What follows belongs to an exercise in optimizing a design on an open flow for small area and a short achievable clock period; a production flow would make more cautious choices. In this exercise RTL edits were held to simulation tests only and were not proved equivalent to the original. The series may have gaps, and a smaller design here may also do less where the tests do not look. Power is estimated from default activity; no workload was simulated.

==> run_1/worst_path.png <==
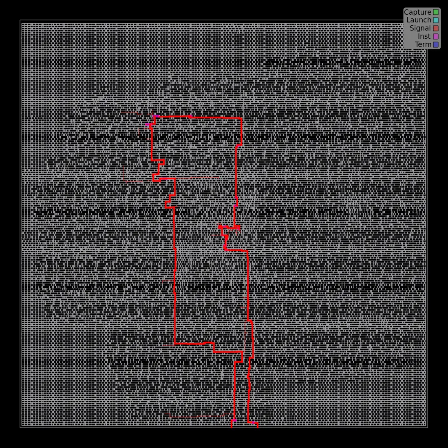
==> run_1/clk_routes.png <==
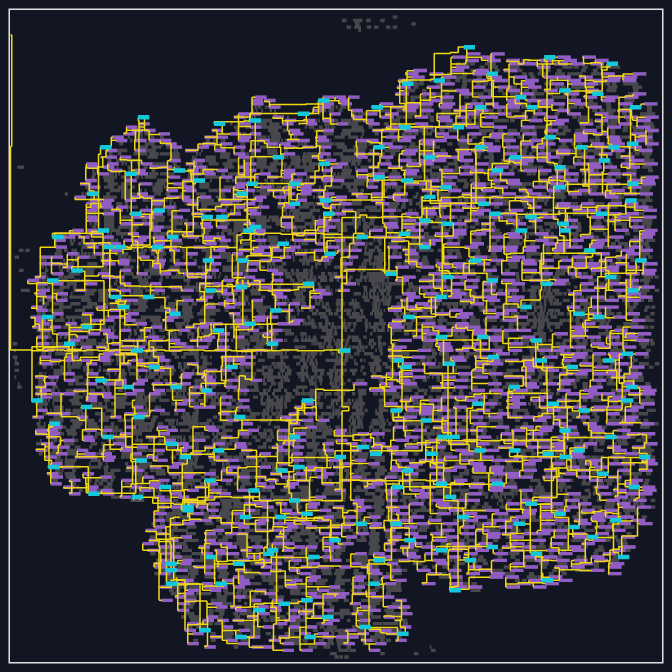
==> run_1/chip.png <==
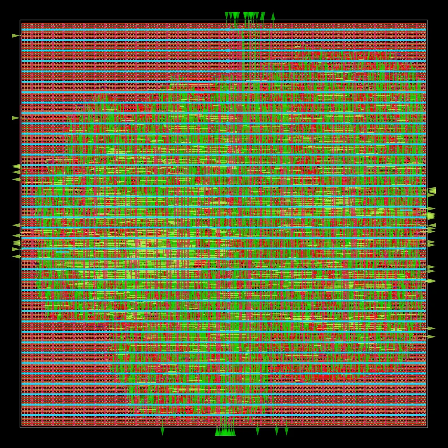
==> run_1/layer_met2.png <==
Bar = 200 µm.
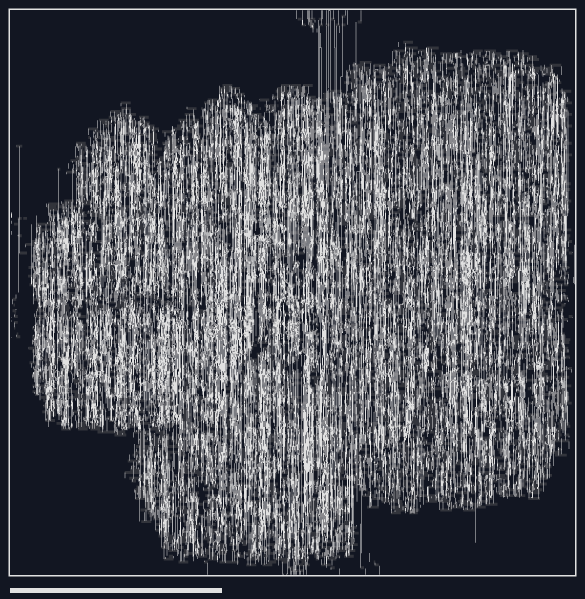
==> flow/design.v <==
module bit32_2to1mux(out,sel,in1,in2);
input [31:0] in1,in2;
output [31:0] out;
input sel;
assign out = sel ? in2 : in1;
endmodule
module bit32AND (out,in1,in2);
input [31:0] in1,in2;
output [31:0] out;
assign {out}=in1 &in2;
endmodule
module bit32OR (out,in1,in2);
input [31:0] in1,in2;
output [31:0] out;
assign {out}=in1 | in2;
endmodule
module FA_dataflow (Cout, Sum,In1,In2,Cin);
input[31:0] In1,In2;
input Cin;
output Cout;
output[31:0] Sum;
assign {Cout,Sum}=In1+In2+Cin;
endmodule
module bit32_3to1_mux(out,sel,in1,in2,in3);
    input [31:0] in1, in2, in3;
    output [31:0] out;
    input [1:0] sel;
    wire[31:0] out1;
    bit32_2to1mux mux1(out1,sel[0],in1,in2);
    bit32_2to1mux mux2(out,sel[1],out1,in3);
endmodule
module ALU(in1, in2,binvert,carryin,op,result,carryout);
    input [31:0] in1,in2;
    output [31:0] result;
    input [1:0] op;
    input carryin;
    input binvert;
    output carryout;
    wire [31:0] andresult,orresult,sum,
    binvertresult;
    wire[31:0] b_inv;
    assign b_inv = ~in2;    
    bit32_2to1mux mux1(binvertresult,
    binvert,in2,b_inv);
    bit32AND ander(andresult,in1,binvertresult);
    bit32OR orer(orresult,in1,binvertresult);
    FA_dataflow adde(carryout,sum,in1,binvertresult,
    carryin);
    bit32_3to1_mux mux2(result,op,andresult,
    orresult,sum);
endmodule
module alu_control(o0,o1,o2,op, ALUOp1, ALUOp0);
    output o0,o1,o2;
    input [5:0] op;
    input ALUOp1, ALUOp0;
    assign o2 = ALUOp0 | (ALUOp1 & op[1]);
    assign o1 = (~ALUOp1) | (~op[2]);
    assign o0 = ALUOp1 & (op[3] | op[0]);
endmodule
module ANDarray (RegDst,ALUSrc, MemtoReg, RegWrite, MemRead, MemWrite,Branch,ALUOp0,ALUOp1,Op);
input [5:0] Op;
output RegDst,ALUSrc,MemtoReg, RegWrite, MemRead, MemWrite,Branch,ALUOp0,ALUOp1;
wire Rformat, lw,sw,beq,addi;
assign Rformat= (~Op[0])& (~Op[1])& (~Op[2])& (~Op[3])& (~Op[4])& (~Op[5]);
assign lw = (Op[5]) & (~Op[4]) & (~Op[3]) & (~Op[2]) & (Op[1]) & (Op[0]);
assign sw = (Op[5]) & (~Op[4]) & (Op[3]) & (~Op[2]) & (Op[1]) & (Op[0]);
assign beq = (~Op[5]) & (~Op[4]) & (~Op[3]) & (Op[2]) & (~Op[1]) & (~Op[0]);
assign addi = (~Op[5]) & (~Op[4]) & (Op[3]) & (~Op[2]) & (~Op[1]) & (~Op[0]);
assign RegDst=Rformat;
assign ALUSrc = lw | sw | addi;
assign MemtoReg = lw;
assign RegWrite = Rformat | lw | addi;
assign MemRead = lw;
assign MemWrite = sw;
assign Branch = beq;
assign ALUOp1 = Rformat;
assign ALUOp0 = beq;
endmodule
module sign_extender(outp, inp);
output[31:0] outp;
input[15:0] inp;
assign outp = (inp[15]==1)? {16'hFFFF,inp} : {16'h0000,inp};
endmodule
module RegFile32(clk,reset,ReadReg1,ReadReg2,WriteData,WriteReg,RegWrite,ReadData1,ReadData2); 
input clk, reset, RegWrite;
input[31:0] WriteData;
output[31:0] ReadData1, ReadData2;
input[4:0] ReadReg1, ReadReg2, WriteReg;
reg[1023:0] registers;
always @ (posedge clk or negedge reset)
begin
if (!reset)
registers <= 1024'b00;
else if (RegWrite)
registers[WriteReg*32 +: 32] <= WriteData;
end
assign ReadData1 = registers[ReadReg1*32 +: 32];
assign ReadData2 = registers[ReadReg2*32 +: 32];
endmodule
module data_memory(clk,Address,WriteData,MemWrite,ReadData); 
input clk, MemWrite;
input[31:0] WriteData;
output[31:0] ReadData;
input[4:0] Address;
reg[1023:0] registers;
always @ (posedge clk)
begin
if (MemWrite)
registers[Address*32 +: 32] <= WriteData;
end
assign ReadData = registers[Address*32 +: 32];
endmodule
module SCDDataPath(ALUout, instr, reset, clk);
output[31:0] ALUout;
input clk, reset;
input[31:0] instr;
wire[31:0] ReadMemData,in1,in2,aluresult,signextended,instruction, ReadData1, ReadData2, WriteData;
wire RegDst, ALUSrc, MemtoReg, RegWrite, MemRead, MemWrite, Branch, ALUOp0, ALUOp1, ALUOp2;
wire o0, o1, o2, carryout;
wire[4:0] WriteReg;
assign instruction = instr;
ANDarray control_unit(RegDst,ALUSrc, MemtoReg, RegWrite, MemRead, MemWrite,Branch,ALUOp0,ALUOp1,instruction[31:26]);
assign WriteReg = (RegDst==1)? instruction[15:11] : instruction[20:16];
RegFile32 register_file(clk,reset,instruction[25:21],instruction[20:16],WriteData,WriteReg,RegWrite,ReadData1,ReadData2);
sign_extender sign_extend(signextended, instruction[15:0]);
bit32_2to1mux alu_src_mux(in2,ALUSrc,ReadData2,signextended);
alu_control alu_con_instancce(o0,o1,o2,instruction[5:0], ALUOp1, ALUOp0);
ALU alu_instance(ReadData1,in2,o2,o2,{o1,o0},ALUout,carryout);
data_memory data_mem_instance(clk,ALUout[4:0],ReadData2,MemWrite,ReadMemData);
bit32_2to1mux data_mem_mux(WriteData,MemtoReg,ALUout,ReadMemData);
endmodule
==> flow/run.sh <==
#!/bin/bash
# synth_recipe.tcl (not shown) runs the flow's synth.tcl, then flattens the netlist and writes it again
# the make line also repeats each setting of config.mk as NAME=value (left out here)
make -C /OpenROAD-flow-scripts/flow DESIGN_CONFIG=/design/flow/config.mk WORK_HOME=/design/flow/orfs CLKGATE_MAP_FILE= SYNTH_SCRIPT=/design/flow/synth_recipe.tcl finish
==> flow/config.mk <==
export PLATFORM = sky130hd
export DESIGN_NAME = SCDDataPath
export DESIGN_NICKNAME = SCDDataPath
export VERILOG_FILES = /design/flow/design.v
export SDC_FILE = /design/flow/constraint.sdc
export NUM_CORES = 4
export LEC_CHECK = 0
export CAP_MARGIN = 20
export CORE_MARGIN = 2
export CORE_UTILIZATION = 40
export SLEW_MARGIN = 20
==> flow/constraint.sdc <==
create_clock -name core_clock -period 10.5 [get_ports {clk}]
set_input_delay 2.1000 -clock core_clock [delete_from_list [all_inputs] [get_ports {clk}]]
set_output_delay 2.1000 -clock core_clock [all_outputs]
set_load 0.01 [all_outputs]
==> out/qor.yml, run 1 <==
initial_core_util: 0.4029
slew_headroom: 0.2210
synth_fp_nets: 7922
vias_per_cell: 6.368
yosys.area.top_type: "edfxtp_1"
dp_cells: 11112
nMultiInputCombCells: 4858
worst_slack_ns: 0.2141
multiInputGateArea_mm2: 0.05191
clkTransAtPathRegs_ns: 0.06
grt_max_degree: 183
hold_viol_final: 0
top_power_group: "sequential cells"
nClkBuffers: 297
largest_class: "flip-flops and latches"
crit_path_max_fanout: 25
port-buffer-count: 65
crit_chain: "buf_8 -> buf_12 -> mux4_2 -> mux4_2 -> mux2_2 -> mux2i_1 -> xnor2_1 -> ha_1 -> a21o_1 -> a221o_1 -> a221oi_1 -> o21ai_0 -> a211oi_1 -> o311a_1 -> o31a_1 -> clkdlybuf4s50_1"
met2WireLength_um: 166800
clockRootBuffer: "clkbuf_16"
clock_skew_ns: 0.09454
post_dp_cell_area_mm2: 0.1170
wl_per_cell_um: 30.75
power.internal_mw: 13.98
fillers: 24308
syn_area_per_cell_um2: 14.27
cts_resized: 0
synth-edff-count: 1024
postCtsSetupBuffers: 0
syn_inst: 7818
p_leak_nw: 46.39
synthTopCellsByCount: "mux2_2, dfrtp_1, edfxtp_1"
setup_viol: 0
synth-seq-cells: 2048
ir_drop_mv: 0.1424
ys_warn_count: 2
met3_length_um: 27850
slowest_delay_ns: 0.65
reg_top3: "data_mem_instance.registers: 1024 flops, register_file.registers: 1024 flops"
synth_compound_area_frac: 0.06877
multi_input_area_share: 0.4164
ys_types: 94
seq_cells: 2048
crit_path_start_kind: "input port"
final_layout_size_suffix_gt1_frac: 0.3975
seq_area_mm2: 0.05637
drtIter0Drc: 8576
coreArea_mm2: 0.2770
highest_layer: "met5"
buffers_excl_clock: 412
yosysSeqAreaShare: 0.5052
synth_top_area_frac: 0.2756
synth_top_family_by_area: "multiplexers"
antenna-diode-count: 8
clk_latency_ns: 0.90
dp.final_hpwl_um: 224700
synth_xor_area_frac: 0.004317
r2r_setup_slack_ns: 3.31
buffer_area_frac: 0.03058
grt_most_used_layer: "met2"
p_sw_frac: 0.2491
slowest_stage: "clkdlybuf4s50_1"
grt.overflow.total: 0
wl_met1_um: 146600
grt_use_met2: 0.3920
power.density_mw_per_mm2: 149.3
die-area_mm2: 0.2832
clock_power_mw: 8.13
pin_count: 66
synthMuxAreaShare: 0.3376
worstHoldPathType: "reg -> reg"
inverters_excl_clock: 92
hold_depth: 2
dp_slack_ns: 0.01250
outcome: "complete, no violations"
via_count: 73433
grt_use_met1: 0.3360
mostFrequentLayoutCells: "mux2_2, edfxtp_1, dfrtp_1"
reg2reg_depth: 20
cts_buffer_depth: 3
cp.arrival_ns: 8.19
yosys.area_share.simple: 0.04123
place_congestion: 0.8866
yosysMostFrequentCell: "mux2_2"
ys_top_cells_by_area: "edfxtp_1, dfrtp_1, mux4_2"
seqPwrFrac: 0.457
synth_flop_cell: "edfxtp_1"
startpoint: "instr[16]"
seq_share: 0.4522
regToRegEndpoint: "data_mem_instance.registers[779]$_DFFE_PP_"
grt_usage: 0.2464
numCtsBuffers: 221
syn_area_mm2: 0.1116
pwr-share-comb: 0.106
dr.pass1.iters: 6
setup.worst_path.end: "ALUout[23]"
min-delay-start: "register_file.registers[464]$_DFFE_PN0P_"
whs_ns: 0.4960
nWellTaps: 3705
max_freq_mhz: 97.22
Back to the opening pictures, worst_path.png:
final non-filler cell total: 11532
final core utilization: 0.4501
Setup TNS Final: 0 ns

Back to the opening pictures, clk_routes.png:
[clock wires] yellow | length: 27.6 mm
[flip-flops] purple | count: 2048
[clock drivers] cyan | count: 221
routed clock nets: 222

Back to the opening pictures, chip.png:
floorplan row count: 193
chip width: 532.2 µm

Back to the opening pictures, layer_met2.png:
longest straight run: 151 µm
main direction: vertical
nets with wire on the layer: 6854
wire length on this layer: 167 mm

==> run 2: a larger rewrite; changed files in full <==
==> flow/design.v <==
module bit32_2to1mux(out, sel, in1, in2);
input [31:0] in1, in2;
output [31:0] out;
input sel;
assign out = sel ? in2 : in1;
endmodule
module bop_bit(out, r, alusrc, k);
output out;
input r, alusrc, k;
assign out = (r & ~alusrc) ^ k;
endmodule
module g_inv(y, a);
output y;
input a;
assign y = ~a;
endmodule
module g_nand2(y, a, b);
output y;
input a, b;
assign y = ~(a & b);
endmodule
module g_nor2(y, a, b);
output y;
input a, b;
assign y = ~(a | b);
endmodule
module g_nand3(y, a, b, c);
output y;
input a, b, c;
assign y = ~(a & b & c);
endmodule
module g_and3(y, a, b, c);
output y;
input a, b, c;
assign y = a & b & c;
endmodule
module g_and2(y, a, b);
output y;
input a, b;
assign y = a & b;
endmodule
module g_nand4(y, a, b, c, d);
output y;
input a, b, c, d;
assign y = ~(a & b & c & d);
endmodule
module g_a22oi(y, a1, a2, b1, b2);
output y;
input a1, a2, b1, b2;
assign y = ~((a1 & a2) | (b1 & b2));
endmodule
module g_a21oi(y, a1, a2, b1);
output y;
input a1, a2, b1;
assign y = ~((a1 & a2) | b1);
endmodule
module g_o21ai(y, a1, a2, b1);
output y;
input a1, a2, b1;
assign y = ~((a1 | a2) & b1);
endmodule
module g_xor2(y, a, b);
output y;
input a, b;
assign y = a ^ b;
endmodule
module g_xnor2(y, a, b);
output y;
input a, b;
assign y = ~(a ^ b);
endmodule
module g_xor2o(y, a, b);
output y;
input a, b;
assign y = a ^ b;
endmodule
module g_xnor2o(y, a, b);
output y;
input a, b;
assign y = ~(a ^ b);
endmodule
module ks_carry(c, gn, tn);
output [31:0] c;
input [31:0] gn, tn;
wire G1_31;
wire T1_31;
wire G1_30;
wire T1_30;
wire G1_29;
wire T1_29;
wire G1_28;
wire T1_28;
wire G1_27;
wire T1_27;
wire G1_26;
wire T1_26;
wire G1_25;
wire T1_25;
wire G1_24;
wire T1_24;
wire G1_23;
wire T1_23;
wire G1_22;
wire T1_22;
wire G1_21;
wire T1_21;
wire G1_20;
wire T1_20;
wire G1_19;
wire T1_19;
wire G1_18;
wire T1_18;
wire G1_17;
wire T1_17;
wire G1_16;
wire T1_16;
wire G1_15;
wire T1_15;
wire G1_14;
wire T1_14;
wire G1_13;
wire T1_13;
wire G1_12;
wire T1_12;
wire G1_11;
wire T1_11;
wire G1_10;
wire T1_10;
wire G1_9;
wire T1_9;
wire G1_8;
wire T1_8;
wire G1_7;
wire T1_7;
wire G1_6;
wire T1_6;
wire G1_5;
wire T1_5;
wire G1_4;
wire T1_4;
wire G1_3;
wire T1_3;
wire G1_2;
wire T1_2;
wire G1_1;
wire G2_31;
wire T2_31;
wire G2_30;
wire T2_30;
wire G2_29;
wire T2_29;
wire G2_28;
wire T2_28;
wire G2_27;
wire T2_27;
wire G2_26;
wire T2_26;
wire G2_25;
wire T2_25;
wire G2_24;
wire T2_24;
wire G2_23;
wire T2_23;
wire G2_22;
wire T2_22;
wire G2_21;
wire T2_21;
wire G2_20;
wire T2_20;
wire G2_19;
wire T2_19;
wire G2_18;
wire T2_18;
wire G2_17;
wire T2_17;
wire G2_16;
wire T2_16;
wire G2_15;
wire T2_15;
wire G2_14;
wire T2_14;
wire G2_13;
wire T2_13;
wire G2_12;
wire T2_12;
wire G2_11;
wire T2_11;
wire G2_10;
wire T2_10;
wire G2_9;
wire T2_9;
wire G2_8;
wire T2_8;
wire G2_7;
wire T2_7;
wire G2_6;
wire T2_6;
wire G2_5;
wire T2_5;
wire G2_4;
wire T2_4;
wire G2_3;
wire G2_2;
wire gn_0_i;
wire G3_31;
wire T3_31;
wire G3_30;
wire T3_30;
wire G3_29;
wire T3_29;
wire G3_28;
wire T3_28;
wire G3_27;
wire T3_27;
wire G3_26;
wire T3_26;
wire G3_25;
wire T3_25;
wire G3_24;
wire T3_24;
wire G3_23;
wire T3_23;
wire G3_22;
wire T3_22;
wire G3_21;
wire T3_21;
wire G3_20;
wire T3_20;
wire G3_19;
wire T3_19;
wire G3_18;
wire T3_18;
wire G3_17;
wire T3_17;
wire G3_16;
wire T3_16;
wire G3_15;
wire T3_15;
wire G3_14;
wire T3_14;
wire G3_13;
wire T3_13;
wire G3_12;
wire T3_12;
wire G3_11;
wire T3_11;
wire G3_10;
wire T3_10;
wire G3_9;
wire T3_9;
wire G3_8;
wire T3_8;
wire G3_7;
wire G3_6;
wire G3_5;
wire G1_1_i;
wire G3_4;
wire G4_31;
wire T4_31;
wire G4_30;
wire T4_30;
wire G4_29;
wire T4_29;
wire G4_28;
wire T4_28;
wire G4_27;
wire T4_27;
wire G4_26;
wire T4_26;
wire G4_25;
wire T4_25;
wire G4_24;
wire T4_24;
wire G4_23;
wire T4_23;
wire G4_22;
wire T4_22;
wire G4_21;
wire T4_21;
wire G4_20;
wire T4_20;
wire G4_19;
wire T4_19;
wire G4_18;
wire T4_18;
wire G4_17;
wire T4_17;
wire G4_16;
wire T4_16;
wire G4_15;
wire G4_14;
wire G4_13;
wire G4_12;
wire G4_11;
wire G2_3_i;
wire G4_10;
wire G2_2_i;
wire G4_9;
wire G4_8;
wire G5_31;
wire G5_30;
wire G5_29;
wire G5_28;
wire G5_27;
wire G5_26;
wire G5_25;
wire G5_24;
wire G5_23;
wire G3_7_i;
wire G5_22;
wire G3_6_i;
wire G5_21;
wire G3_5_i;
wire G5_20;
wire G3_4_i;
wire G5_19;
wire G5_18;
wire G5_17;
wire G5_16;
wire G4_8_i;
wire G4_9_i;
wire G4_10_i;
wire G4_11_i;
wire G4_12_i;
wire G4_13_i;
wire G4_14_i;
wire G4_15_i;
g_o21ai u1(G1_31, tn[31], gn[30], gn[31]);
g_nor2 u2(T1_31, tn[31], tn[30]);
g_o21ai u3(G1_30, tn[30], gn[29], gn[30]);
g_nor2 u4(T1_30, tn[30], tn[29]);
g_o21ai u5(G1_29, tn[29], gn[28], gn[29]);
g_nor2 u6(T1_29, tn[29], tn[28]);
g_o21ai u7(G1_28, tn[28], gn[27], gn[28]);
g_nor2 u8(T1_28, tn[28], tn[27]);
g_o21ai u9(G1_27, tn[27], gn[26], gn[27]);
g_nor2 u10(T1_27, tn[27], tn[26]);
g_o21ai u11(G1_26, tn[26], gn[25], gn[26]);
g_nor2 u12(T1_26, tn[26], tn[25]);
g_o21ai u13(G1_25, tn[25], gn[24], gn[25]);
g_nor2 u14(T1_25, tn[25], tn[24]);
g_o21ai u15(G1_24, tn[24], gn[23], gn[24]);
g_nor2 u16(T1_24, tn[24], tn[23]);
g_o21ai u17(G1_23, tn[23], gn[22], gn[23]);
g_nor2 u18(T1_23, tn[23], tn[22]);
g_o21ai u19(G1_22, tn[22], gn[21], gn[22]);
g_nor2 u20(T1_22, tn[22], tn[21]);
g_o21ai u21(G1_21, tn[21], gn[20], gn[21]);
g_nor2 u22(T1_21, tn[21], tn[20]);
g_o21ai u23(G1_20, tn[20], gn[19], gn[20]);
g_nor2 u24(T1_20, tn[20], tn[19]);
g_o21ai u25(G1_19, tn[19], gn[18], gn[19]);
g_nor2 u26(T1_19, tn[19], tn[18]);
g_o21ai u27(G1_18, tn[18], gn[17], gn[18]);
g_nor2 u28(T1_18, tn[18], tn[17]);
g_o21ai u29(G1_17, tn[17], gn[16], gn[17]);
g_nor2 u30(T1_17, tn[17], tn[16]);
g_o21ai u31(G1_16, tn[16], gn[15], gn[16]);
g_nor2 u32(T1_16, tn[16], tn[15]);
g_o21ai u33(G1_15, tn[15], gn[14], gn[15]);
g_nor2 u34(T1_15, tn[15], tn[14]);
g_o21ai u35(G1_14, tn[14], gn[13], gn[14]);
g_nor2 u36(T1_14, tn[14], tn[13]);
g_o21ai u37(G1_13, tn[13], gn[12], gn[13]);
g_nor2 u38(T1_13, tn[13], tn[12]);
g_o21ai u39(G1_12, tn[12], gn[11], gn[12]);
g_nor2 u40(T1_12, tn[12], tn[11]);
g_o21ai u41(G1_11, tn[11], gn[10], gn[11]);
g_nor2 u42(T1_11, tn[11], tn[10]);
g_o21ai u43(G1_10, tn[10], gn[9], gn[10]);
g_nor2 u44(T1_10, tn[10], tn[9]);
g_o21ai u45(G1_9, tn[9], gn[8], gn[9]);
g_nor2 u46(T1_9, tn[9], tn[8]);
g_o21ai u47(G1_8, tn[8], gn[7], gn[8]);
g_nor2 u48(T1_8, tn[8], tn[7]);
g_o21ai u49(G1_7, tn[7], gn[6], gn[7]);
g_nor2 u50(T1_7, tn[7], tn[6]);
g_o21ai u51(G1_6, tn[6], gn[5], gn[6]);
g_nor2 u52(T1_6, tn[6], tn[5]);
g_o21ai u53(G1_5, tn[5], gn[4], gn[5]);
g_nor2 u54(T1_5, tn[5], tn[4]);
g_o21ai u55(G1_4, tn[4], gn[3], gn[4]);
g_nor2 u56(T1_4, tn[4], tn[3]);
g_o21ai u57(G1_3, tn[3], gn[2], gn[3]);
g_nor2 u58(T1_3, tn[3], tn[2]);
g_o21ai u59(G1_2, tn[2], gn[1], gn[2]);
g_nor2 u60(T1_2, tn[2], tn[1]);
g_o21ai u61(G1_1, tn[1], gn[0], gn[1]);
g_a21oi u62(G2_31, T1_31, G1_29, G1_31);
g_nand2 u63(T2_31, T1_31, T1_29);
g_a21oi u64(G2_30, T1_30, G1_28, G1_30);
g_nand2 u65(T2_30, T1_30, T1_28);
g_a21oi u66(G2_29, T1_29, G1_27, G1_29);
g_nand2 u67(T2_29, T1_29, T1_27);
g_a21oi u68(G2_28, T1_28, G1_26, G1_28);
g_nand2 u69(T2_28, T1_28, T1_26);
g_a21oi u70(G2_27, T1_27, G1_25, G1_27);
g_nand2 u71(T2_27, T1_27, T1_25);
g_a21oi u72(G2_26, T1_26, G1_24, G1_26);
g_nand2 u73(T2_26, T1_26, T1_24);
g_a21oi u74(G2_25, T1_25, G1_23, G1_25);
g_nand2 u75(T2_25, T1_25, T1_23);
g_a21oi u76(G2_24, T1_24, G1_22, G1_24);
g_nand2 u77(T2_24, T1_24, T1_22);
g_a21oi u78(G2_23, T1_23, G1_21, G1_23);
g_nand2 u79(T2_23, T1_23, T1_21);
g_a21oi u80(G2_22, T1_22, G1_20, G1_22);
g_nand2 u81(T2_22, T1_22, T1_20);
g_a21oi u82(G2_21, T1_21, G1_19, G1_21);
g_nand2 u83(T2_21, T1_21, T1_19);
g_a21oi u84(G2_20, T1_20, G1_18, G1_20);
g_nand2 u85(T2_20, T1_20, T1_18);
g_a21oi u86(G2_19, T1_19, G1_17, G1_19);
g_nand2 u87(T2_19, T1_19, T1_17);
g_a21oi u88(G2_18, T1_18, G1_16, G1_18);
g_nand2 u89(T2_18, T1_18, T1_16);
g_a21oi u90(G2_17, T1_17, G1_15, G1_17);
g_nand2 u91(T2_17, T1_17, T1_15);
g_a21oi u92(G2_16, T1_16, G1_14, G1_16);
g_nand2 u93(T2_16, T1_16, T1_14);
g_a21oi u94(G2_15, T1_15, G1_13, G1_15);
g_nand2 u95(T2_15, T1_15, T1_13);
g_a21oi u96(G2_14, T1_14, G1_12, G1_14);
g_nand2 u97(T2_14, T1_14, T1_12);
g_a21oi u98(G2_13, T1_13, G1_11, G1_13);
g_nand2 u99(T2_13, T1_13, T1_11);
g_a21oi u100(G2_12, T1_12, G1_10, G1_12);
g_nand2 u101(T2_12, T1_12, T1_10);
g_a21oi u102(G2_11, T1_11, G1_9, G1_11);
g_nand2 u103(T2_11, T1_11, T1_9);
g_a21oi u104(G2_10, T1_10, G1_8, G1_10);
g_nand2 u105(T2_10, T1_10, T1_8);
g_a21oi u106(G2_9, T1_9, G1_7, G1_9);
g_nand2 u107(T2_9, T1_9, T1_7);
g_a21oi u108(G2_8, T1_8, G1_6, G1_8);
g_nand2 u109(T2_8, T1_8, T1_6);
g_a21oi u110(G2_7, T1_7, G1_5, G1_7);
g_nand2 u111(T2_7, T1_7, T1_5);
g_a21oi u112(G2_6, T1_6, G1_4, G1_6);
g_nand2 u113(T2_6, T1_6, T1_4);
g_a21oi u114(G2_5, T1_5, G1_3, G1_5);
g_nand2 u115(T2_5, T1_5, T1_3);
g_a21oi u116(G2_4, T1_4, G1_2, G1_4);
g_nand2 u117(T2_4, T1_4, T1_2);
g_a21oi u118(G2_3, T1_3, G1_1, G1_3);
g_inv u119(gn_0_i, gn[0]);
g_a21oi u120(G2_2, T1_2, gn_0_i, G1_2);
g_o21ai u121(G3_31, T2_31, G2_27, G2_31);
g_nor2 u122(T3_31, T2_31, T2_27);
g_o21ai u123(G3_30, T2_30, G2_26, G2_30);
g_nor2 u124(T3_30, T2_30, T2_26);
g_o21ai u125(G3_29, T2_29, G2_25, G2_29);
g_nor2 u126(T3_29, T2_29, T2_25);
g_o21ai u127(G3_28, T2_28, G2_24, G2_28);
g_nor2 u128(T3_28, T2_28, T2_24);
g_o21ai u129(G3_27, T2_27, G2_23, G2_27);
g_nor2 u130(T3_27, T2_27, T2_23);
g_o21ai u131(G3_26, T2_26, G2_22, G2_26);
g_nor2 u132(T3_26, T2_26, T2_22);
g_o21ai u133(G3_25, T2_25, G2_21, G2_25);
g_nor2 u134(T3_25, T2_25, T2_21);
g_o21ai u135(G3_24, T2_24, G2_20, G2_24);
g_nor2 u136(T3_24, T2_24, T2_20);
g_o21ai u137(G3_23, T2_23, G2_19, G2_23);
g_nor2 u138(T3_23, T2_23, T2_19);
g_o21ai u139(G3_22, T2_22, G2_18, G2_22);
g_nor2 u140(T3_22, T2_22, T2_18);
g_o21ai u141(G3_21, T2_21, G2_17, G2_21);
g_nor2 u142(T3_21, T2_21, T2_17);
g_o21ai u143(G3_20, T2_20, G2_16, G2_20);
g_nor2 u144(T3_20, T2_20, T2_16);
g_o21ai u145(G3_19, T2_19, G2_15, G2_19);
g_nor2 u146(T3_19, T2_19, T2_15);
g_o21ai u147(G3_18, T2_18, G2_14, G2_18);
g_nor2 u148(T3_18, T2_18, T2_14);
g_o21ai u149(G3_17, T2_17, G2_13, G2_17);
g_nor2 u150(T3_17, T2_17, T2_13);
g_o21ai u151(G3_16, T2_16, G2_12, G2_16);
g_nor2 u152(T3_16, T2_16, T2_12);
g_o21ai u153(G3_15, T2_15, G2_11, G2_15);
g_nor2 u154(T3_15, T2_15, T2_11);
g_o21ai u155(G3_14, T2_14, G2_10, G2_14);
g_nor2 u156(T3_14, T2_14, T2_10);
g_o21ai u157(G3_13, T2_13, G2_9, G2_13);
g_nor2 u158(T3_13, T2_13, T2_9);
g_o21ai u159(G3_12, T2_12, G2_8, G2_12);
g_nor2 u160(T3_12, T2_12, T2_8);
g_o21ai u161(G3_11, T2_11, G2_7, G2_11);
g_nor2 u162(T3_11, T2_11, T2_7);
g_o21ai u163(G3_10, T2_10, G2_6, G2_10);
g_nor2 u164(T3_10, T2_10, T2_6);
g_o21ai u165(G3_9, T2_9, G2_5, G2_9);
g_nor2 u166(T3_9, T2_9, T2_5);
g_o21ai u167(G3_8, T2_8, G2_4, G2_8);
g_nor2 u168(T3_8, T2_8, T2_4);
g_o21ai u169(G3_7, T2_7, G2_3, G2_7);
g_o21ai u170(G3_6, T2_6, G2_2, G2_6);
g_inv u171(G1_1_i, G1_1);
g_o21ai u172(G3_5, T2_5, G1_1_i, G2_5);
g_o21ai u173(G3_4, T2_4, gn[0], G2_4);
g_a21oi u174(G4_31, T3_31, G3_23, G3_31);
g_nand2 u175(T4_31, T3_31, T3_23);
g_a21oi u176(G4_30, T3_30, G3_22, G3_30);
g_nand2 u177(T4_30, T3_30, T3_22);
g_a21oi u178(G4_29, T3_29, G3_21, G3_29);
g_nand2 u179(T4_29, T3_29, T3_21);
g_a21oi u180(G4_28, T3_28, G3_20, G3_28);
g_nand2 u181(T4_28, T3_28, T3_20);
g_a21oi u182(G4_27, T3_27, G3_19, G3_27);
g_nand2 u183(T4_27, T3_27, T3_19);
g_a21oi u184(G4_26, T3_26, G3_18, G3_26);
g_nand2 u185(T4_26, T3_26, T3_18);
g_a21oi u186(G4_25, T3_25, G3_17, G3_25);
g_nand2 u187(T4_25, T3_25, T3_17);
g_a21oi u188(G4_24, T3_24, G3_16, G3_24);
g_nand2 u189(T4_24, T3_24, T3_16);
g_a21oi u190(G4_23, T3_23, G3_15, G3_23);
g_nand2 u191(T4_23, T3_23, T3_15);
g_a21oi u192(G4_22, T3_22, G3_14, G3_22);
g_nand2 u193(T4_22, T3_22, T3_14);
g_a21oi u194(G4_21, T3_21, G3_13, G3_21);
g_nand2 u195(T4_21, T3_21, T3_13);
g_a21oi u196(G4_20, T3_20, G3_12, G3_20);
g_nand2 u197(T4_20, T3_20, T3_12);
g_a21oi u198(G4_19, T3_19, G3_11, G3_19);
g_nand2 u199(T4_19, T3_19, T3_11);
g_a21oi u200(G4_18, T3_18, G3_10, G3_18);
g_nand2 u201(T4_18, T3_18, T3_10);
g_a21oi u202(G4_17, T3_17, G3_9, G3_17);
g_nand2 u203(T4_17, T3_17, T3_9);
g_a21oi u204(G4_16, T3_16, G3_8, G3_16);
g_nand2 u205(T4_16, T3_16, T3_8);
g_a21oi u206(G4_15, T3_15, G3_7, G3_15);
g_a21oi u207(G4_14, T3_14, G3_6, G3_14);
g_a21oi u208(G4_13, T3_13, G3_5, G3_13);
g_a21oi u209(G4_12, T3_12, G3_4, G3_12);
g_inv u210(G2_3_i, G2_3);
g_a21oi u211(G4_11, T3_11, G2_3_i, G3_11);
g_inv u212(G2_2_i, G2_2);
g_a21oi u213(G4_10, T3_10, G2_2_i, G3_10);
g_a21oi u214(G4_9, T3_9, G1_1, G3_9);
g_a21oi u215(G4_8, T3_8, gn_0_i, G3_8);
g_o21ai u216(G5_31, T4_31, G4_15, G4_31);
g_o21ai u217(G5_30, T4_30, G4_14, G4_30);
g_o21ai u218(G5_29, T4_29, G4_13, G4_29);
g_o21ai u219(G5_28, T4_28, G4_12, G4_28);
g_o21ai u220(G5_27, T4_27, G4_11, G4_27);
g_o21ai u221(G5_26, T4_26, G4_10, G4_26);
g_o21ai u222(G5_25, T4_25, G4_9, G4_25);
g_o21ai u223(G5_24, T4_24, G4_8, G4_24);
g_inv u224(G3_7_i, G3_7);
g_o21ai u225(G5_23, T4_23, G3_7_i, G4_23);
g_inv u226(G3_6_i, G3_6);
g_o21ai u227(G5_22, T4_22, G3_6_i, G4_22);
g_inv u228(G3_5_i, G3_5);
g_o21ai u229(G5_21, T4_21, G3_5_i, G4_21);
g_inv u230(G3_4_i, G3_4);
g_o21ai u231(G5_20, T4_20, G3_4_i, G4_20);
g_o21ai u232(G5_19, T4_19, G2_3, G4_19);
g_o21ai u233(G5_18, T4_18, G2_2, G4_18);
g_o21ai u234(G5_17, T4_17, G1_1_i, G4_17);
g_o21ai u235(G5_16, T4_16, gn[0], G4_16);
assign c[0] = gn_0_i;
assign c[1] = G1_1;
assign c[2] = G2_2_i;
assign c[3] = G2_3_i;
assign c[4] = G3_4;
assign c[5] = G3_5;
assign c[6] = G3_6;
assign c[7] = G3_7;
g_inv u236(G4_8_i, G4_8);
assign c[8] = G4_8_i;
g_inv u237(G4_9_i, G4_9);
assign c[9] = G4_9_i;
g_inv u238(G4_10_i, G4_10);
assign c[10] = G4_10_i;
g_inv u239(G4_11_i, G4_11);
assign c[11] = G4_11_i;
g_inv u240(G4_12_i, G4_12);
assign c[12] = G4_12_i;
g_inv u241(G4_13_i, G4_13);
assign c[13] = G4_13_i;
g_inv u242(G4_14_i, G4_14);
assign c[14] = G4_14_i;
g_inv u243(G4_15_i, G4_15);
assign c[15] = G4_15_i;
assign c[16] = G5_16;
assign c[17] = G5_17;
assign c[18] = G5_18;
assign c[19] = G5_19;
assign c[20] = G5_20;
assign c[21] = G5_21;
assign c[22] = G5_22;
assign c[23] = G5_23;
assign c[24] = G5_24;
assign c[25] = G5_25;
assign c[26] = G5_26;
assign c[27] = G5_27;
assign c[28] = G5_28;
assign c[29] = G5_29;
assign c[30] = G5_30;
assign c[31] = G5_31;
endmodule
module predec5(pa, pb, a);
output [3:0] pa;
output [7:0] pb;
input [4:0] a;
assign pa = 4'b1 << a[1:0];
assign pb = 8'b1 << a[4:2];
endmodule
module ALU(in1, in2, carryin, op, result, resout);
input [31:0] in1, in2;
input carryin;
input [1:0] op;
output [31:0] result, resout;
wire [31:0] gn, tn, hn, c, pre;
wire cin = carryin & op[1];
alu_pg pg(gn, tn, hn, in1, in2, op[1], cin);
alu_pre pl(pre, tn, hn, op);
ks_carry ks(c, gn, tn);
genvar j;
generate
for (j = 0; j < 32; j = j + 1) begin : bt
  if (j == 0) begin
    g_xor2 x(result[j], pre[j], cin);
    g_xor2o xo(resout[j], pre[j], cin);
  end else begin
    g_xor2 x(result[j], pre[j], c[j-1]);
    g_xor2o xo(resout[j], pre[j], c[j-1]);
  end
end
endgenerate
endmodule
module alu_pre(pre, tn, hn, op);
output [31:0] pre;
input [31:0] tn, hn;
input [1:0] op;
genvar j;
generate
for (j = 0; j < 32; j = j + 1) begin : bt
  pre_bit p(pre[j], tn[j], hn[j], op[1], op[0]);
end
endgenerate
endmodule
module pre_bit(pre, tn, hn, o1, o0);
output pre;
input tn, hn, o1, o0;
assign pre = o1 ? (~tn & hn) : (o0 ? ~tn : ~hn);
endmodule
module alu_pg(gn, tn, hn, a, b, en, cin);
output [31:0] gn, tn, hn;
input [31:0] a, b;
input en, cin;
genvar j;
generate
for (j = 0; j < 32; j = j + 1) begin : bt
  if (j == 0) begin
    assign gn[0] = ~((a[0] & b[0] & en) | ((a[0] | b[0]) & cin));
  end else begin
    g_nand3 n(gn[j], a[j], b[j], en);
  end
  g_nor2 t(tn[j], a[j], b[j]);
  g_nand2 h(hn[j], a[j], b[j]);
end
endgenerate
endmodule
module alu_control(o0,o1,o2,op, ALUOp1, ALUOp0);
    output o0,o1,o2;
    input [5:0] op;
    input ALUOp1, ALUOp0;
    assign o2 = ALUOp0 | (ALUOp1 & op[1]);
    assign o1 = (~ALUOp1) | (~op[2]);
    assign o0 = ALUOp1 & (op[3] | op[0]);
endmodule
module alu_early(k, imm, alusrc, o2);
output [31:0] k;
input [31:0] imm;
input alusrc, o2;
assign k = alusrc ? imm : {32{o2}};
endmodule
module ANDarray (RegDst,ALUSrc, MemtoReg, RegWrite, MemRead, MemWrite,Branch,ALUOp0,ALUOp1,Op);
input [5:0] Op;
output RegDst,ALUSrc,MemtoReg, RegWrite, MemRead, MemWrite, Branch, ALUOp0, ALUOp1;
wire Rformat, lw,sw,beq,addi;
assign Rformat= (~Op[0])& (~Op[1])& (~Op[2])& (~Op[3])& (~Op[4])& (~Op[5]);
assign lw = (Op[5]) & (~Op[4]) & (~Op[3]) & (~Op[2]) & (Op[1]) & (Op[0]);
assign sw = (Op[5]) & (~Op[4]) & (Op[3]) & (~Op[2]) & (Op[1]) & (Op[0]);
assign beq = (~Op[5]) & (~Op[4]) & (~Op[3]) & (Op[2]) & (~Op[1]) & (~Op[0]);
assign addi = (~Op[5]) & (~Op[4]) & (Op[3]) & (~Op[2]) & (~Op[1]) & (~Op[0]);
assign RegDst=Rformat;
assign ALUSrc = lw | sw | addi;
assign MemtoReg = lw;
assign RegWrite = Rformat | lw | addi;
assign MemRead = lw;
assign MemWrite = sw;
assign Branch = beq;
assign ALUOp1 = Rformat;
assign ALUOp0 = beq;
endmodule
module sign_extender(outp, inp);
output[31:0] outp;
input[15:0] inp;
assign outp = {{16{inp[15]}}, inp};
endmodule
module RegFile32(clk, reset, ReadReg1, ReadReg2, WriteData, WriteReg, RegWrite,
                 ReadData1, H2);
input clk, reset, RegWrite;
input [31:0] WriteData;
input [4:0] ReadReg1, ReadReg2, WriteReg;
output [31:0] ReadData1;
output [63:0] H2;
reg [31:0] regs [0:31];
reg [31:0] valid;
wire [31:0] sel1, sel2;
wire [1023:0] flat;
wire [127:0] Q1, Q2;
wire [63:0] H1;
wire [3:0] pa1, pa2;
wire [7:0] pb1, pb2;
predec5 pd1(pa1, pb1, ReadReg1);
predec5 pd2(pa2, pb2, ReadReg2);
genvar i, j;
generate
for (i = 0; i < 32; i = i + 1) begin : g
  always @(posedge clk)
    if (RegWrite && WriteReg == i) regs[i] <= WriteData;
  always @(posedge clk or negedge reset)
    if (!reset) valid[i] <= 1'b0;
    else if (RegWrite && WriteReg == i) valid[i] <= 1'b1;
  g_and3 s1(sel1[i], pa1[i % 4], pb1[i / 4], valid[i]);
  g_and3 s2(sel2[i], pa2[i % 4], pb2[i / 4], valid[i]);
end
for (i = 0; i < 32; i = i + 1) begin : f
  assign flat[i*32 +: 32] = regs[i];
end
endgenerate
andor32q t1(Q1, sel1, flat);
andor32q t2(Q2, sel2, flat);
qcomb c1(H1, Q1);
qcomb c2(H2, Q2);
for (j = 0; j < 32; j = j + 1) begin : ot
  g_nand2 f1(ReadData1[j], H1[2*j], H1[2*j+1]);
end
endmodule
module andor32q(q, sel, d);
output [127:0] q;
input [31:0] sel;
input [1023:0] d;
reg [31:0] r [0:3];
integer k, m;
always @* begin
  for (m = 0; m < 4; m = m + 1) begin
    r[m] = 32'b0;
    for (k = 0; k < 8; k = k + 1)
      r[m] = r[m] | ({32{sel[8*m+k]}} & d[(8*m+k)*32 +: 32]);
  end
end
genvar j, n;
generate
for (j = 0; j < 32; j = j + 1) begin : bt
  for (n = 0; n < 4; n = n + 1) begin : qt
    assign q[4*j+n] = r[n][j];
  end
end
endgenerate
endmodule
module qcomb(h, q);
output [63:0] h;
input [127:0] q;
genvar j;
generate
for (j = 0; j < 64; j = j + 1) begin : bt
  g_nor2 n(h[j], q[2*j], q[2*j+1]);
end
endgenerate
endmodule
module data_memory(clk, Address, WriteData, MemWrite, ReadData);
input clk, MemWrite;
input [31:0] WriteData;
output [31:0] ReadData;
input [4:0] Address;
reg [31:0] mem [0:31];
wire [31:0] sel;
wire [1023:0] flat;
wire [127:0] Q;
wire [63:0] H;
wire [3:0] pa;
wire [7:0] pb;
predec5 pd(pa, pb, Address);
genvar i, j;
generate
for (i = 0; i < 32; i = i + 1) begin : g
  always @(posedge clk)
    if (MemWrite && Address == i) mem[i] <= WriteData;
  g_and2 s(sel[i], pa[i % 4], pb[i / 4]);
end
for (i = 0; i < 32; i = i + 1) begin : f
  assign flat[i*32 +: 32] = mem[i];
end
endgenerate
andor32q t(Q, sel, flat);
qcomb c(H, Q);
for (j = 0; j < 32; j = j + 1) begin : ot
  g_nand2 f(ReadData[j], H[2*j], H[2*j+1]);
end
endmodule
module SCDDataPath(ALUout, instr, reset, clk);
output [31:0] ALUout;
input clk, reset;
input [31:0] instr;
wire RegDst, ALUSrc, MemtoReg, RegWrite, MemRead, MemWrite, Branch, ALUOp0, ALUOp1;
wire o0, o1, o2;
wire [31:0] ReadData1, ReadData2, BOperand, AluRes, WriteData, ReadMemData, signextended, k;
wire [63:0] H2;
wire [4:0] WriteReg;
ANDarray control_unit(RegDst, ALUSrc, MemtoReg, RegWrite, MemRead, MemWrite, Branch, ALUOp0, ALUOp1, instr[31:26]);
alu_control alu_con(o0, o1, o2, instr[5:0], ALUOp1, ALUOp0);
sign_extender sign_extend(signextended, instr[15:0]);
alu_early early(k, signextended, ALUSrc, o2);
assign WriteReg = RegDst ? instr[15:11] : instr[20:16];
RegFile32 register_file(clk, reset, instr[25:21], instr[20:16], WriteData, WriteReg, RegWrite,
                        ReadData1, H2);
genvar j;
generate
for (j = 0; j < 32; j = j + 1) begin : bt
  wire rb;
  g_nand2 rd2(ReadData2[j], H2[2*j], H2[2*j+1]);
  g_a21oi rbm(rb, H2[2*j], H2[2*j+1], ALUSrc);
  g_xor2 bx(BOperand[j], rb, k[j]);
end
endgenerate
bit32_2to1mux wd(WriteData, MemtoReg, AluRes, ReadMemData);
ALU alu_instance(ReadData1, BOperand, o2, {o1, o0}, AluRes, ALUout);
data_memory data_mem(clk, AluRes[4:0], ReadData2, MemWrite, ReadMemData);
endmodule
==> flow/config.mk <==
export PLATFORM = sky130hd
export DESIGN_NAME = SCDDataPath
export DESIGN_NICKNAME = SCDDataPath
export VERILOG_FILES = /design/flow/design.v
export SDC_FILE = /design/flow/constraint.sdc
export NUM_CORES = 4
export LEC_CHECK = 0
export CAP_MARGIN = 20
export CORE_MARGIN = 2
export CORE_UTILIZATION = 40
export CTS_BUF_LIST = sky130_fd_sc_hd__clkbuf_8 sky130_fd_sc_hd__clkbuf_16
export CTS_CLUSTER_DIAMETER = 100
export CTS_CLUSTER_SIZE = 30
export SETUP_SLACK_MARGIN = 3
export SLEW_MARGIN = 20
export SYNTH_HIERARCHICAL = 1
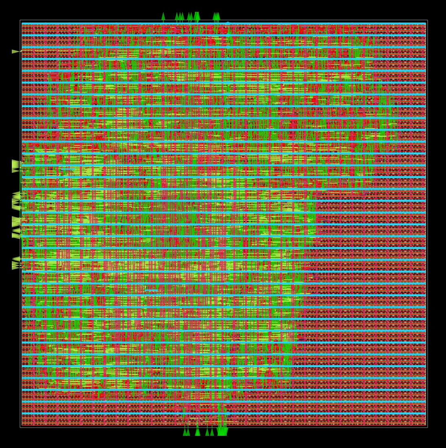
(run_2/chip.png)
chip width: 469.2 µm
final core utilization: 0.4700
final non-filler cell total: 8737

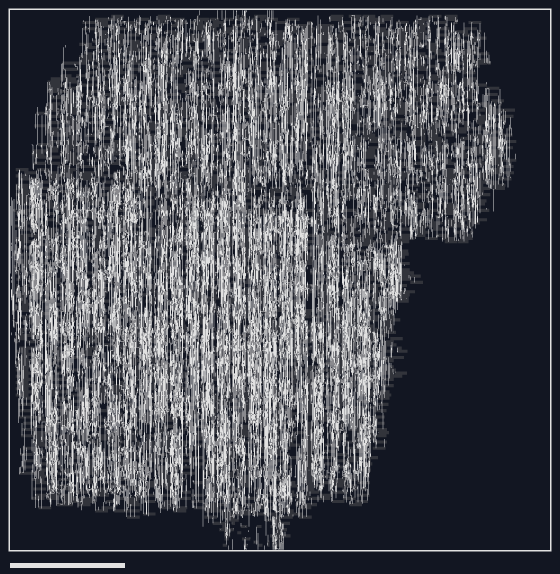
(run_2/layer_met2.png)
Bar = 100 µm.
nets with wire on the layer: 5247
share of all routed wire: 44%

==> out/qor.yml, run 2 <==
dp.final_hpwl_um: 187400
vias_per_cell: 6.696
power_mw: 14.83
met3_length_um: 37930
r2r-start: "register_file.valid[19]$_DFFE_PN0P_"
r2r_setup_slack_ns: 4.08
setup_viol: 0
min-delay-start: "register_file.valid[8]$_DFFE_PN0P_"
slew_headroom: 0.2014
ys_warn_count: 12
slowest_stage: "nand4_1"
setup.worst_path.end: "ALUout[28]"
initial_core_util: 0.4029
multiInputGateArea_mm2: 0.02663
dp_slack_ns: 0.8387
final_layout_size_suffix_gt1_frac: 0.2657
numCtsBuffers: 84
p_sw_frac: 0.2454
buffer_area_frac: 0.05812
die-area_mm2: 0.2201
grt.overflow.total: 0
pin_count: 66
dr.pass1.iters: 8
antenna_found_initial: 23
mostFrequentLayoutCells: "edfxtp_1, a22oi_1, nand4_1"
multi_input_area_share: 0.2637
p_leak_nw: 31.64
clkTransAtPathRegs_ns: 0.11
dp_cells: 8349
regToRegEndpoint: "register_file.regs[16][11]$_DFFE_PP_"
grt_max_degree: 52
pg_seq_mw: 9.27
crit_path_max_fanout: 7
syn_area_per_cell_um2: 15.56
outcome: "complete, no violations"
wl_met1_um: 116200
cp.arrival_ns: 5.75
worst_slack_ns: 2.654
seq_cells: 2080
grt_usage: 0.2715
syn_area_mm2: 0.08655
ir_drop_mv: 0.1413
clockRootBuffer: "clkbuf_16"
worstHoldPathType: "reg -> reg"
met2WireLength_um: 135500
crit_chain: "buf_12 -> nor2b_4 -> buf_8 -> and3_4 -> buf_12 -> buf_4 -> a22oi_2 -> nand4_1 -> nor2_4 -> a21oi_2 -> xor2_2 -> buf_4 -> nor2_4 -> o21ai_2 -> buf_4 -> a21oi_4 -> buf_12 -> o21ai_4 -> a21oi_4 -> o21ai_4 -> xor2_4 -> buf_6"
buffers_excl_clock: 580
startpoint: "instr[17]"
hold_depth: 1
grt_use_met2: 0.4058
hold_viol_final: 0
seq_area_mm2: 0.06230
inverters_excl_clock: 16
pwr-share-comb: 0.094
rows: 170
power.density_mw_per_mm2: 146.8
nWellTaps: 2838
max_freq_mhz: 127.4
via_count: 58502
grtUsageMet3: 0.06839
wirelength_um: 308600
fillers: 18250
clk_latency_ns: 0.81
largest_class: "flip-flops and latches"
coreArea_mm2: 0.2148
postCtsSetupBuffers: 156
drtIter0Drc: 9404
crit_path_start_kind: "input port"
whs_ns: 0.5173
post_dp_cell_area_mm2: 0.09180
cts_resized: 947
seqPwrFrac: 0.625
slew_violations: 0
antenna-diode-count: 13
port-buffer-count: 65
reg2reg_depth: 23
top_power_group: "sequential cells"
clock_power_mw: 4.16
seq_share: 0.6170
crit_buf_inv: 8
power.internal_mw: 11.19
maxCapViolations: 0
path_delay_family: "buffers and inverters"
syn_inst: 5562
slowest_delay_ns: 0.28
highest_layer: "met5"
nMultiInputCombCells: 3097
nClkBuffers: 85
place_congestion: 0.9576
grt_most_used_layer: "met2"
clock_skew_ns: 0.04064
fin_tns_setup_ns: 0
==> run 3: changes to the inputs <==
--- a/flow/design.v
+++ b/flow/design.v
@@ -5,4 +5,9 @@
 assign out = sel ? in2 : in1;
 endmodule
+module addr_add(addr, a, imm);
+output [4:0] addr;
+input [4:0] a, imm;
+assign addr = a + imm;
+endmodule
 module bop_bit(out, r, alusrc, k);
 output out;
@@ -45,4 +50,14 @@
 assign y = ~(a & b & c & d);
 endmodule
+module g_nor3(y, a, b, c);
+output y;
+input a, b, c;
+assign y = ~(a | b | c);
+endmodule
+module g_a21o(y, a1, a2, b1);
+output y;
+input a1, a2, b1;
+assign y = (a1 & a2) | b1;
+endmodule
 module g_a22oi(y, a1, a2, b1, b2);
 output y;
@@ -677,5 +692,21 @@
 input [31:0] imm;
 input alusrc, o2;
-assign k = alusrc ? imm : {32{o2}};
+genvar j;
+generate
+for (j = 0; j < 32; j = j + 1) begin : bt
+  g_a21o a(k[j], alusrc, imm[j], o2);
+end
+endgenerate
+endmodule
+module alusrc_dec(alusrc, op);
+output alusrc;
+input [5:0] op;
+wire a, b0, b, y, z;
+g_nand3 ga(a, op[5], op[1], op[0]);
+g_nor3 gb0(b0, op[5], op[1], op[0]);
+g_nand2 gb(b, op[3], b0);
+g_nand2 gy(y, a, b);
+g_nor2 gz(z, op[4], op[2]);
+g_and2 gs(alusrc, y, z);
 endmodule
 module ANDarray (RegDst,ALUSrc, MemtoReg, RegWrite, MemRead, MemWrite,Branch,ALUOp0,ALUOp1,Op);
@@ -814,5 +845,7 @@
 wire [63:0] H2;
 wire [4:0] WriteReg;
-ANDarray control_unit(RegDst, ALUSrc, MemtoReg, RegWrite, MemRead, MemWrite, Branch, ALUOp0, ALUOp1, instr[31:26]);
+wire ALUSrcCtl;
+ANDarray control_unit(RegDst, ALUSrcCtl, MemtoReg, RegWrite, MemRead, MemWrite, Branch, ALUOp0, ALUOp1, instr[31:26]);
+alusrc_dec alusrc_fast(ALUSrc, instr[31:26]);
 alu_control alu_con(o0, o1, o2, instr[5:0], ALUOp1, ALUOp0);
 sign_extender sign_extend(signextended, instr[15:0]);
@@ -832,4 +865,6 @@
 bit32_2to1mux wd(WriteData, MemtoReg, AluRes, ReadMemData);
 ALU alu_instance(ReadData1, BOperand, o2, {o1, o0}, AluRes, ALUout);
-data_memory data_mem(clk, AluRes[4:0], ReadData2, MemWrite, ReadMemData);
+wire [4:0] MemAddr;
+addr_add aadd(MemAddr, ReadData1[4:0], instr[4:0]);
+data_memory data_mem(clk, MemAddr, ReadData2, MemWrite, ReadMemData);
 endmodule
--- a/flow/config.mk
+++ b/flow/config.mk
@@ -10,6 +10,6 @@
 export CORE_UTILIZATION = 40
 export CTS_BUF_LIST = sky130_fd_sc_hd__clkbuf_8 sky130_fd_sc_hd__clkbuf_16
-export CTS_CLUSTER_DIAMETER = 100
-export CTS_CLUSTER_SIZE = 30
+export CTS_CLUSTER_DIAMETER = 80
+export CTS_CLUSTER_SIZE = 20
 export SETUP_SLACK_MARGIN = 3
 export SLEW_MARGIN = 20
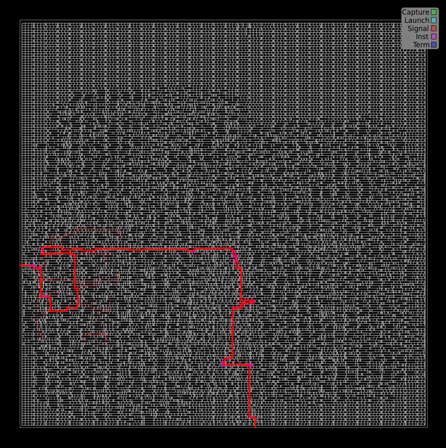
(run_3/worst_path.png)
final core utilization: 0.4736
Final WS setup: 2.639 ns
final non-filler cell total: 8827
minimum clock period: 7.861 ns

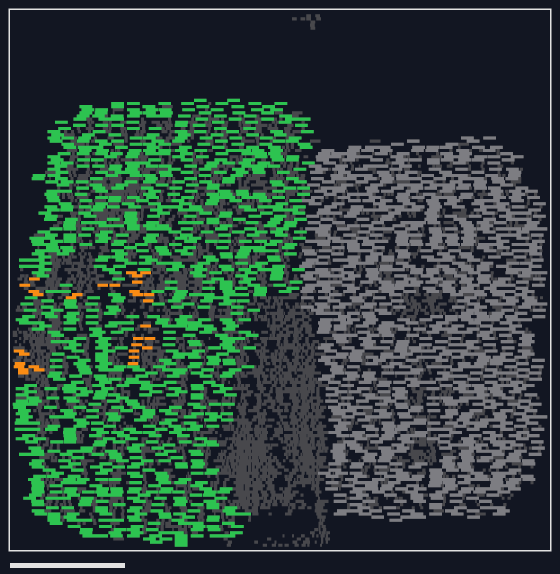
(run_3/flops_by_reg.png)
Bar = 100 µm.
| netlist name | colour | sequential cells |
|---|---|---|
| register_file.regs | green | 1024 |
| register_file.valid | orange | 32 |
not coloured: 1024
seq pwr: 9.26 mW
register area: 0.06230 mm²
sequential cell area share: 0.6130

==> out/qor.yml, run 3 <==
ys_warn_count: 12
dr.pass1.iters: 6
pwr-share-comb: 0.091
crit_buf_inv: 4
grt.overflow.total: 0
crit_chain: "buf_8 -> and2_4 -> and3_1 -> buf_6 -> a22oi_1 -> nand4_1 -> nor2_4 -> a21oi_2 -> xor2_2 -> nor2_4 -> o21ai_4 -> buf_4 -> a21oi_4 -> o21ai_1 -> a21oi_2 -> o21ai_4 -> xor2_2 -> buf_2"
fillers: 18102
power_mw: 15.38
syn_area_per_cell_um2: 15.49
final_layout_size_suffix_gt1_frac: 0.2538
initial_core_util: 0.4026
crit_path_start_kind: "input port"
cts_resized: 1006
r2r-start: "register_file.valid[19]$_DFFE_PN0P_"
power.internal_mw: 11.68
p_sw_frac: 0.2404
syn_area_mm2: 0.08640
dp_cells: 8390
mostFrequentLayoutCells: "edfxtp_1, a22oi_1, nand4_1"
drtIter0Drc: 9203
outcome: "complete, no violations"
dp_slack_ns: 0.4549
wirelength_um: 304900
met3_length_um: 34870
maxCapViolations: 0
seqPwrFrac: 0.602
min-delay-start: "register_file.valid[31]$_DFFE_PN0P_"
slew_violations: 0
nClkBuffers: 120
wl_met1_um: 117600
crit_path_max_fanout: 19
clkTransAtPathRegs_ns: 0.09
top_power_group: "sequential cells"
grt_max_degree: 53
dp.final_hpwl_um: 182900
reg2reg_depth: 21
grt_most_used_layer: "met2"
pin_count: 66
antenna-diode-count: 11
reg_top3: "data_mem.mem: 1024 flops, register_file.regs: 1024 flops, register_file.valid: 32 flops"
grtUsageMet3: 0.06385
coreArea_mm2: 0.2146
inverters_excl_clock: 20
nMultiInputCombCells: 3103
post_dp_cell_area_mm2: 0.09081
regToRegEndpoint: "register_file.regs[0][31]$_DFFE_PP_"
slowest_delay_ns: 0.55
clockRootBuffer: "clkbuf_16"
cp.arrival_ns: 5.76
via_count: 57707
syn_inst: 5578
whs_ns: 0.4978
highest_layer: "met5"
setup.worst_path.end: "ALUout[25]"
buffers_excl_clock: 599
multiInputGateArea_mm2: 0.02580
grt_usage: 0.2677
antenna_found_initial: 12
postCtsSetupBuffers: 152
buffer_area_frac: 0.06467
==> run_3/chip.png <==
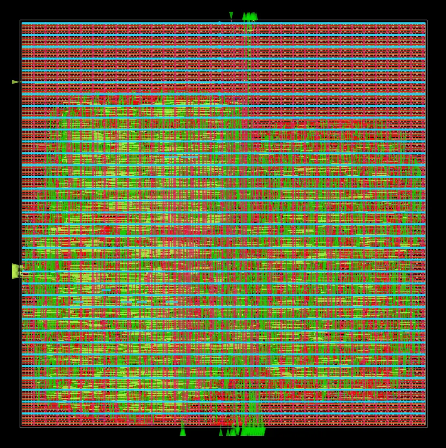

==> run 4: changes to the inputs <==
--- a/flow/config.mk
+++ b/flow/config.mk
@@ -8,5 +8,5 @@
 export CAP_MARGIN = 20
 export CORE_MARGIN = 2
-export CORE_UTILIZATION = 40
+export CORE_UTILIZATION = 50
 export CTS_BUF_LIST = sky130_fd_sc_hd__clkbuf_8 sky130_fd_sc_hd__clkbuf_16
 export CTS_CLUSTER_DIAMETER = 80
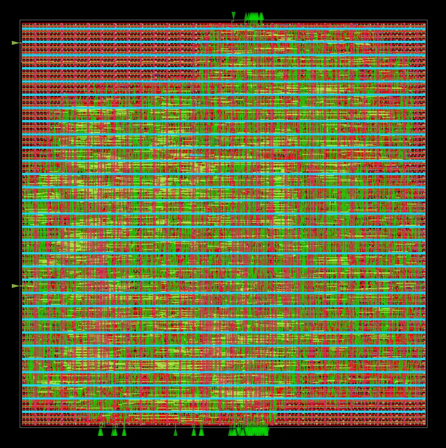
(run_4/chip.png)
final core utilization: 0.5814
final instance area: 0.09984 mm²
Die Area: 0.1761 mm²
total wire length: 295500 µm

==> out/qor.yml, run 4 <==
setup_viol: 0
seqPwrFrac: 0.599
met3_length_um: 27910
maxCapViolations: 0
grt_usage: 0.3278
place_congestion: 0.9800
wl_per_cell_um: 35.89
pwr-share-comb: 0.084
top_power_group: "sequential cells"
initial_core_util: 0.5031
fin_crit_ns: 7.777
numCtsBuffers: 121
dieWidth_um: 419.7
nWellTaps: 2310
path_delay_family: "simple AND/OR/NAND/NOR gates"
postCtsSetupBuffers: 123
ant_nets: 0
seq_cells: 2080
regToRegEndpoint: "register_file.regs[4][6]$_DFFE_PP_"
rows: 152
p_sw_frac: 0.2365
largest_class: "flip-flops and latches"
power.internal_mw: 11.80
ys_warn_count: 12
mostFrequentLayoutCells: "edfxtp_1, a22oi_1, nand4_1"
worstHoldPathType: "reg -> reg"
nClkBuffers: 126
final_cell_count_no_fill: 8234
clockRootBuffer: "clkbuf_16"
ir_drop_mv: 0.1613
pg_seq_mw: 9.26
r2r_setup_slack_ns: 4.32
port-buffer-count: 65
clkTransAtPathRegs_ns: 0.08
outcome: "complete, no violations"
whs_ns: 0.5115
via_count: 57573
fin_tns_setup_ns: 0
syn_inst: 5578
clock_skew_ns: 0.05285
inverters_excl_clock: 20
cts_buffer_depth: 3
clk_latency_ns: 0.84
crit_path_start_kind: "input port"
max_freq_mhz: 128.6
reg2reg_depth: 17
min-delay-start: "register_file.valid[18]$_DFFE_PN0P_"
antenna-diode-count: 9
seq_area_mm2: 0.06230
grt_use_met1: 0.4271
hold_viol_final: 0
r2r-start: "register_file.valid[31]$_DFFE_PN0P_"
worst_slack_ns: 2.723
dp.final_hpwl_um: 180700
cp.arrival_ns: 5.68
slowest_delay_ns: 0.41
crit_buf_inv: 4
setup.worst_path.end: "ALUout[22]"
grt_most_used_layer: "met2"
p_leak_nw: 32.17
crit_path_max_fanout: 12
grtUsageMet3: 0.06067
nets: 5913
buffers_excl_clock: 546
grt.overflow.total: 0
hold_depth: 1
multiInputGateArea_mm2: 0.02519
clock_power_mw: 4.90
dr.pass1.iters: 7
required_ns: 8.40
post_dp_cell_area_mm2: 0.09039
syn_area_mm2: 0.08640
fillers: 12979
seq_share: 0.6240
crit_chain: "buf_12 -> and3b_2 -> buf_4 -> and3_4 -> a22oi_1 -> nand4_1 -> nor2_1 -> a21oi_2 -> xor2_2 -> nor2_4 -> buf_12 -> nor2_4 -> nand2_4 -> nor2_4 -> nand2_1 -> o21ai_4 -> xor2_4 -> clkdlybuf4s15_2"
coreArea_mm2: 0.1717
grt_use_met2: 0.5222
slew_violations: 0
grt_max_degree: 71
final_layout_size_suffix_gt1_frac: 0.2404
nMultiInputCombCells: 3105
vias_per_cell: 6.992
pin_count: 66
buffer_area_frac: 0.05863
dp_slack_ns: 0.7782
dp_cells: 7861
power.density_mw_per_mm2: 154.8
highest_layer: "met5"
power_mw: 15.46
met2WireLength_um: 137600
antenna_found_initial: 10
cts_resized: 903
drtIter0Drc: 8391
reg_top3: "data_mem.mem: 1024 flops, register_file.regs: 1024 flops, register_file.valid: 32 flops"
syn_area_per_cell_um2: 15.49
slowest_stage: "and3_4"
multi_input_area_share: 0.2523
synth_fp_nets: 5617
startpoint: "instr[18]"
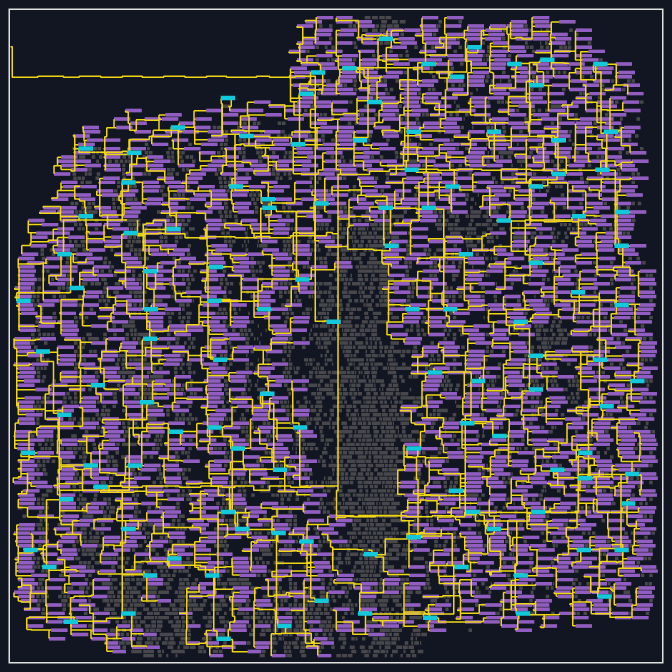
(run_4/clk_routes.png)
[clock drivers] cyan | count: 121
[flip-flops] purple | count: 2080
[clock wires] yellow | length: 21.5 mm
routed clock nets: 122
flops lie: spread over the die

==> run 5: changes to the inputs <==
--- a/flow/config.mk
+++ b/flow/config.mk
@@ -12,4 +12,5 @@
 export CTS_CLUSTER_DIAMETER = 80
 export CTS_CLUSTER_SIZE = 20
+export GPL_ROUTABILITY_DRIVEN = 0
 export SETUP_SLACK_MARGIN = 3
 export SLEW_MARGIN = 20
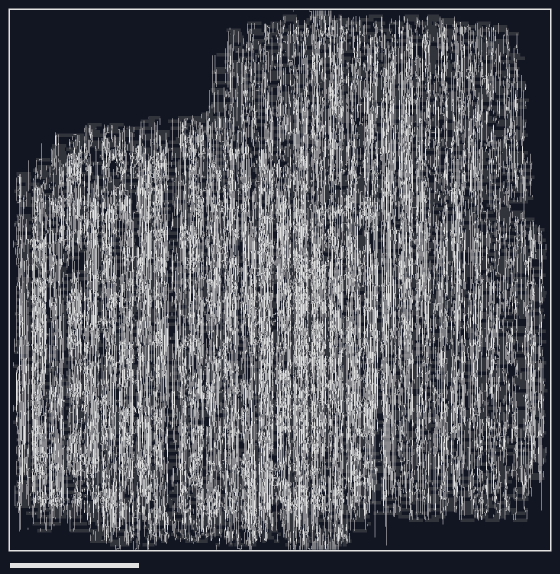
(run_5/layer_met2.png)
Bar = 100 µm.
share of all routed wire: 46%
longest straight run: 315 µm
wire length on this layer: 139 mm
nets with wire on the layer: 5275

==> out/qor.yml, run 5 <==
outcome: "complete, no violations"
fin_util: 0.5878
synth_fp_nets: 5617
post_dp_cell_area_mm2: 0.09036
worstHoldPathType: "reg -> reg"
power.internal_mw: 11.95
p_leak_nw: 32.74
ys_warn_count: 12
multiInputGateArea_mm2: 0.02544
power_mw: 15.77
cp.arrival_ns: 5.72
vias_per_cell: 7.042
wl_met1_um: 109000
maxCapViolations: 0
nMultiInputCombCells: 3116
seq_cells: 2080
stdcell_area_mm2: 0.1009
path_delay_family: "compound AO/OA/AOI/OAI gates"
slowest_stage: "a21oi_4"
r2r-start: "register_file.valid[31]$_DFFE_PN0P_"
syn_area_mm2: 0.08640
grt_use_met2: 0.5226
largest_class: "flip-flops and latches"
multi_input_area_share: 0.2521
crit_path_max_fanout: 8
required_ns: 8.40
met2WireLength_um: 139200
reg2reg_depth: 19
buffers_excl_clock: 606
syn_area_per_cell_um2: 15.49
crit_path_start_kind: "input port"
clk_latency_ns: 0.84
clockRootBuffer: "clkbuf_16"
via_count: 58541
startpoint: "instr[17]"
hold_viol_final: 0
worst_slack_ns: 2.676
buffer_area_frac: 0.06341
grt_max_degree: 95
r2r_setup_slack_ns: 4.05
cts_resized: 946
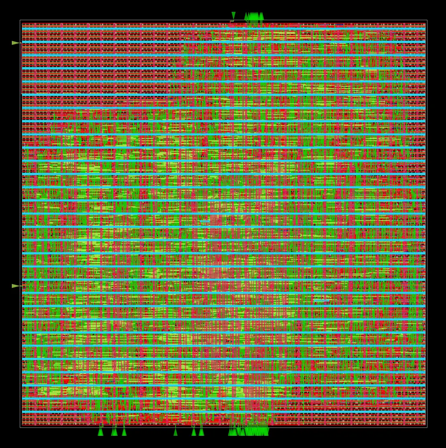
(run_5/chip.png)
die height: 419.7 µm
total wire length: 301400 µm

==> run 6: changes to the inputs <==
--- a/flow/config.mk
+++ b/flow/config.mk
@@ -8,9 +8,8 @@
 export CAP_MARGIN = 20
 export CORE_MARGIN = 2
-export CORE_UTILIZATION = 50
+export CORE_UTILIZATION = 55
 export CTS_BUF_LIST = sky130_fd_sc_hd__clkbuf_8 sky130_fd_sc_hd__clkbuf_16
 export CTS_CLUSTER_DIAMETER = 80
 export CTS_CLUSTER_SIZE = 20
-export GPL_ROUTABILITY_DRIVEN = 0
 export SETUP_SLACK_MARGIN = 3
 export SLEW_MARGIN = 20
==> out/qor.yml, run 6 <==
seq_cells: 2080
clkTransAtPathRegs_ns: 0.08
syn_area_per_cell_um2: 15.49
cts_resized: 915
met3_length_um: 38000
slowest_delay_ns: 0.47
slowest_stage: "nand4_1"
coreArea_mm2: 0.1560
seq_area_mm2: 0.06230
p_sw_frac: 0.2381
reg_top3: "data_mem.mem: 1024 flops, register_file.regs: 1024 flops, register_file.valid: 32 flops"
maxCapViolations: 0
regToRegEndpoint: "register_file.regs[29][8]$_DFFE_PP_"
top_power_group: "sequential cells"
setup.worst_path.end: "ALUout[26]"
dp_cells: 7631
highest_layer: "met4"
p_leak_nw: 32.08
crit_buf_inv: 5
h-tree-depth: 3
grt_use_met1: 0.5244
clk_latency_ns: 0.80
antenna_found_initial: 24
buffer_area_frac: 0.05340
initial_core_util: 0.5538
final_cell_count_no_fill: 7984
final_layout_size_suffix_gt1_frac: 0.2344
nMultiInputCombCells: 3106
synth_fp_nets: 5617
crit_type: "in -> out"
nClkBuffers: 124
met2WireLength_um: 129700
cp.arrival_ns: 5.92
die_h_um: 400.3
grtUsageMet3: 0.09571
grt_usage: 0.3636
crit_chain: "buf_12 -> buf_6 -> and3_4 -> and3_4 -> buf_12 -> buf_4 -> a22oi_1 -> nand4_1 -> nor2_2 -> a21oi_2 -> xor2_2 -> nand3_1 -> o21ai_2 -> a21oi_2 -> o21ai_1 -> a21oi_2 -> o21ai_4 -> xor2_4 -> clkbuf_2"
hold_depth: 1
wl_per_cell_um: 37.39
setup_viol: 0
post_dp_cell_area_mm2: 0.09003
pin_count: 66
power.density_mw_per_mm2: 156.8
dr.pass1.iters: 8
rows: 145
outcome: "complete, no violations"
r2r-start: "register_file.valid[3]$_DFFE_PN0P_"
nWellTaps: 2058
fin_crit_ns: 8.020
postCtsSetupBuffers: 105
fillers: 11450
nets: 5899
worstHoldPathType: "reg -> reg"
grt_pass1_vias: 54125
wl_met1_um: 116500
cts_buffer_depth: 3
fin_tns_setup_ns: 0
whs_ns: 0.5064
pwr-share-comb: 0.088
port-buffer-count: 65
power_mw: 15.50
path_delay_family: "simple AND/OR/NAND/NOR gates"
ys_warn_count: 12
syn_inst: 5578
syn_area_mm2: 0.08640
dp_slack_ns: 0.6949
antenna-diode-count: 17
multiInputGateArea_mm2: 0.02499
grt_most_used_layer: "met2"
worst_slack_ns: 2.480
required_ns: 8.40
ant_nets: 0
mostFrequentLayoutCells: "edfxtp_1, a22oi_1, nand4_1"
numCtsBuffers: 119
drtIter0Drc: 9188
crit_path_max_fanout: 7
clock_power_mw: 4.87
clockRootBuffer: "clkbuf_16"
multi_input_area_share: 0.2529
grt.overflow.total: 0
largest_class: "flip-flops and latches"
vias_per_cell: 7.283
r2r_setup_slack_ns: 4.56
seqPwrFrac: 0.598
power.internal_mw: 11.81
max_freq_mhz: 124.7
place_congestion: 1.047
min-delay-start: "register_file.valid[19]$_DFFE_PN0P_"
clock_skew_ns: 0.06168
pg_seq_mw: 9.26
reg2reg_depth: 17
dp.final_hpwl_um: 189300
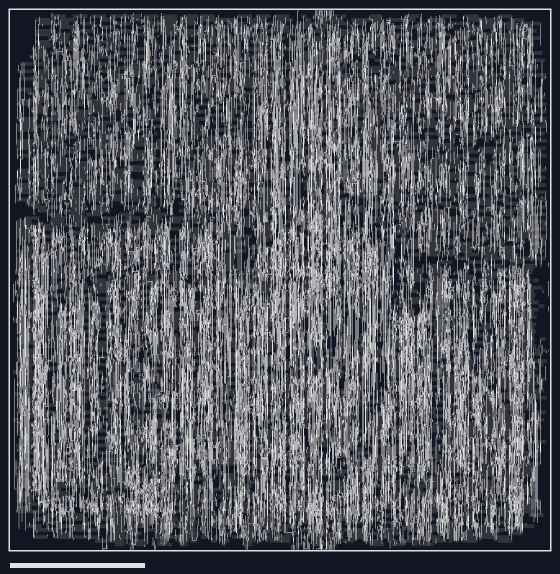
(run_6/layer_met2.png)
Bar = 100 µm.
main direction: vertical
nets with wire on the layer: 5219
longest straight run: 151 µm
share of all routed wire: 43%
wire length on this layer: 130 mm
total wire length: 298500 µm
met2 Track Usage GR: 0.5298
via count: 58147

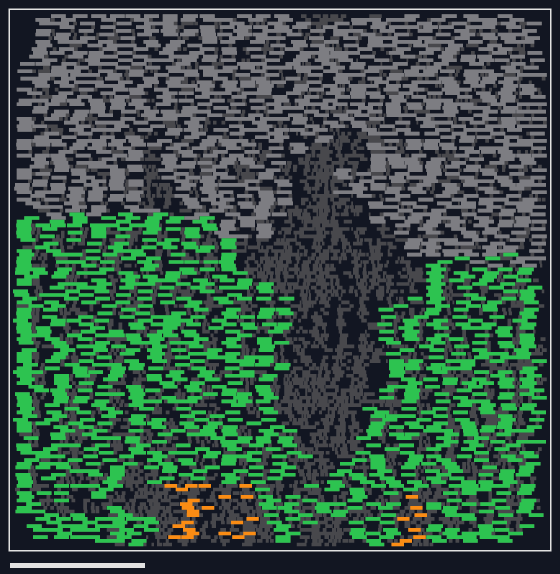
(run_6/flops_by_reg.png)
Bar = 100 µm.
| netlist name | colour | sequential cells |
|---|---|---|
| register_file.regs | green | 1024 |
| register_file.valid | orange | 32 |
not coloured: 1024
final core utilization: 0.6334
sequential cell area share: 0.6304

==> run 7: changes to the inputs <==
--- a/flow/config.mk
+++ b/flow/config.mk
@@ -8,8 +8,8 @@
 export CAP_MARGIN = 20
 export CORE_MARGIN = 2
-export CORE_UTILIZATION = 55
+export CORE_UTILIZATION = 50
 export CTS_BUF_LIST = sky130_fd_sc_hd__clkbuf_8 sky130_fd_sc_hd__clkbuf_16
-export CTS_CLUSTER_DIAMETER = 80
-export CTS_CLUSTER_SIZE = 20
+export CTS_CLUSTER_DIAMETER = 90
+export CTS_CLUSTER_SIZE = 24
 export SETUP_SLACK_MARGIN = 3
 export SLEW_MARGIN = 20
==> out/qor.yml, run 7 <==
inverters_excl_clock: 20
power.internal_mw: 11.37
power_mw: 14.96
seqPwrFrac: 0.619
clock_skew_ns: 0.05507
grt_use_met1: 0.4267
cts_buffer_depth: 3
post_dp_cell_area_mm2: 0.09039
die_h_um: 419.7
die-area_mm2: 0.1761
dieWidth_um: 419.7
seq_share: 0.6289
slew_violations: 0
dp_slack_ns: 0.7782
whs_ns: 0.5125
power.density_mw_per_mm2: 151.0
setup.worst_path.end: "ALUout[30]"
cp.arrival_ns: 5.64
worstHoldPathType: "reg -> reg"
initial_core_util: 0.5031
syn_inst: 5578
numCtsBuffers: 100
clockRootBuffer: "clkbuf_16"
crit_type: "in -> out"
met2WireLength_um: 137300
p_leak_nw: 31.83
seq_area_mm2: 0.06230
dp_cells: 7861
slowest_delay_ns: 0.38
antenna-diode-count: 4
regToRegEndpoint: "register_file.regs[0][27]$_DFFE_PP_"
crit_buf_inv: 8
hold_depth: 1
nClkBuffers: 100
seq_cells: 2080
maxCapViolations: 0
wl_per_cell_um: 35.87
wl_met1_um: 109400
mostFrequentLayoutCells: "edfxtp_1, a22oi_1, nand4_1"
antenna_found_initial: 6
path_delay_family: "buffers and inverters"
ant_nets: 0
slowest_stage: "and3_4"
crit_chain: "buf_6 -> nor2_4 -> and3_4 -> clkbuf_16 -> a22oi_1 -> nand4_1 -> nor2_1 -> buf_4 -> a21oi_4 -> xor2_2 -> buf_4 -> nor2_4 -> buf_4 -> nor2_4 -> nand2_4 -> o21ai_4 -> buf_6 -> a21oi_4 -> o21ai_4 -> xor2_2 -> buf_4 -> buf_6"
reg_top3: "data_mem.mem: 1024 flops, register_file.regs: 1024 flops, register_file.valid: 32 flops"
final_layout_size_suffix_gt1_frac: 0.2353
pg_seq_mw: 9.26
via_count: 57368
slew_headroom: 0.3008
grt_use_met2: 0.5209
cts_resized: 856
wirelength_um: 294200
grt_usage: 0.3256
outcome: "complete, no violations"
port-buffer-count: 65
crit_path_start_kind: "input port"
syn_area_mm2: 0.08640
synth_fp_nets: 5617
r2r-start: "register_file.valid[31]$_DFFE_PN0P_"
ys_warn_count: 12
grtUsageMet3: 0.05714
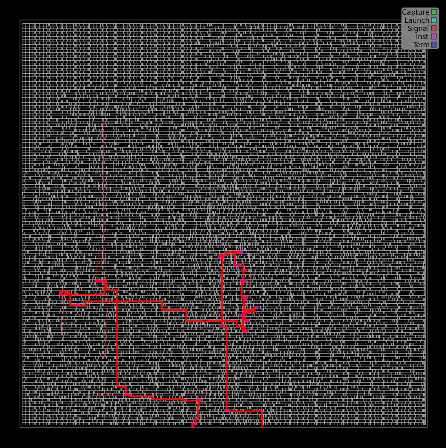
(run_7/worst_path.png)
final non-filler cell total: 8200
final core utilization: 0.5768
minimum clock period: 7.743 ns
Final WS setup: 2.757 ns

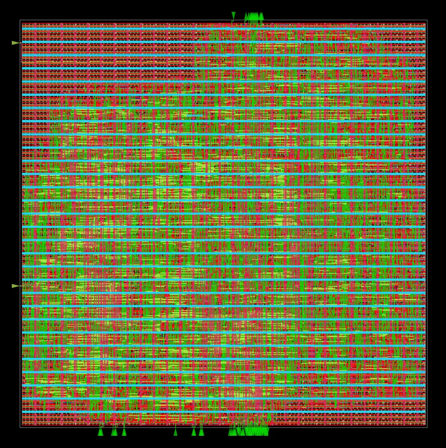
(run_7/chip.png)
final instance area: 0.09906 mm²
IO Pins: 66
floorplan row count: 152

==> run 8: changes to the inputs <==
--- a/flow/design.v
+++ b/flow/design.v
@@ -60,4 +60,9 @@
 assign y = (a1 & a2) | b1;
 endmodule
+module g_or3(y, a, b, c);
+output y;
+input a, b, c;
+assign y = a | b | c;
+endmodule
 module g_a22oi(y, a1, a2, b1, b2);
 output y;
@@ -796,4 +801,36 @@
 endgenerate
 endmodule
+module andor32g(g, sel, d);
+output [351:0] g;
+input [31:0] sel;
+input [1023:0] d;
+genvar j, m;
+generate
+for (j = 0; j < 32; j = j + 1) begin : bt
+  for (m = 0; m < 11; m = m + 1) begin : gt
+    if (m < 10) begin
+      assign g[11*j+m] = ~((sel[3*m] & d[(3*m)*32+j]) | (sel[3*m+1] & d[(3*m+1)*32+j])
+                           | (sel[3*m+2] & d[(3*m+2)*32+j]));
+    end else begin
+      assign g[11*j+m] = ~((sel[30] & d[30*32+j]) | (sel[31] & d[31*32+j]));
+    end
+  end
+end
+endgenerate
+endmodule
+module gcomb(out, g);
+output [31:0] out;
+input [351:0] g;
+genvar j;
+generate
+for (j = 0; j < 32; j = j + 1) begin : bt
+  wire [2:0] h;
+  g_nand4 n0(h[0], g[11*j], g[11*j+1], g[11*j+2], g[11*j+3]);
+  g_nand4 n1(h[1], g[11*j+4], g[11*j+5], g[11*j+6], g[11*j+7]);
+  g_nand3 n2(h[2], g[11*j+8], g[11*j+9], g[11*j+10]);
+  g_or3 o(out[j], h[0], h[1], h[2]);
+end
+endgenerate
+endmodule
 module qcomb(h, q);
 output [63:0] h;
@@ -814,6 +851,5 @@
 wire [31:0] sel;
 wire [1023:0] flat;
-wire [127:0] Q;
-wire [63:0] H;
+wire [351:0] Q;
 wire [3:0] pa;
 wire [7:0] pb;
@@ -830,9 +866,6 @@
 end
 endgenerate
-andor32q t(Q, sel, flat);
-qcomb c(H, Q);
-for (j = 0; j < 32; j = j + 1) begin : ot
-  g_nand2 f(ReadData[j], H[2*j], H[2*j+1]);
-end
+andor32g t(Q, sel, flat);
+gcomb c(ReadData, Q);
 endmodule
 module SCDDataPath(ALUout, instr, reset, clk);
--- a/flow/config.mk
+++ b/flow/config.mk
@@ -10,6 +10,6 @@
 export CORE_UTILIZATION = 50
 export CTS_BUF_LIST = sky130_fd_sc_hd__clkbuf_8 sky130_fd_sc_hd__clkbuf_16
-export CTS_CLUSTER_DIAMETER = 90
-export CTS_CLUSTER_SIZE = 24
+export CTS_CLUSTER_DIAMETER = 80
+export CTS_CLUSTER_SIZE = 20
 export SETUP_SLACK_MARGIN = 3
 export SLEW_MARGIN = 20
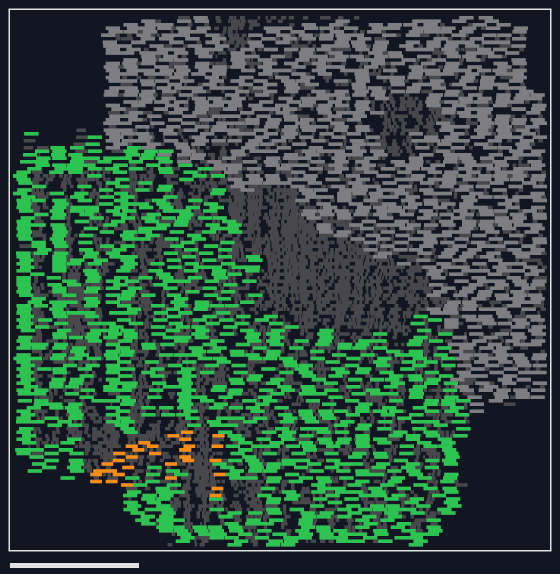
(run_8/flops_by_reg.png)
Bar = 100 µm.
| netlist name | colour | sequential cells |
|---|---|---|
| register_file.valid | orange | 32 |
| register_file.regs | green | 1024 |
not coloured: 1024

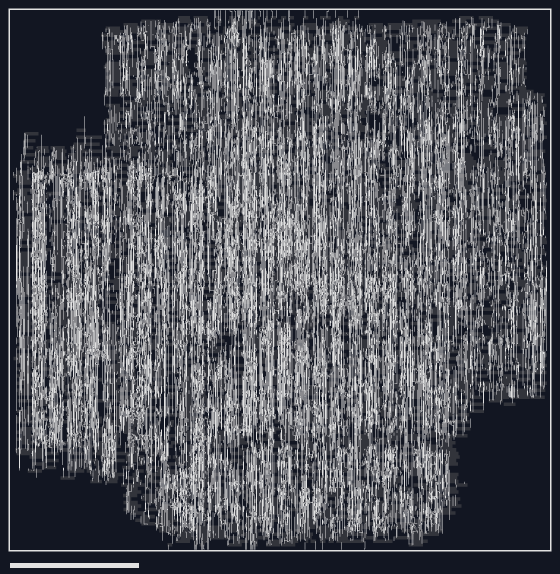
(run_8/layer_met2.png)
Bar = 100 µm.
main direction: vertical
wire length on this layer: 132 mm
share of all routed wire: 45%
longest straight run: 182 µm
total wire length: 292300 µm
met2 Track Usage GR: 0.4909

==> out/qor.yml, run 8 <==
outcome: "complete, no violations"
mostFrequentLayoutCells: "edfxtp_1, a22oi_1, buf_4"
nMultiInputCombCells: 2854
crit_path_start_kind: "input port"
die-area_mm2: 0.1748
p_sw_frac: 0.2357
dp_cells: 7525
syn_area_per_cell_um2: 16.11
drtIter0Drc: 11041
die_h_um: 418.1
grtUsageMet3: 0.06224
pg_seq_mw: 9.26
pwr-share-comb: 0.084
highest_layer: "met5"
wl_per_cell_um: 37.07
met2WireLength_um: 132300
startpoint: "instr[16]"
h-tree-depth: 4
numCtsBuffers: 130
grt_usage: 0.3226
initial_core_util: 0.5048
max_freq_mhz: 126.3
slew_violations: 0
setup.worst_path.end: "ALUout[27]"
whs_ns: 0.5199
crit_chain: "buf_12 -> nor2b_4 -> buf_6 -> and3_4 -> buf_12 -> buf_16 -> a22oi_1 -> nand4_1 -> nor2_4 -> a21oi_2 -> xor2_2 -> nand3_2 -> o21ai_4 -> a21oi_4 -> o21ai_2 -> a21oi_4 -> buf_12 -> o21ai_4 -> xor2_2 -> buf_2"
path_delay_family: "compound AO/OA/AOI/OAI gates"
nClkBuffers: 134
clkTransAtPathRegs_ns: 0.08
reg_top3: "data_mem.mem: 1024 flops, register_file.regs: 1024 flops, register_file.valid: 32 flops"
coreArea_mm2: 0.1698
pin_count: 66
cp.arrival_ns: 5.82
grt_pass1_vias: 53149
largest_class: "flip-flops and latches"
post_dp_cell_area_mm2: 0.08922
reg2reg_depth: 18
p_leak_nw: 32.19
buffer_area_frac: 0.05129
antenna_found_initial: 13
ir_drop_mv: 0.1807
seq_share: 0.6298
seq_area_mm2: 0.06230
min-delay-start: "register_file.valid[10]$_DFFE_PN0P_"
fin_util: 0.5824
grt_most_used_layer: "met2"
clock_skew_ns: 0.04017
r2r-start: "register_file.valid[19]$_DFFE_PN0P_"
syn_inst: 5322
worst_slack_ns: 2.583
grt.overflow.total: 0
fin_tns_setup_ns: 0
nets: 5647
buffers_excl_clock: 522
power.internal_mw: 12.05
wl_met1_um: 108900
slowest_stage: "nand4_1"
multiInputGateArea_mm2: 0.02480
dp.final_hpwl_um: 183000
stdcell_area_mm2: 0.09892
dp_slack_ns: 0.8253
maxCapViolations: 0
grt_use_met1: 0.4509
clock_power_mw: 5.19
multi_input_area_share: 0.2507
met3_length_um: 35030
grt_max_degree: 96
dr.pass1.iters: 10
cts_resized: 969
port-buffer-count: 65
rows: 151
crit_path_max_fanout: 8
postCtsSetupBuffers: 100
ant_nets: 0
place_congestion: 0.9607
dieWidth_um: 418.1
regToRegEndpoint: "register_file.regs[5][1]$_DFFE_PP_"
cts_buffer_depth: 3
nWellTaps: 2218
power.density_mw_per_mm2: 159.4
hold_depth: 1
hold_viol_final: 0
fin_crit_ns: 7.917
crit_type: "in -> out"
seq_cells: 2080
fillers: 12660
seqPwrFrac: 0.587
vias_per_cell: 7.294
clockRootBuffer: "clkbuf_16"
via_count: 57519
synth_fp_nets: 5361
antenna-diode-count: 11
setup_viol: 0
inverters_excl_clock: 20
slew_headroom: 0.1857
==> run 9: too many edits to list; what changed since run 8 <==
flow/design.v: 903 -> 903 lines; modules unchanged: 23
  wdata_n: new, 12 lines
  addr_add: edited, 5 -> 5 lines
  ks_carry: edited, 522 -> 538 lines
  ALU: edited, 23 -> 24 lines
  alu_pre: edited, 11 -> 11 lines
  pre_bit: edited, 5 -> 5 lines
  alu_pg: edited, 17 -> 17 lines
  alu_logic: new, 6 lines
  alusrc_dec: edited, 11 -> 12 lines
  RegFile32: edited, 40 -> 40 lines
  andor32q: edited, 22 -> 22 lines
  qcomb: edited, 10 -> 10 lines
  data_memory: edited, 26 -> 26 lines
  SCDDataPath: edited, 33 -> 34 lines
  removed: g_or3, andor32g, gcomb
==> module pre_bit as of run 9 <==
module pre_bit(pre, t, h, o1, o0);
output pre;
input t, h, o1, o0;
assign pre = o1 ? (t & ~h) : (o0 ? t : h);
endmodule
==> module addr_add as of run 9 <==
module addr_add(addr, an, imm);
output [4:0] addr;
input [4:0] an, imm;
assign addr = ~an + imm;
endmodule
==> module data_memory as of run 9 <==
module data_memory(clk, Address, WriteDataN, MemWrite, H);
input clk, MemWrite;
input [31:0] WriteDataN;
output [63:0] H;
input [4:0] Address;
reg [31:0] mem [0:31];
wire [31:0] sel;
wire [1023:0] flat;
wire [255:0] Q;
wire [3:0] pa;
wire [7:0] pb;
predec5 pd(pa, pb, Address);
genvar i, j;
generate
for (i = 0; i < 32; i = i + 1) begin : g
  always @(posedge clk)
    if (MemWrite && Address == i) mem[i] <= WriteDataN;
  g_nand2 s(sel[i], pa[i % 4], pb[i / 4]);
end
for (i = 0; i < 32; i = i + 1) begin : f
  assign flat[i*32 +: 32] = mem[i];
end
endgenerate
andor32q t(Q, sel, flat);
qcomb c(H, Q);
endmodule
==> module wdata_n as of run 9 <==
module wdata_n(out, sel, alu, h);
input [31:0] alu;
input [63:0] h;
output [31:0] out;
input sel;
genvar j;
generate
for (j = 0; j < 32; j = j + 1) begin : bt
  assign out[j] = ~(sel ? (h[2*j] | h[2*j+1]) : alu[j]);
end
endgenerate
endmodule
==> module qcomb as of run 9 <==
module qcomb(h, q);
output [63:0] h;
input [255:0] q;
genvar j;
generate
for (j = 0; j < 64; j = j + 1) begin : bt
  g_nand4 n(h[j], q[4*j], q[4*j+1], q[4*j+2], q[4*j+3]);
end
endgenerate
endmodule
==> module alu_logic as of run 9 <==
module alu_logic(o1n, op, ALUOp1);
    output o1n;
    input [5:0] op;
    input ALUOp1;
    assign o1n = ALUOp1 & op[2];
endmodule
==> module alu_pre as of run 9 <==
module alu_pre(pre, t, h, op);
output [31:0] pre;
input [31:0] t, h;
input [1:0] op;
genvar j;
generate
for (j = 0; j < 32; j = j + 1) begin : bt
  pre_bit p(pre[j], t[j], h[j], op[1], op[0]);
end
endgenerate
endmodule
==> module andor32q as of run 9 <==
module andor32q(q, seln, dn);
output [255:0] q;
input [31:0] seln;
input [1023:0] dn;
reg [31:0] r [0:7];
integer k, m;
always @* begin
  for (m = 0; m < 8; m = m + 1) begin
    r[m] = 32'b0;
    for (k = 0; k < 4; k = k + 1)
      r[m] = r[m] | ~({32{seln[4*m+k]}} | dn[(4*m+k)*32 +: 32]);
  end
end
genvar j, n;
generate
for (j = 0; j < 32; j = j + 1) begin : bt
  for (n = 0; n < 8; n = n + 1) begin : qt
    assign q[8*j+n] = ~r[n][j];
  end
end
endgenerate
endmodule
==> module alusrc_dec as of run 9 <==
module alusrc_dec(alusrc, alusrcn, op);
output alusrc, alusrcn;
input [5:0] op;
wire a, b0, b, y, z;
g_nand3 ga(a, op[5], op[1], op[0]);
g_nor3 gb0(b0, op[5], op[1], op[0]);
g_nand2 gb(b, op[3], b0);
g_nand2 gy(y, a, b);
g_nor2 gz(z, op[4], op[2]);
g_and2 gs(alusrc, y, z);
g_nand2 gsn(alusrcn, y, z);
endmodule
==> module alu_pg as of run 9 <==
module alu_pg(g, t, h, an, bn, o1n, cin);
output [31:0] g, t, h;
input [31:0] an, bn;
input o1n, cin;
genvar j;
generate
for (j = 0; j < 32; j = j + 1) begin : bt
  if (j == 0) begin
    assign g[0] = ~(an[0] | bn[0] | o1n) | (~(an[0] & bn[0]) & cin);
  end else begin
    g_nor3 n(g[j], an[j], bn[j], o1n);
  end
  g_nand2 tt(t[j], an[j], bn[j]);
  g_nor2 hh(h[j], an[j], bn[j]);
end
endgenerate
endmodule
==> module RegFile32 as of run 9 <==
module RegFile32(clk, reset, ReadReg1, ReadReg2, WriteDataN, WriteReg, RegWrite,
                 ReadData1N, H2);
input clk, reset, RegWrite;
input [31:0] WriteDataN;
input [4:0] ReadReg1, ReadReg2, WriteReg;
output [31:0] ReadData1N;
output [63:0] H2;
reg [31:0] regs [0:31];
reg [31:0] valid;
wire [31:0] sel1, sel2;
wire [1023:0] flat;
wire [255:0] Q1, Q2;
wire [63:0] H1;
wire [3:0] pa1, pa2;
wire [7:0] pb1, pb2;
predec5 pd1(pa1, pb1, ReadReg1);
predec5 pd2(pa2, pb2, ReadReg2);
genvar i, j;
generate
for (i = 0; i < 32; i = i + 1) begin : g
  always @(posedge clk)
    if (RegWrite && WriteReg == i) regs[i] <= WriteDataN;
  always @(posedge clk or negedge reset)
    if (!reset) valid[i] <= 1'b0;
    else if (RegWrite && WriteReg == i) valid[i] <= 1'b1;
  g_nand3 s1(sel1[i], pa1[i % 4], pb1[i / 4], valid[i]);
  g_nand3 s2(sel2[i], pa2[i % 4], pb2[i / 4], valid[i]);
end
for (i = 0; i < 32; i = i + 1) begin : f
  assign flat[i*32 +: 32] = regs[i];
end
endgenerate
andor32q t1(Q1, sel1, flat);
andor32q t2(Q2, sel2, flat);
qcomb c1(H1, Q1);
qcomb c2(H2, Q2);
for (j = 0; j < 32; j = j + 1) begin : ot
  g_nor2 f1(ReadData1N[j], H1[2*j], H1[2*j+1]);
end
endmodule
==> module ALU as of run 9 <==
module ALU(an, bn, carryin, op, o1n, result, resout);
input [31:0] an, bn;
input carryin, o1n;
input [1:0] op;
output [31:0] result, resout;
wire [31:0] g, t, c, pre;
wire cin = carryin & op[1];
wire [31:0] h;
alu_pg pg(g, t, h, an, bn, o1n, cin);
alu_pre pl(pre, t, h, op);
ks_carry ks(c, g, t);
genvar j;
generate
for (j = 0; j < 32; j = j + 1) begin : bt
  if (j == 0) begin
    g_xor2 x(result[j], pre[j], cin);
    g_xor2o xo(resout[j], pre[j], cin);
  end else begin
    g_xor2 x(result[j], pre[j], c[j-1]);
    g_xor2o xo(resout[j], pre[j], c[j-1]);
  end
end
endgenerate
endmodule
==> module SCDDataPath as of run 9 <==
module SCDDataPath(ALUout, instr, reset, clk);
output [31:0] ALUout;
input clk, reset;
input [31:0] instr;
wire RegDst, ALUSrc, ALUSrcN, MemtoReg, RegWrite, MemRead, MemWrite, Branch, ALUOp0, ALUOp1;
wire o0, o1, o2, o1n;
wire [31:0] ReadData1N, ReadData2N, BOperandN, AluRes, WriteDataN, signextended, k;
wire [63:0] H2, HM;
wire [4:0] WriteReg;
wire ALUSrcCtl;
ANDarray control_unit(RegDst, ALUSrcCtl, MemtoReg, RegWrite, MemRead, MemWrite, Branch, ALUOp0, ALUOp1, instr[31:26]);
alusrc_dec alusrc_fast(ALUSrc, ALUSrcN, instr[31:26]);
alu_control alu_con(o0, o1, o2, instr[5:0], ALUOp1, ALUOp0);
alu_logic alu_lg(o1n, instr[5:0], ALUOp1);
sign_extender sign_extend(signextended, instr[15:0]);
alu_early early(k, signextended, ALUSrc, o2);
assign WriteReg = RegDst ? instr[15:11] : instr[20:16];
RegFile32 register_file(clk, reset, instr[25:21], instr[20:16], WriteDataN, WriteReg, RegWrite,
                        ReadData1N, H2);
genvar j;
generate
for (j = 0; j < 32; j = j + 1) begin : bt
  wire rbn;
  g_nor2 rd2(ReadData2N[j], H2[2*j], H2[2*j+1]);
  g_o21ai rbm(rbn, H2[2*j], H2[2*j+1], ALUSrcN);
  g_xor2 bx(BOperandN[j], rbn, k[j]);
end
endgenerate
wdata_n wd(WriteDataN, MemtoReg, AluRes, HM);
ALU alu_instance(ReadData1N, BOperandN, o2, {o1, o0}, o1n, AluRes, ALUout);
wire [4:0] MemAddr;
addr_add aadd(MemAddr, ReadData1N[4:0], instr[4:0]);
data_memory data_mem(clk, MemAddr, ReadData2N, MemWrite, HM);
endmodule
--- a/flow/config.mk
+++ b/flow/config.mk
@@ -8,5 +8,5 @@
 export CAP_MARGIN = 20
 export CORE_MARGIN = 2
-export CORE_UTILIZATION = 50
+export CORE_UTILIZATION = 40
 export CTS_BUF_LIST = sky130_fd_sc_hd__clkbuf_8 sky130_fd_sc_hd__clkbuf_16
 export CTS_CLUSTER_DIAMETER = 80
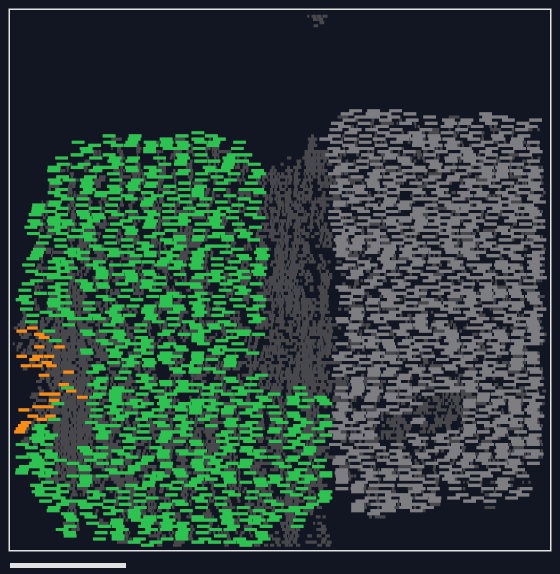
(run_9/flops_by_reg.png)
Bar = 100 µm.
| netlist name | colour | sequential cells |
|---|---|---|
| register_file.regs | green | 1024 |
| register_file.valid | orange | 32 |

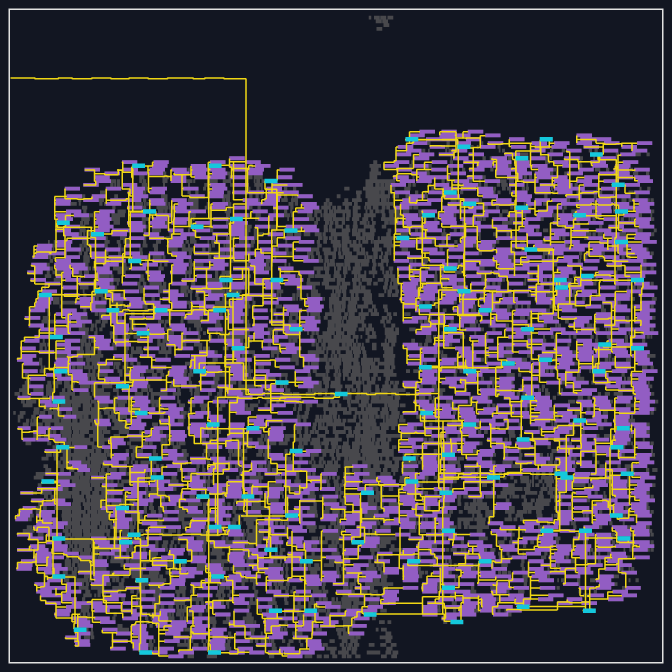
(run_9/clk_routes.png)
[clock wires] yellow | length: 21.6 mm
[flip-flops] purple | count: 2080
[clock drivers] cyan | count: 117
routed clock nets: 118

==> out/qor.yml, run 9 <==
outcome: "complete, no violations"
regToRegEndpoint: "register_file.regs[11][21]$_DFFE_PP_"
via_count: 61342
clkTransAtPathRegs_ns: 0.08
grt_use_met2: 0.4209
met2WireLength_um: 140200
fin_crit_ns: 8.022
dieWidth_um: 466.5
seqPwrFrac: 0.603
wl_per_cell_um: 32.93
max_freq_mhz: 124.7
slowest_delay_ns: 0.51
pg_seq_mw: 9.28
dp.final_hpwl_um: 183500
multi_input_area_share: 0.2361
fin_tns_setup_ns: 0
seq_share: 0.6095
multiInputGateArea_mm2: 0.02413
largest_class: "flip-flops and latches"
fin_util: 0.4815
syn_area_mm2: 0.08554
rows: 169
postCtsSetupBuffers: 311
initial_core_util: 0.4029
startpoint: "instr[25]"
vias_per_cell: 6.491
grt_most_used_layer: "met2"
cts_buffer_depth: 3
worst_slack_ns: 2.478
p_sw_frac: 0.2398
slew_headroom: 0.1897
required_ns: 8.40
h-tree-depth: 3
min-delay-start: "register_file.valid[7]$_DFFE_PN0P_"
nMultiInputCombCells: 3494
worstHoldPathType: "reg -> reg"
reg2reg_depth: 40
final_cell_count_no_fill: 9451
power.internal_mw: 11.70
seq_area_mm2: 0.06230
hold_depth: 1
wirelength_um: 311200
r2r_setup_slack_ns: 3.86
met3_length_um: 38840
grt.overflow.total: 0
numCtsBuffers: 117
clk_latency_ns: 0.82
drtIter0Drc: 9863
post_dp_cell_area_mm2: 0.09029
syn_area_per_cell_um2: 14.24
cp.arrival_ns: 5.92
p_leak_nw: 32.75
syn_inst: 6008
final_common_cell: "edfxtp_1"
power_mw: 15.39
port-buffer-count: 65
seq_cells: 2080
grt_use_met1: 0.3594
cts_resized: 747
synth_fp_nets: 6047
dp_cells: 8823
slew_violations: 0
final_layout_size_suffix_gt1_frac: 0.2441
place_congestion: 0.9381
pin_count: 66
crit_path_max_fanout: 8
clock_skew_ns: 0.04239
crit_type: "in -> out"
nWellTaps: 2821
ant_nets: 0
stdcell_area_mm2: 0.1022
ys_warn_count: 12
buffer_area_frac: 0.08525
antenna-diode-count: 7
maxCapViolations: 0
nets: 6623
grt_pass1_vias: 56329
setup_viol: 0
antenna_found_initial: 17
ir_drop_mv: 0.1506
highest_layer: "met5"
wl_met1_um: 112300
path_delay_family: "simple AND/OR/NAND/NOR gates"
slowest_stage: "nand4_1"
setup.worst_path.end: "ALUout[25]"
grtUsageMet3: 0.06238
pwr-share-comb: 0.090
dr.pass1.iters: 8
grt_usage: 0.2732
crit_path_start_kind: "input port"
crit_buf_inv: 9
inverters_excl_clock: 62
reg_top3: "data_mem.mem: 1024 flops, register_file.regs: 1024 flops, register_file.valid: 32 flops"
buffers_excl_clock: 829
top_power_group: "sequential cells"
crit_chain: "buf_6 -> and3b_2 -> buf_12 -> nand3_4 -> buf_12 -> bufbuf_16 -> buf_4 -> o22ai_1 -> nor2_1 -> nand4_1 -> nor2_4 -> nand2_4 -> a21oi_4 -> buf_6 -> o21ai_4 -> a21oi_4 -> buf_4 -> o21ai_2 -> a21oi_2 -> inv_2 -> xor2_4 -> buf_6"
clockRootBuffer: "clkbuf_16"
dp_slack_ns: 0.2711
whs_ns: 0.5811
r2r-start: "register_file.valid[12]$_DFFE_PN0P_"
clock_power_mw: 4.73
==> run 10: changes to the inputs <==
--- a/flow/design.v
+++ b/flow/design.v
@@ -5,7 +5,7 @@
 assign out = sel ? in2 : in1;
 endmodule
-module wdata_n(out, sel, alu, h);
+module wdata(out, sel, alu, h);
 input [31:0] alu;
-input [63:0] h;
+input [95:0] h;
 output [31:0] out;
 input sel;
@@ -13,5 +13,5 @@
 generate
 for (j = 0; j < 32; j = j + 1) begin : bt
-  assign out[j] = ~(sel ? (h[2*j] | h[2*j+1]) : alu[j]);
+  assign out[j] = sel ? (h[3*j] | h[3*j+1] | h[3*j+2]) : alu[j];
 end
 endgenerate
@@ -72,4 +72,14 @@
 assign y = (a1 & a2) | b1;
 endmodule
+module g_or3(y, a, b, c);
+output y;
+input a, b, c;
+assign y = a | b | c;
+endmodule
+module g_o31ai(y, a1, a2, a3, b1);
+output y;
+input a1, a2, a3, b1;
+assign y = ~((a1 | a2 | a3) & b1);
+endmodule
 module g_a22oi(y, a1, a2, b1, b2);
 output y;
@@ -770,17 +780,17 @@
 assign outp = {{16{inp[15]}}, inp};
 endmodule
-module RegFile32(clk, reset, ReadReg1, ReadReg2, WriteDataN, WriteReg, RegWrite,
+module RegFile32(clk, reset, ReadReg1, ReadReg2, WriteData, WriteReg, RegWrite,
                  ReadData1N, H2);
 input clk, reset, RegWrite;
-input [31:0] WriteDataN;
+input [31:0] WriteData;
 input [4:0] ReadReg1, ReadReg2, WriteReg;
 output [31:0] ReadData1N;
-output [63:0] H2;
+output [95:0] H2;
 reg [31:0] regs [0:31];
 reg [31:0] valid;
 wire [31:0] sel1, sel2;
 wire [1023:0] flat;
-wire [255:0] Q1, Q2;
-wire [63:0] H1;
+wire [351:0] Q1, Q2;
+wire [95:0] H1;
 wire [3:0] pa1, pa2;
 wire [7:0] pb1, pb2;
@@ -791,10 +801,10 @@
 for (i = 0; i < 32; i = i + 1) begin : g
   always @(posedge clk)
-    if (RegWrite && WriteReg == i) regs[i] <= WriteDataN;
+    if (RegWrite && WriteReg == i) regs[i] <= WriteData;
   always @(posedge clk or negedge reset)
     if (!reset) valid[i] <= 1'b0;
     else if (RegWrite && WriteReg == i) valid[i] <= 1'b1;
-  g_nand3 s1(sel1[i], pa1[i % 4], pb1[i / 4], valid[i]);
-  g_nand3 s2(sel2[i], pa2[i % 4], pb2[i / 4], valid[i]);
+  g_and3 s1(sel1[i], pa1[i % 4], pb1[i / 4], valid[i]);
+  g_and3 s2(sel2[i], pa2[i % 4], pb2[i / 4], valid[i]);
 end
 for (i = 0; i < 32; i = i + 1) begin : f
@@ -802,53 +812,51 @@
 end
 endgenerate
-andor32q t1(Q1, sel1, flat);
-andor32q t2(Q2, sel2, flat);
-qcomb c1(H1, Q1);
-qcomb c2(H2, Q2);
+andor32g t1(Q1, sel1, flat);
+andor32g t2(Q2, sel2, flat);
+gcomb c1(H1, Q1);
+gcomb c2(H2, Q2);
 for (j = 0; j < 32; j = j + 1) begin : ot
-  g_nor2 f1(ReadData1N[j], H1[2*j], H1[2*j+1]);
+  g_nor3 f1(ReadData1N[j], H1[3*j], H1[3*j+1], H1[3*j+2]);
 end
 endmodule
-module andor32q(q, seln, dn);
-output [255:0] q;
-input [31:0] seln;
-input [1023:0] dn;
-reg [31:0] r [0:7];
-integer k, m;
-always @* begin
-  for (m = 0; m < 8; m = m + 1) begin
-    r[m] = 32'b0;
-    for (k = 0; k < 4; k = k + 1)
-      r[m] = r[m] | ~({32{seln[4*m+k]}} | dn[(4*m+k)*32 +: 32]);
-  end
-end
-genvar j, n;
+module andor32g(g, sel, d);
+output [351:0] g;
+input [31:0] sel;
+input [1023:0] d;
+genvar j, m;
 generate
 for (j = 0; j < 32; j = j + 1) begin : bt
-  for (n = 0; n < 8; n = n + 1) begin : qt
-    assign q[8*j+n] = ~r[n][j];
+  for (m = 0; m < 11; m = m + 1) begin : gt
+    if (m < 10) begin
+      assign g[11*j+m] = ~((sel[3*m] & d[(3*m)*32+j]) | (sel[3*m+1] & d[(3*m+1)*32+j])
+                           | (sel[3*m+2] & d[(3*m+2)*32+j]));
+    end else begin
+      assign g[11*j+m] = ~((sel[30] & d[30*32+j]) | (sel[31] & d[31*32+j]));
+    end
   end
 end
 endgenerate
 endmodule
-module qcomb(h, q);
-output [63:0] h;
-input [255:0] q;
+module gcomb(h, g);
+output [95:0] h;
+input [351:0] g;
 genvar j;
 generate
-for (j = 0; j < 64; j = j + 1) begin : bt
-  g_nand4 n(h[j], q[4*j], q[4*j+1], q[4*j+2], q[4*j+3]);
+for (j = 0; j < 32; j = j + 1) begin : bt
+  g_nand4 n0(h[3*j], g[11*j], g[11*j+1], g[11*j+2], g[11*j+3]);
+  g_nand4 n1(h[3*j+1], g[11*j+4], g[11*j+5], g[11*j+6], g[11*j+7]);
+  g_nand3 n2(h[3*j+2], g[11*j+8], g[11*j+9], g[11*j+10]);
 end
 endgenerate
 endmodule
-module data_memory(clk, Address, WriteDataN, MemWrite, H);
+module data_memory(clk, Address, WriteData, MemWrite, H);
 input clk, MemWrite;
-input [31:0] WriteDataN;
-output [63:0] H;
+input [31:0] WriteData;
+output [95:0] H;
 input [4:0] Address;
 reg [31:0] mem [0:31];
 wire [31:0] sel;
 wire [1023:0] flat;
-wire [255:0] Q;
+wire [351:0] Q;
 wire [3:0] pa;
 wire [7:0] pb;
@@ -858,6 +866,6 @@
 for (i = 0; i < 32; i = i + 1) begin : g
   always @(posedge clk)
-    if (MemWrite && Address == i) mem[i] <= WriteDataN;
-  g_nand2 s(sel[i], pa[i % 4], pb[i / 4]);
+    if (MemWrite && Address == i) mem[i] <= WriteData;
+  g_and2 s(sel[i], pa[i % 4], pb[i / 4]);
 end
 for (i = 0; i < 32; i = i + 1) begin : f
@@ -865,6 +873,6 @@
 end
 endgenerate
-andor32q t(Q, sel, flat);
-qcomb c(H, Q);
+andor32g t(Q, sel, flat);
+gcomb c(H, Q);
 endmodule
 module SCDDataPath(ALUout, instr, reset, clk);
@@ -874,6 +882,6 @@
 wire RegDst, ALUSrc, ALUSrcN, MemtoReg, RegWrite, MemRead, MemWrite, Branch, ALUOp0, ALUOp1;
 wire o0, o1, o2, o1n;
-wire [31:0] ReadData1N, ReadData2N, BOperandN, AluRes, WriteDataN, signextended, k;
-wire [63:0] H2, HM;
+wire [31:0] ReadData1N, ReadData2, BOperandN, AluRes, WriteData, signextended, k;
+wire [95:0] H2, HM;
 wire [4:0] WriteReg;
 wire ALUSrcCtl;
@@ -885,5 +893,5 @@
 alu_early early(k, signextended, ALUSrc, o2);
 assign WriteReg = RegDst ? instr[15:11] : instr[20:16];
-RegFile32 register_file(clk, reset, instr[25:21], instr[20:16], WriteDataN, WriteReg, RegWrite,
+RegFile32 register_file(clk, reset, instr[25:21], instr[20:16], WriteData, WriteReg, RegWrite,
                         ReadData1N, H2);
 genvar j;
@@ -891,13 +899,13 @@
 for (j = 0; j < 32; j = j + 1) begin : bt
   wire rbn;
-  g_nor2 rd2(ReadData2N[j], H2[2*j], H2[2*j+1]);
-  g_o21ai rbm(rbn, H2[2*j], H2[2*j+1], ALUSrcN);
+  g_or3 rd2(ReadData2[j], H2[3*j], H2[3*j+1], H2[3*j+2]);
+  g_o31ai rbm(rbn, H2[3*j], H2[3*j+1], H2[3*j+2], ALUSrcN);
   g_xor2 bx(BOperandN[j], rbn, k[j]);
 end
 endgenerate
-wdata_n wd(WriteDataN, MemtoReg, AluRes, HM);
+wdata wd(WriteData, MemtoReg, AluRes, HM);
 ALU alu_instance(ReadData1N, BOperandN, o2, {o1, o0}, o1n, AluRes, ALUout);
 wire [4:0] MemAddr;
 addr_add aadd(MemAddr, ReadData1N[4:0], instr[4:0]);
-data_memory data_mem(clk, MemAddr, ReadData2N, MemWrite, HM);
+data_memory data_mem(clk, MemAddr, ReadData2, MemWrite, HM);
 endmodule
--- a/flow/config.mk
+++ b/flow/config.mk
@@ -8,5 +8,5 @@
 export CAP_MARGIN = 20
 export CORE_MARGIN = 2
-export CORE_UTILIZATION = 40
+export CORE_UTILIZATION = 50
 export CTS_BUF_LIST = sky130_fd_sc_hd__clkbuf_8 sky130_fd_sc_hd__clkbuf_16
 export CTS_CLUSTER_DIAMETER = 80
==> out/qor.yml, run 10 <==
grt_use_met2: 0.5368
setup.worst_path.end: "ALUout[27]"
grt_most_used_layer: "met2"
dp_cells: 7175
nWellTaps: 2218
pwr-share-comb: 0.088
vias_per_cell: 7.454
dp.final_hpwl_um: 187100
r2r_setup_slack_ns: 3.78
die-area_mm2: 0.1727
antenna_found_initial: 12
highest_layer: "met5"
dr.pass1.iters: 14
final_cell_count_no_fill: 7618
seq_share: 0.6389
clk_latency_ns: 0.80
p_leak_nw: 32.43
ant_nets: 0
dp_slack_ns: 0.4648
maxCapViolations: 0
ir_drop_mv: 0.1440
grt_max_degree: 66
regToRegEndpoint: "register_file.regs[22][28]$_DFFE_PP_"
grtUsageMet3: 0.06558
clockRootBuffer: "clkbuf_16"
buffer_area_frac: 0.07417
syn_area_per_cell_um2: 17.33
reg_top3: "data_mem.mem: 1024 flops, register_file.regs: 1024 flops, register_file.valid: 32 flops"
met2WireLength_um: 141100
cp.arrival_ns: 6.03
syn_inst: 4889
multi_input_area_share: 0.2230
crit_chain: "buf_12 -> and2_4 -> buf_6 -> and3_4 -> buf_12 -> a222oi_1 -> nand4_1 -> buf_6 -> o31ai_4 -> xor2_2 -> nand2_2 -> buf_4 -> nand2_2 -> o21ai_4 -> a21oi_2 -> buf_4 -> o21ai_4 -> buf_6 -> a21oi_4 -> inv_2 -> xor2_4 -> buf_6"
nMultiInputCombCells: 2369
coreArea_mm2: 0.1689
seqPwrFrac: 0.607
whs_ns: 0.5003
crit_path_max_fanout: 7
power.density_mw_per_mm2: 156.5
path_delay_family: "buffers and inverters"
wl_per_cell_um: 39.52
h-tree-depth: 3
port-buffer-count: 65
nets: 5401
reg2reg_depth: 41
crit_buf_inv: 9
slowest_stage: "a222oi_1"
initial_core_util: 0.5016
clkTransAtPathRegs_ns: 0.08
outcome: "complete, no violations"
numCtsBuffers: 117
power.internal_mw: 11.70
antenna-diode-count: 4
inverters_excl_clock: 62
slew_headroom: 0.3076
via_count: 56788
final_common_cell: "edfxtp_1"
met3_length_um: 36780
clock_power_mw: 4.66
largest_class: "flip-flops and latches"
cts_resized: 569
seq_cells: 2080
mostFrequentLayoutCells: "edfxtp_1, a222oi_1, buf_4"
ys_warn_count: 10
buffers_excl_clock: 732
grt_usage: 0.3341
top_power_group: "sequential cells"
clock_skew_ns: 0.04660
syn_area_mm2: 0.08472
fin_tns_setup_ns: 0
wl_met1_um: 101800
grt_use_met1: 0.4233
required_ns: 8.40
pg_seq_mw: 9.26
nClkBuffers: 119
fin_util: 0.5773
setup_viol: 0
postCtsSetupBuffers: 178
r2r-start: "register_file.valid[10]$_DFFE_PN0P_"
slowest_delay_ns: 0.34
seq_area_mm2: 0.06230
startpoint: "instr[17]"
fillers: 12777
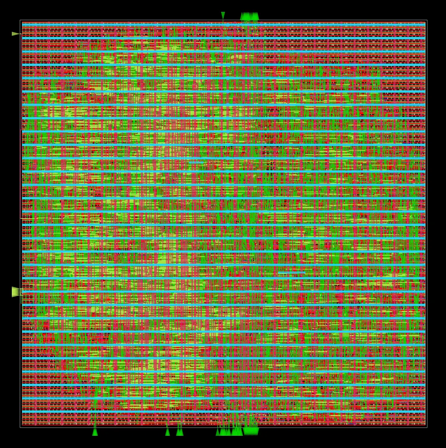
(run_10/chip.png)
total wire length: 301100 µm
floorplan row count: 151
final instance area: 0.09751 mm²
die height: 415.6 µm

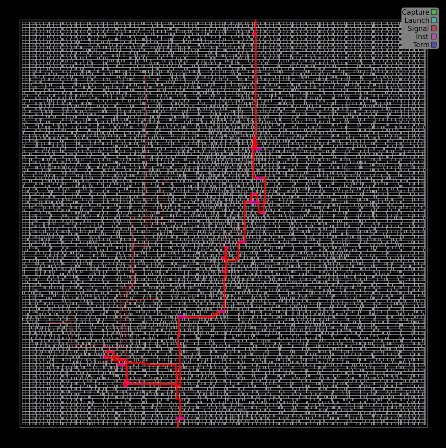
(run_10/worst_path.png)
Final WS setup: 2.373 ns
minimum clock period: 8.127 ns


==> screenshots <==
Metal 2.
Bar = 100 µm.
shot_01.png
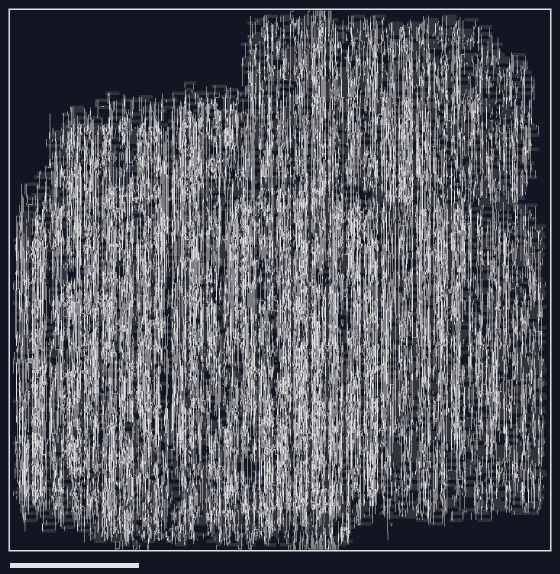
shot_02.png
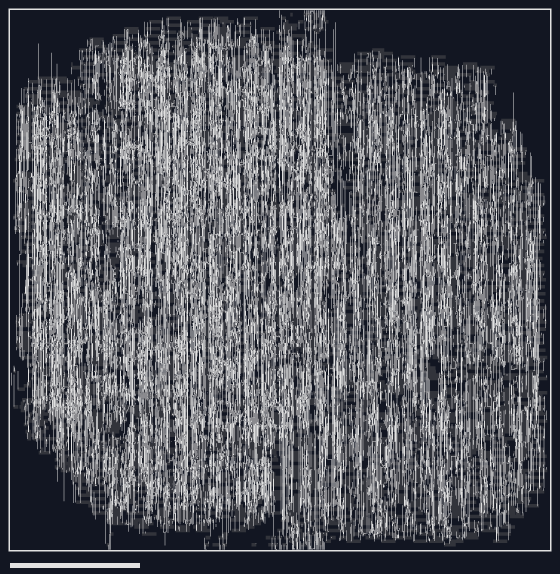
shot_03.png
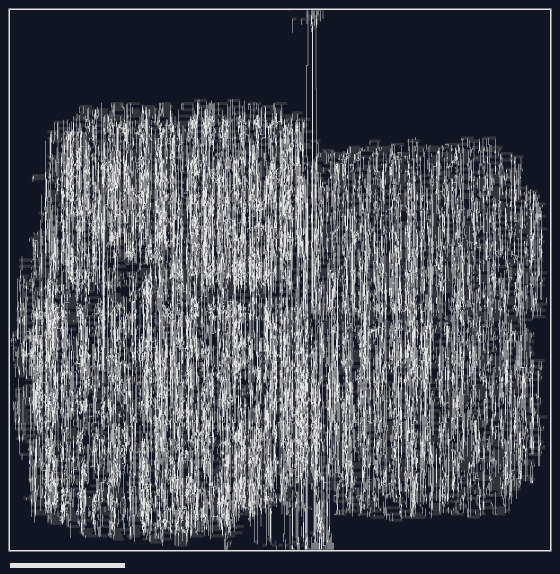
shot_02.png: run 10
shot_03.png: run 3
shot_01.png: run 4
Of these, largest die: shot_03.png

Key to shot_02.png:
share of all routed wire: 47%
nets with wire on the layer: 4881
main direction: vertical


## Gallery

Sequential cells grouped by signal name.
Bar = 100 µm.
picture 1
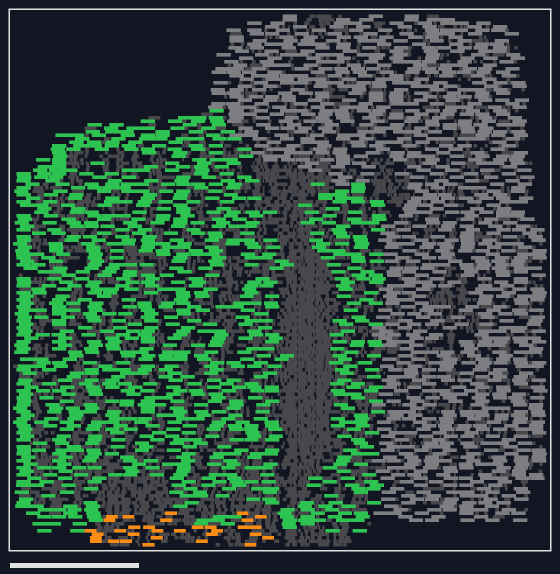
picture 2
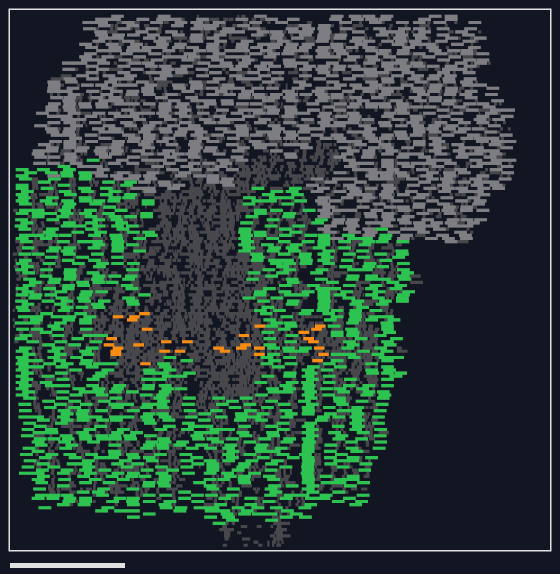
picture 3
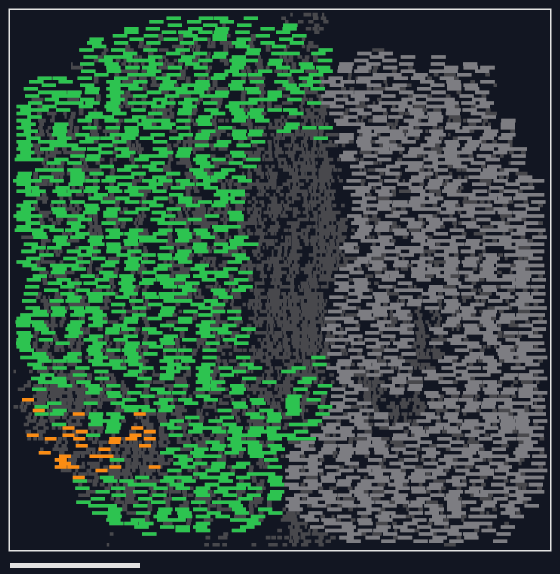
Of these, largest die: picture 2
Picture 2 comes from run 2.
Picture 3 comes from run 10.
Picture 1 comes from run 5.

Key to picture 1:
| netlist name | colour | sequential cells |
|---|---|---|
| register_file.regs | green | 1024 |
| register_file.valid | orange | 32 |
not coloured: 1024

[port drivers added, routing unchanged]
No port has a modelled driver above. Below, the same layouts with a new extraction and two added sets of constraints.
Step 1, drivers: a clkbuf_16 drives clk and a buf_2 each remaining input, both assumed.
Step 2 moves the port delays by t, midway between the first and last clock arrival at a register: inputs arrive t later, outputs are due t later. That takes back most of the time a late clock gives input paths.
Three values: no drivers, after step 1, after step 2; two values: the first two.
run	shift t [ns]	slack for setup (ns)	latest minus earliest clock arrival (ns)	pins driven straight from the clock port
run 1	0.951	0.214 / 0.162 / 0.162	0.094 / 0.094	1
run 2	0.879	2.654 / 2.501 / 1.935	0.042 / 0.041	1
run 3	0.877	2.639 / 2.534 / 2.189	0.053 / 0.054	1
run 4	0.895	2.723 / 2.629 / 2.260	0.053 / 0.053	1
run 5	0.903	2.676 / 2.627 / 2.075	0.037 / 0.037	1
run 6	0.866	2.480 / 2.431 / 2.151	0.062 / 0.062	1
run 7	0.863	2.757 / 2.722 / 2.250	0.055 / 0.055	1
run 8	0.901	2.583 / 2.535 / 2.173	0.041 / 0.041	1
run 9	0.896	2.478 / 2.440 / 1.836	0.042 / 0.042	1
run 10	0.855	2.373 / 2.326 / 1.739	0.047 / 0.047	1
After both steps setup and hold are still met in every run listed. The setup slack of run 2, which loses most, moves by -0.153 ns with the drivers and by -0.719 ns with both steps.
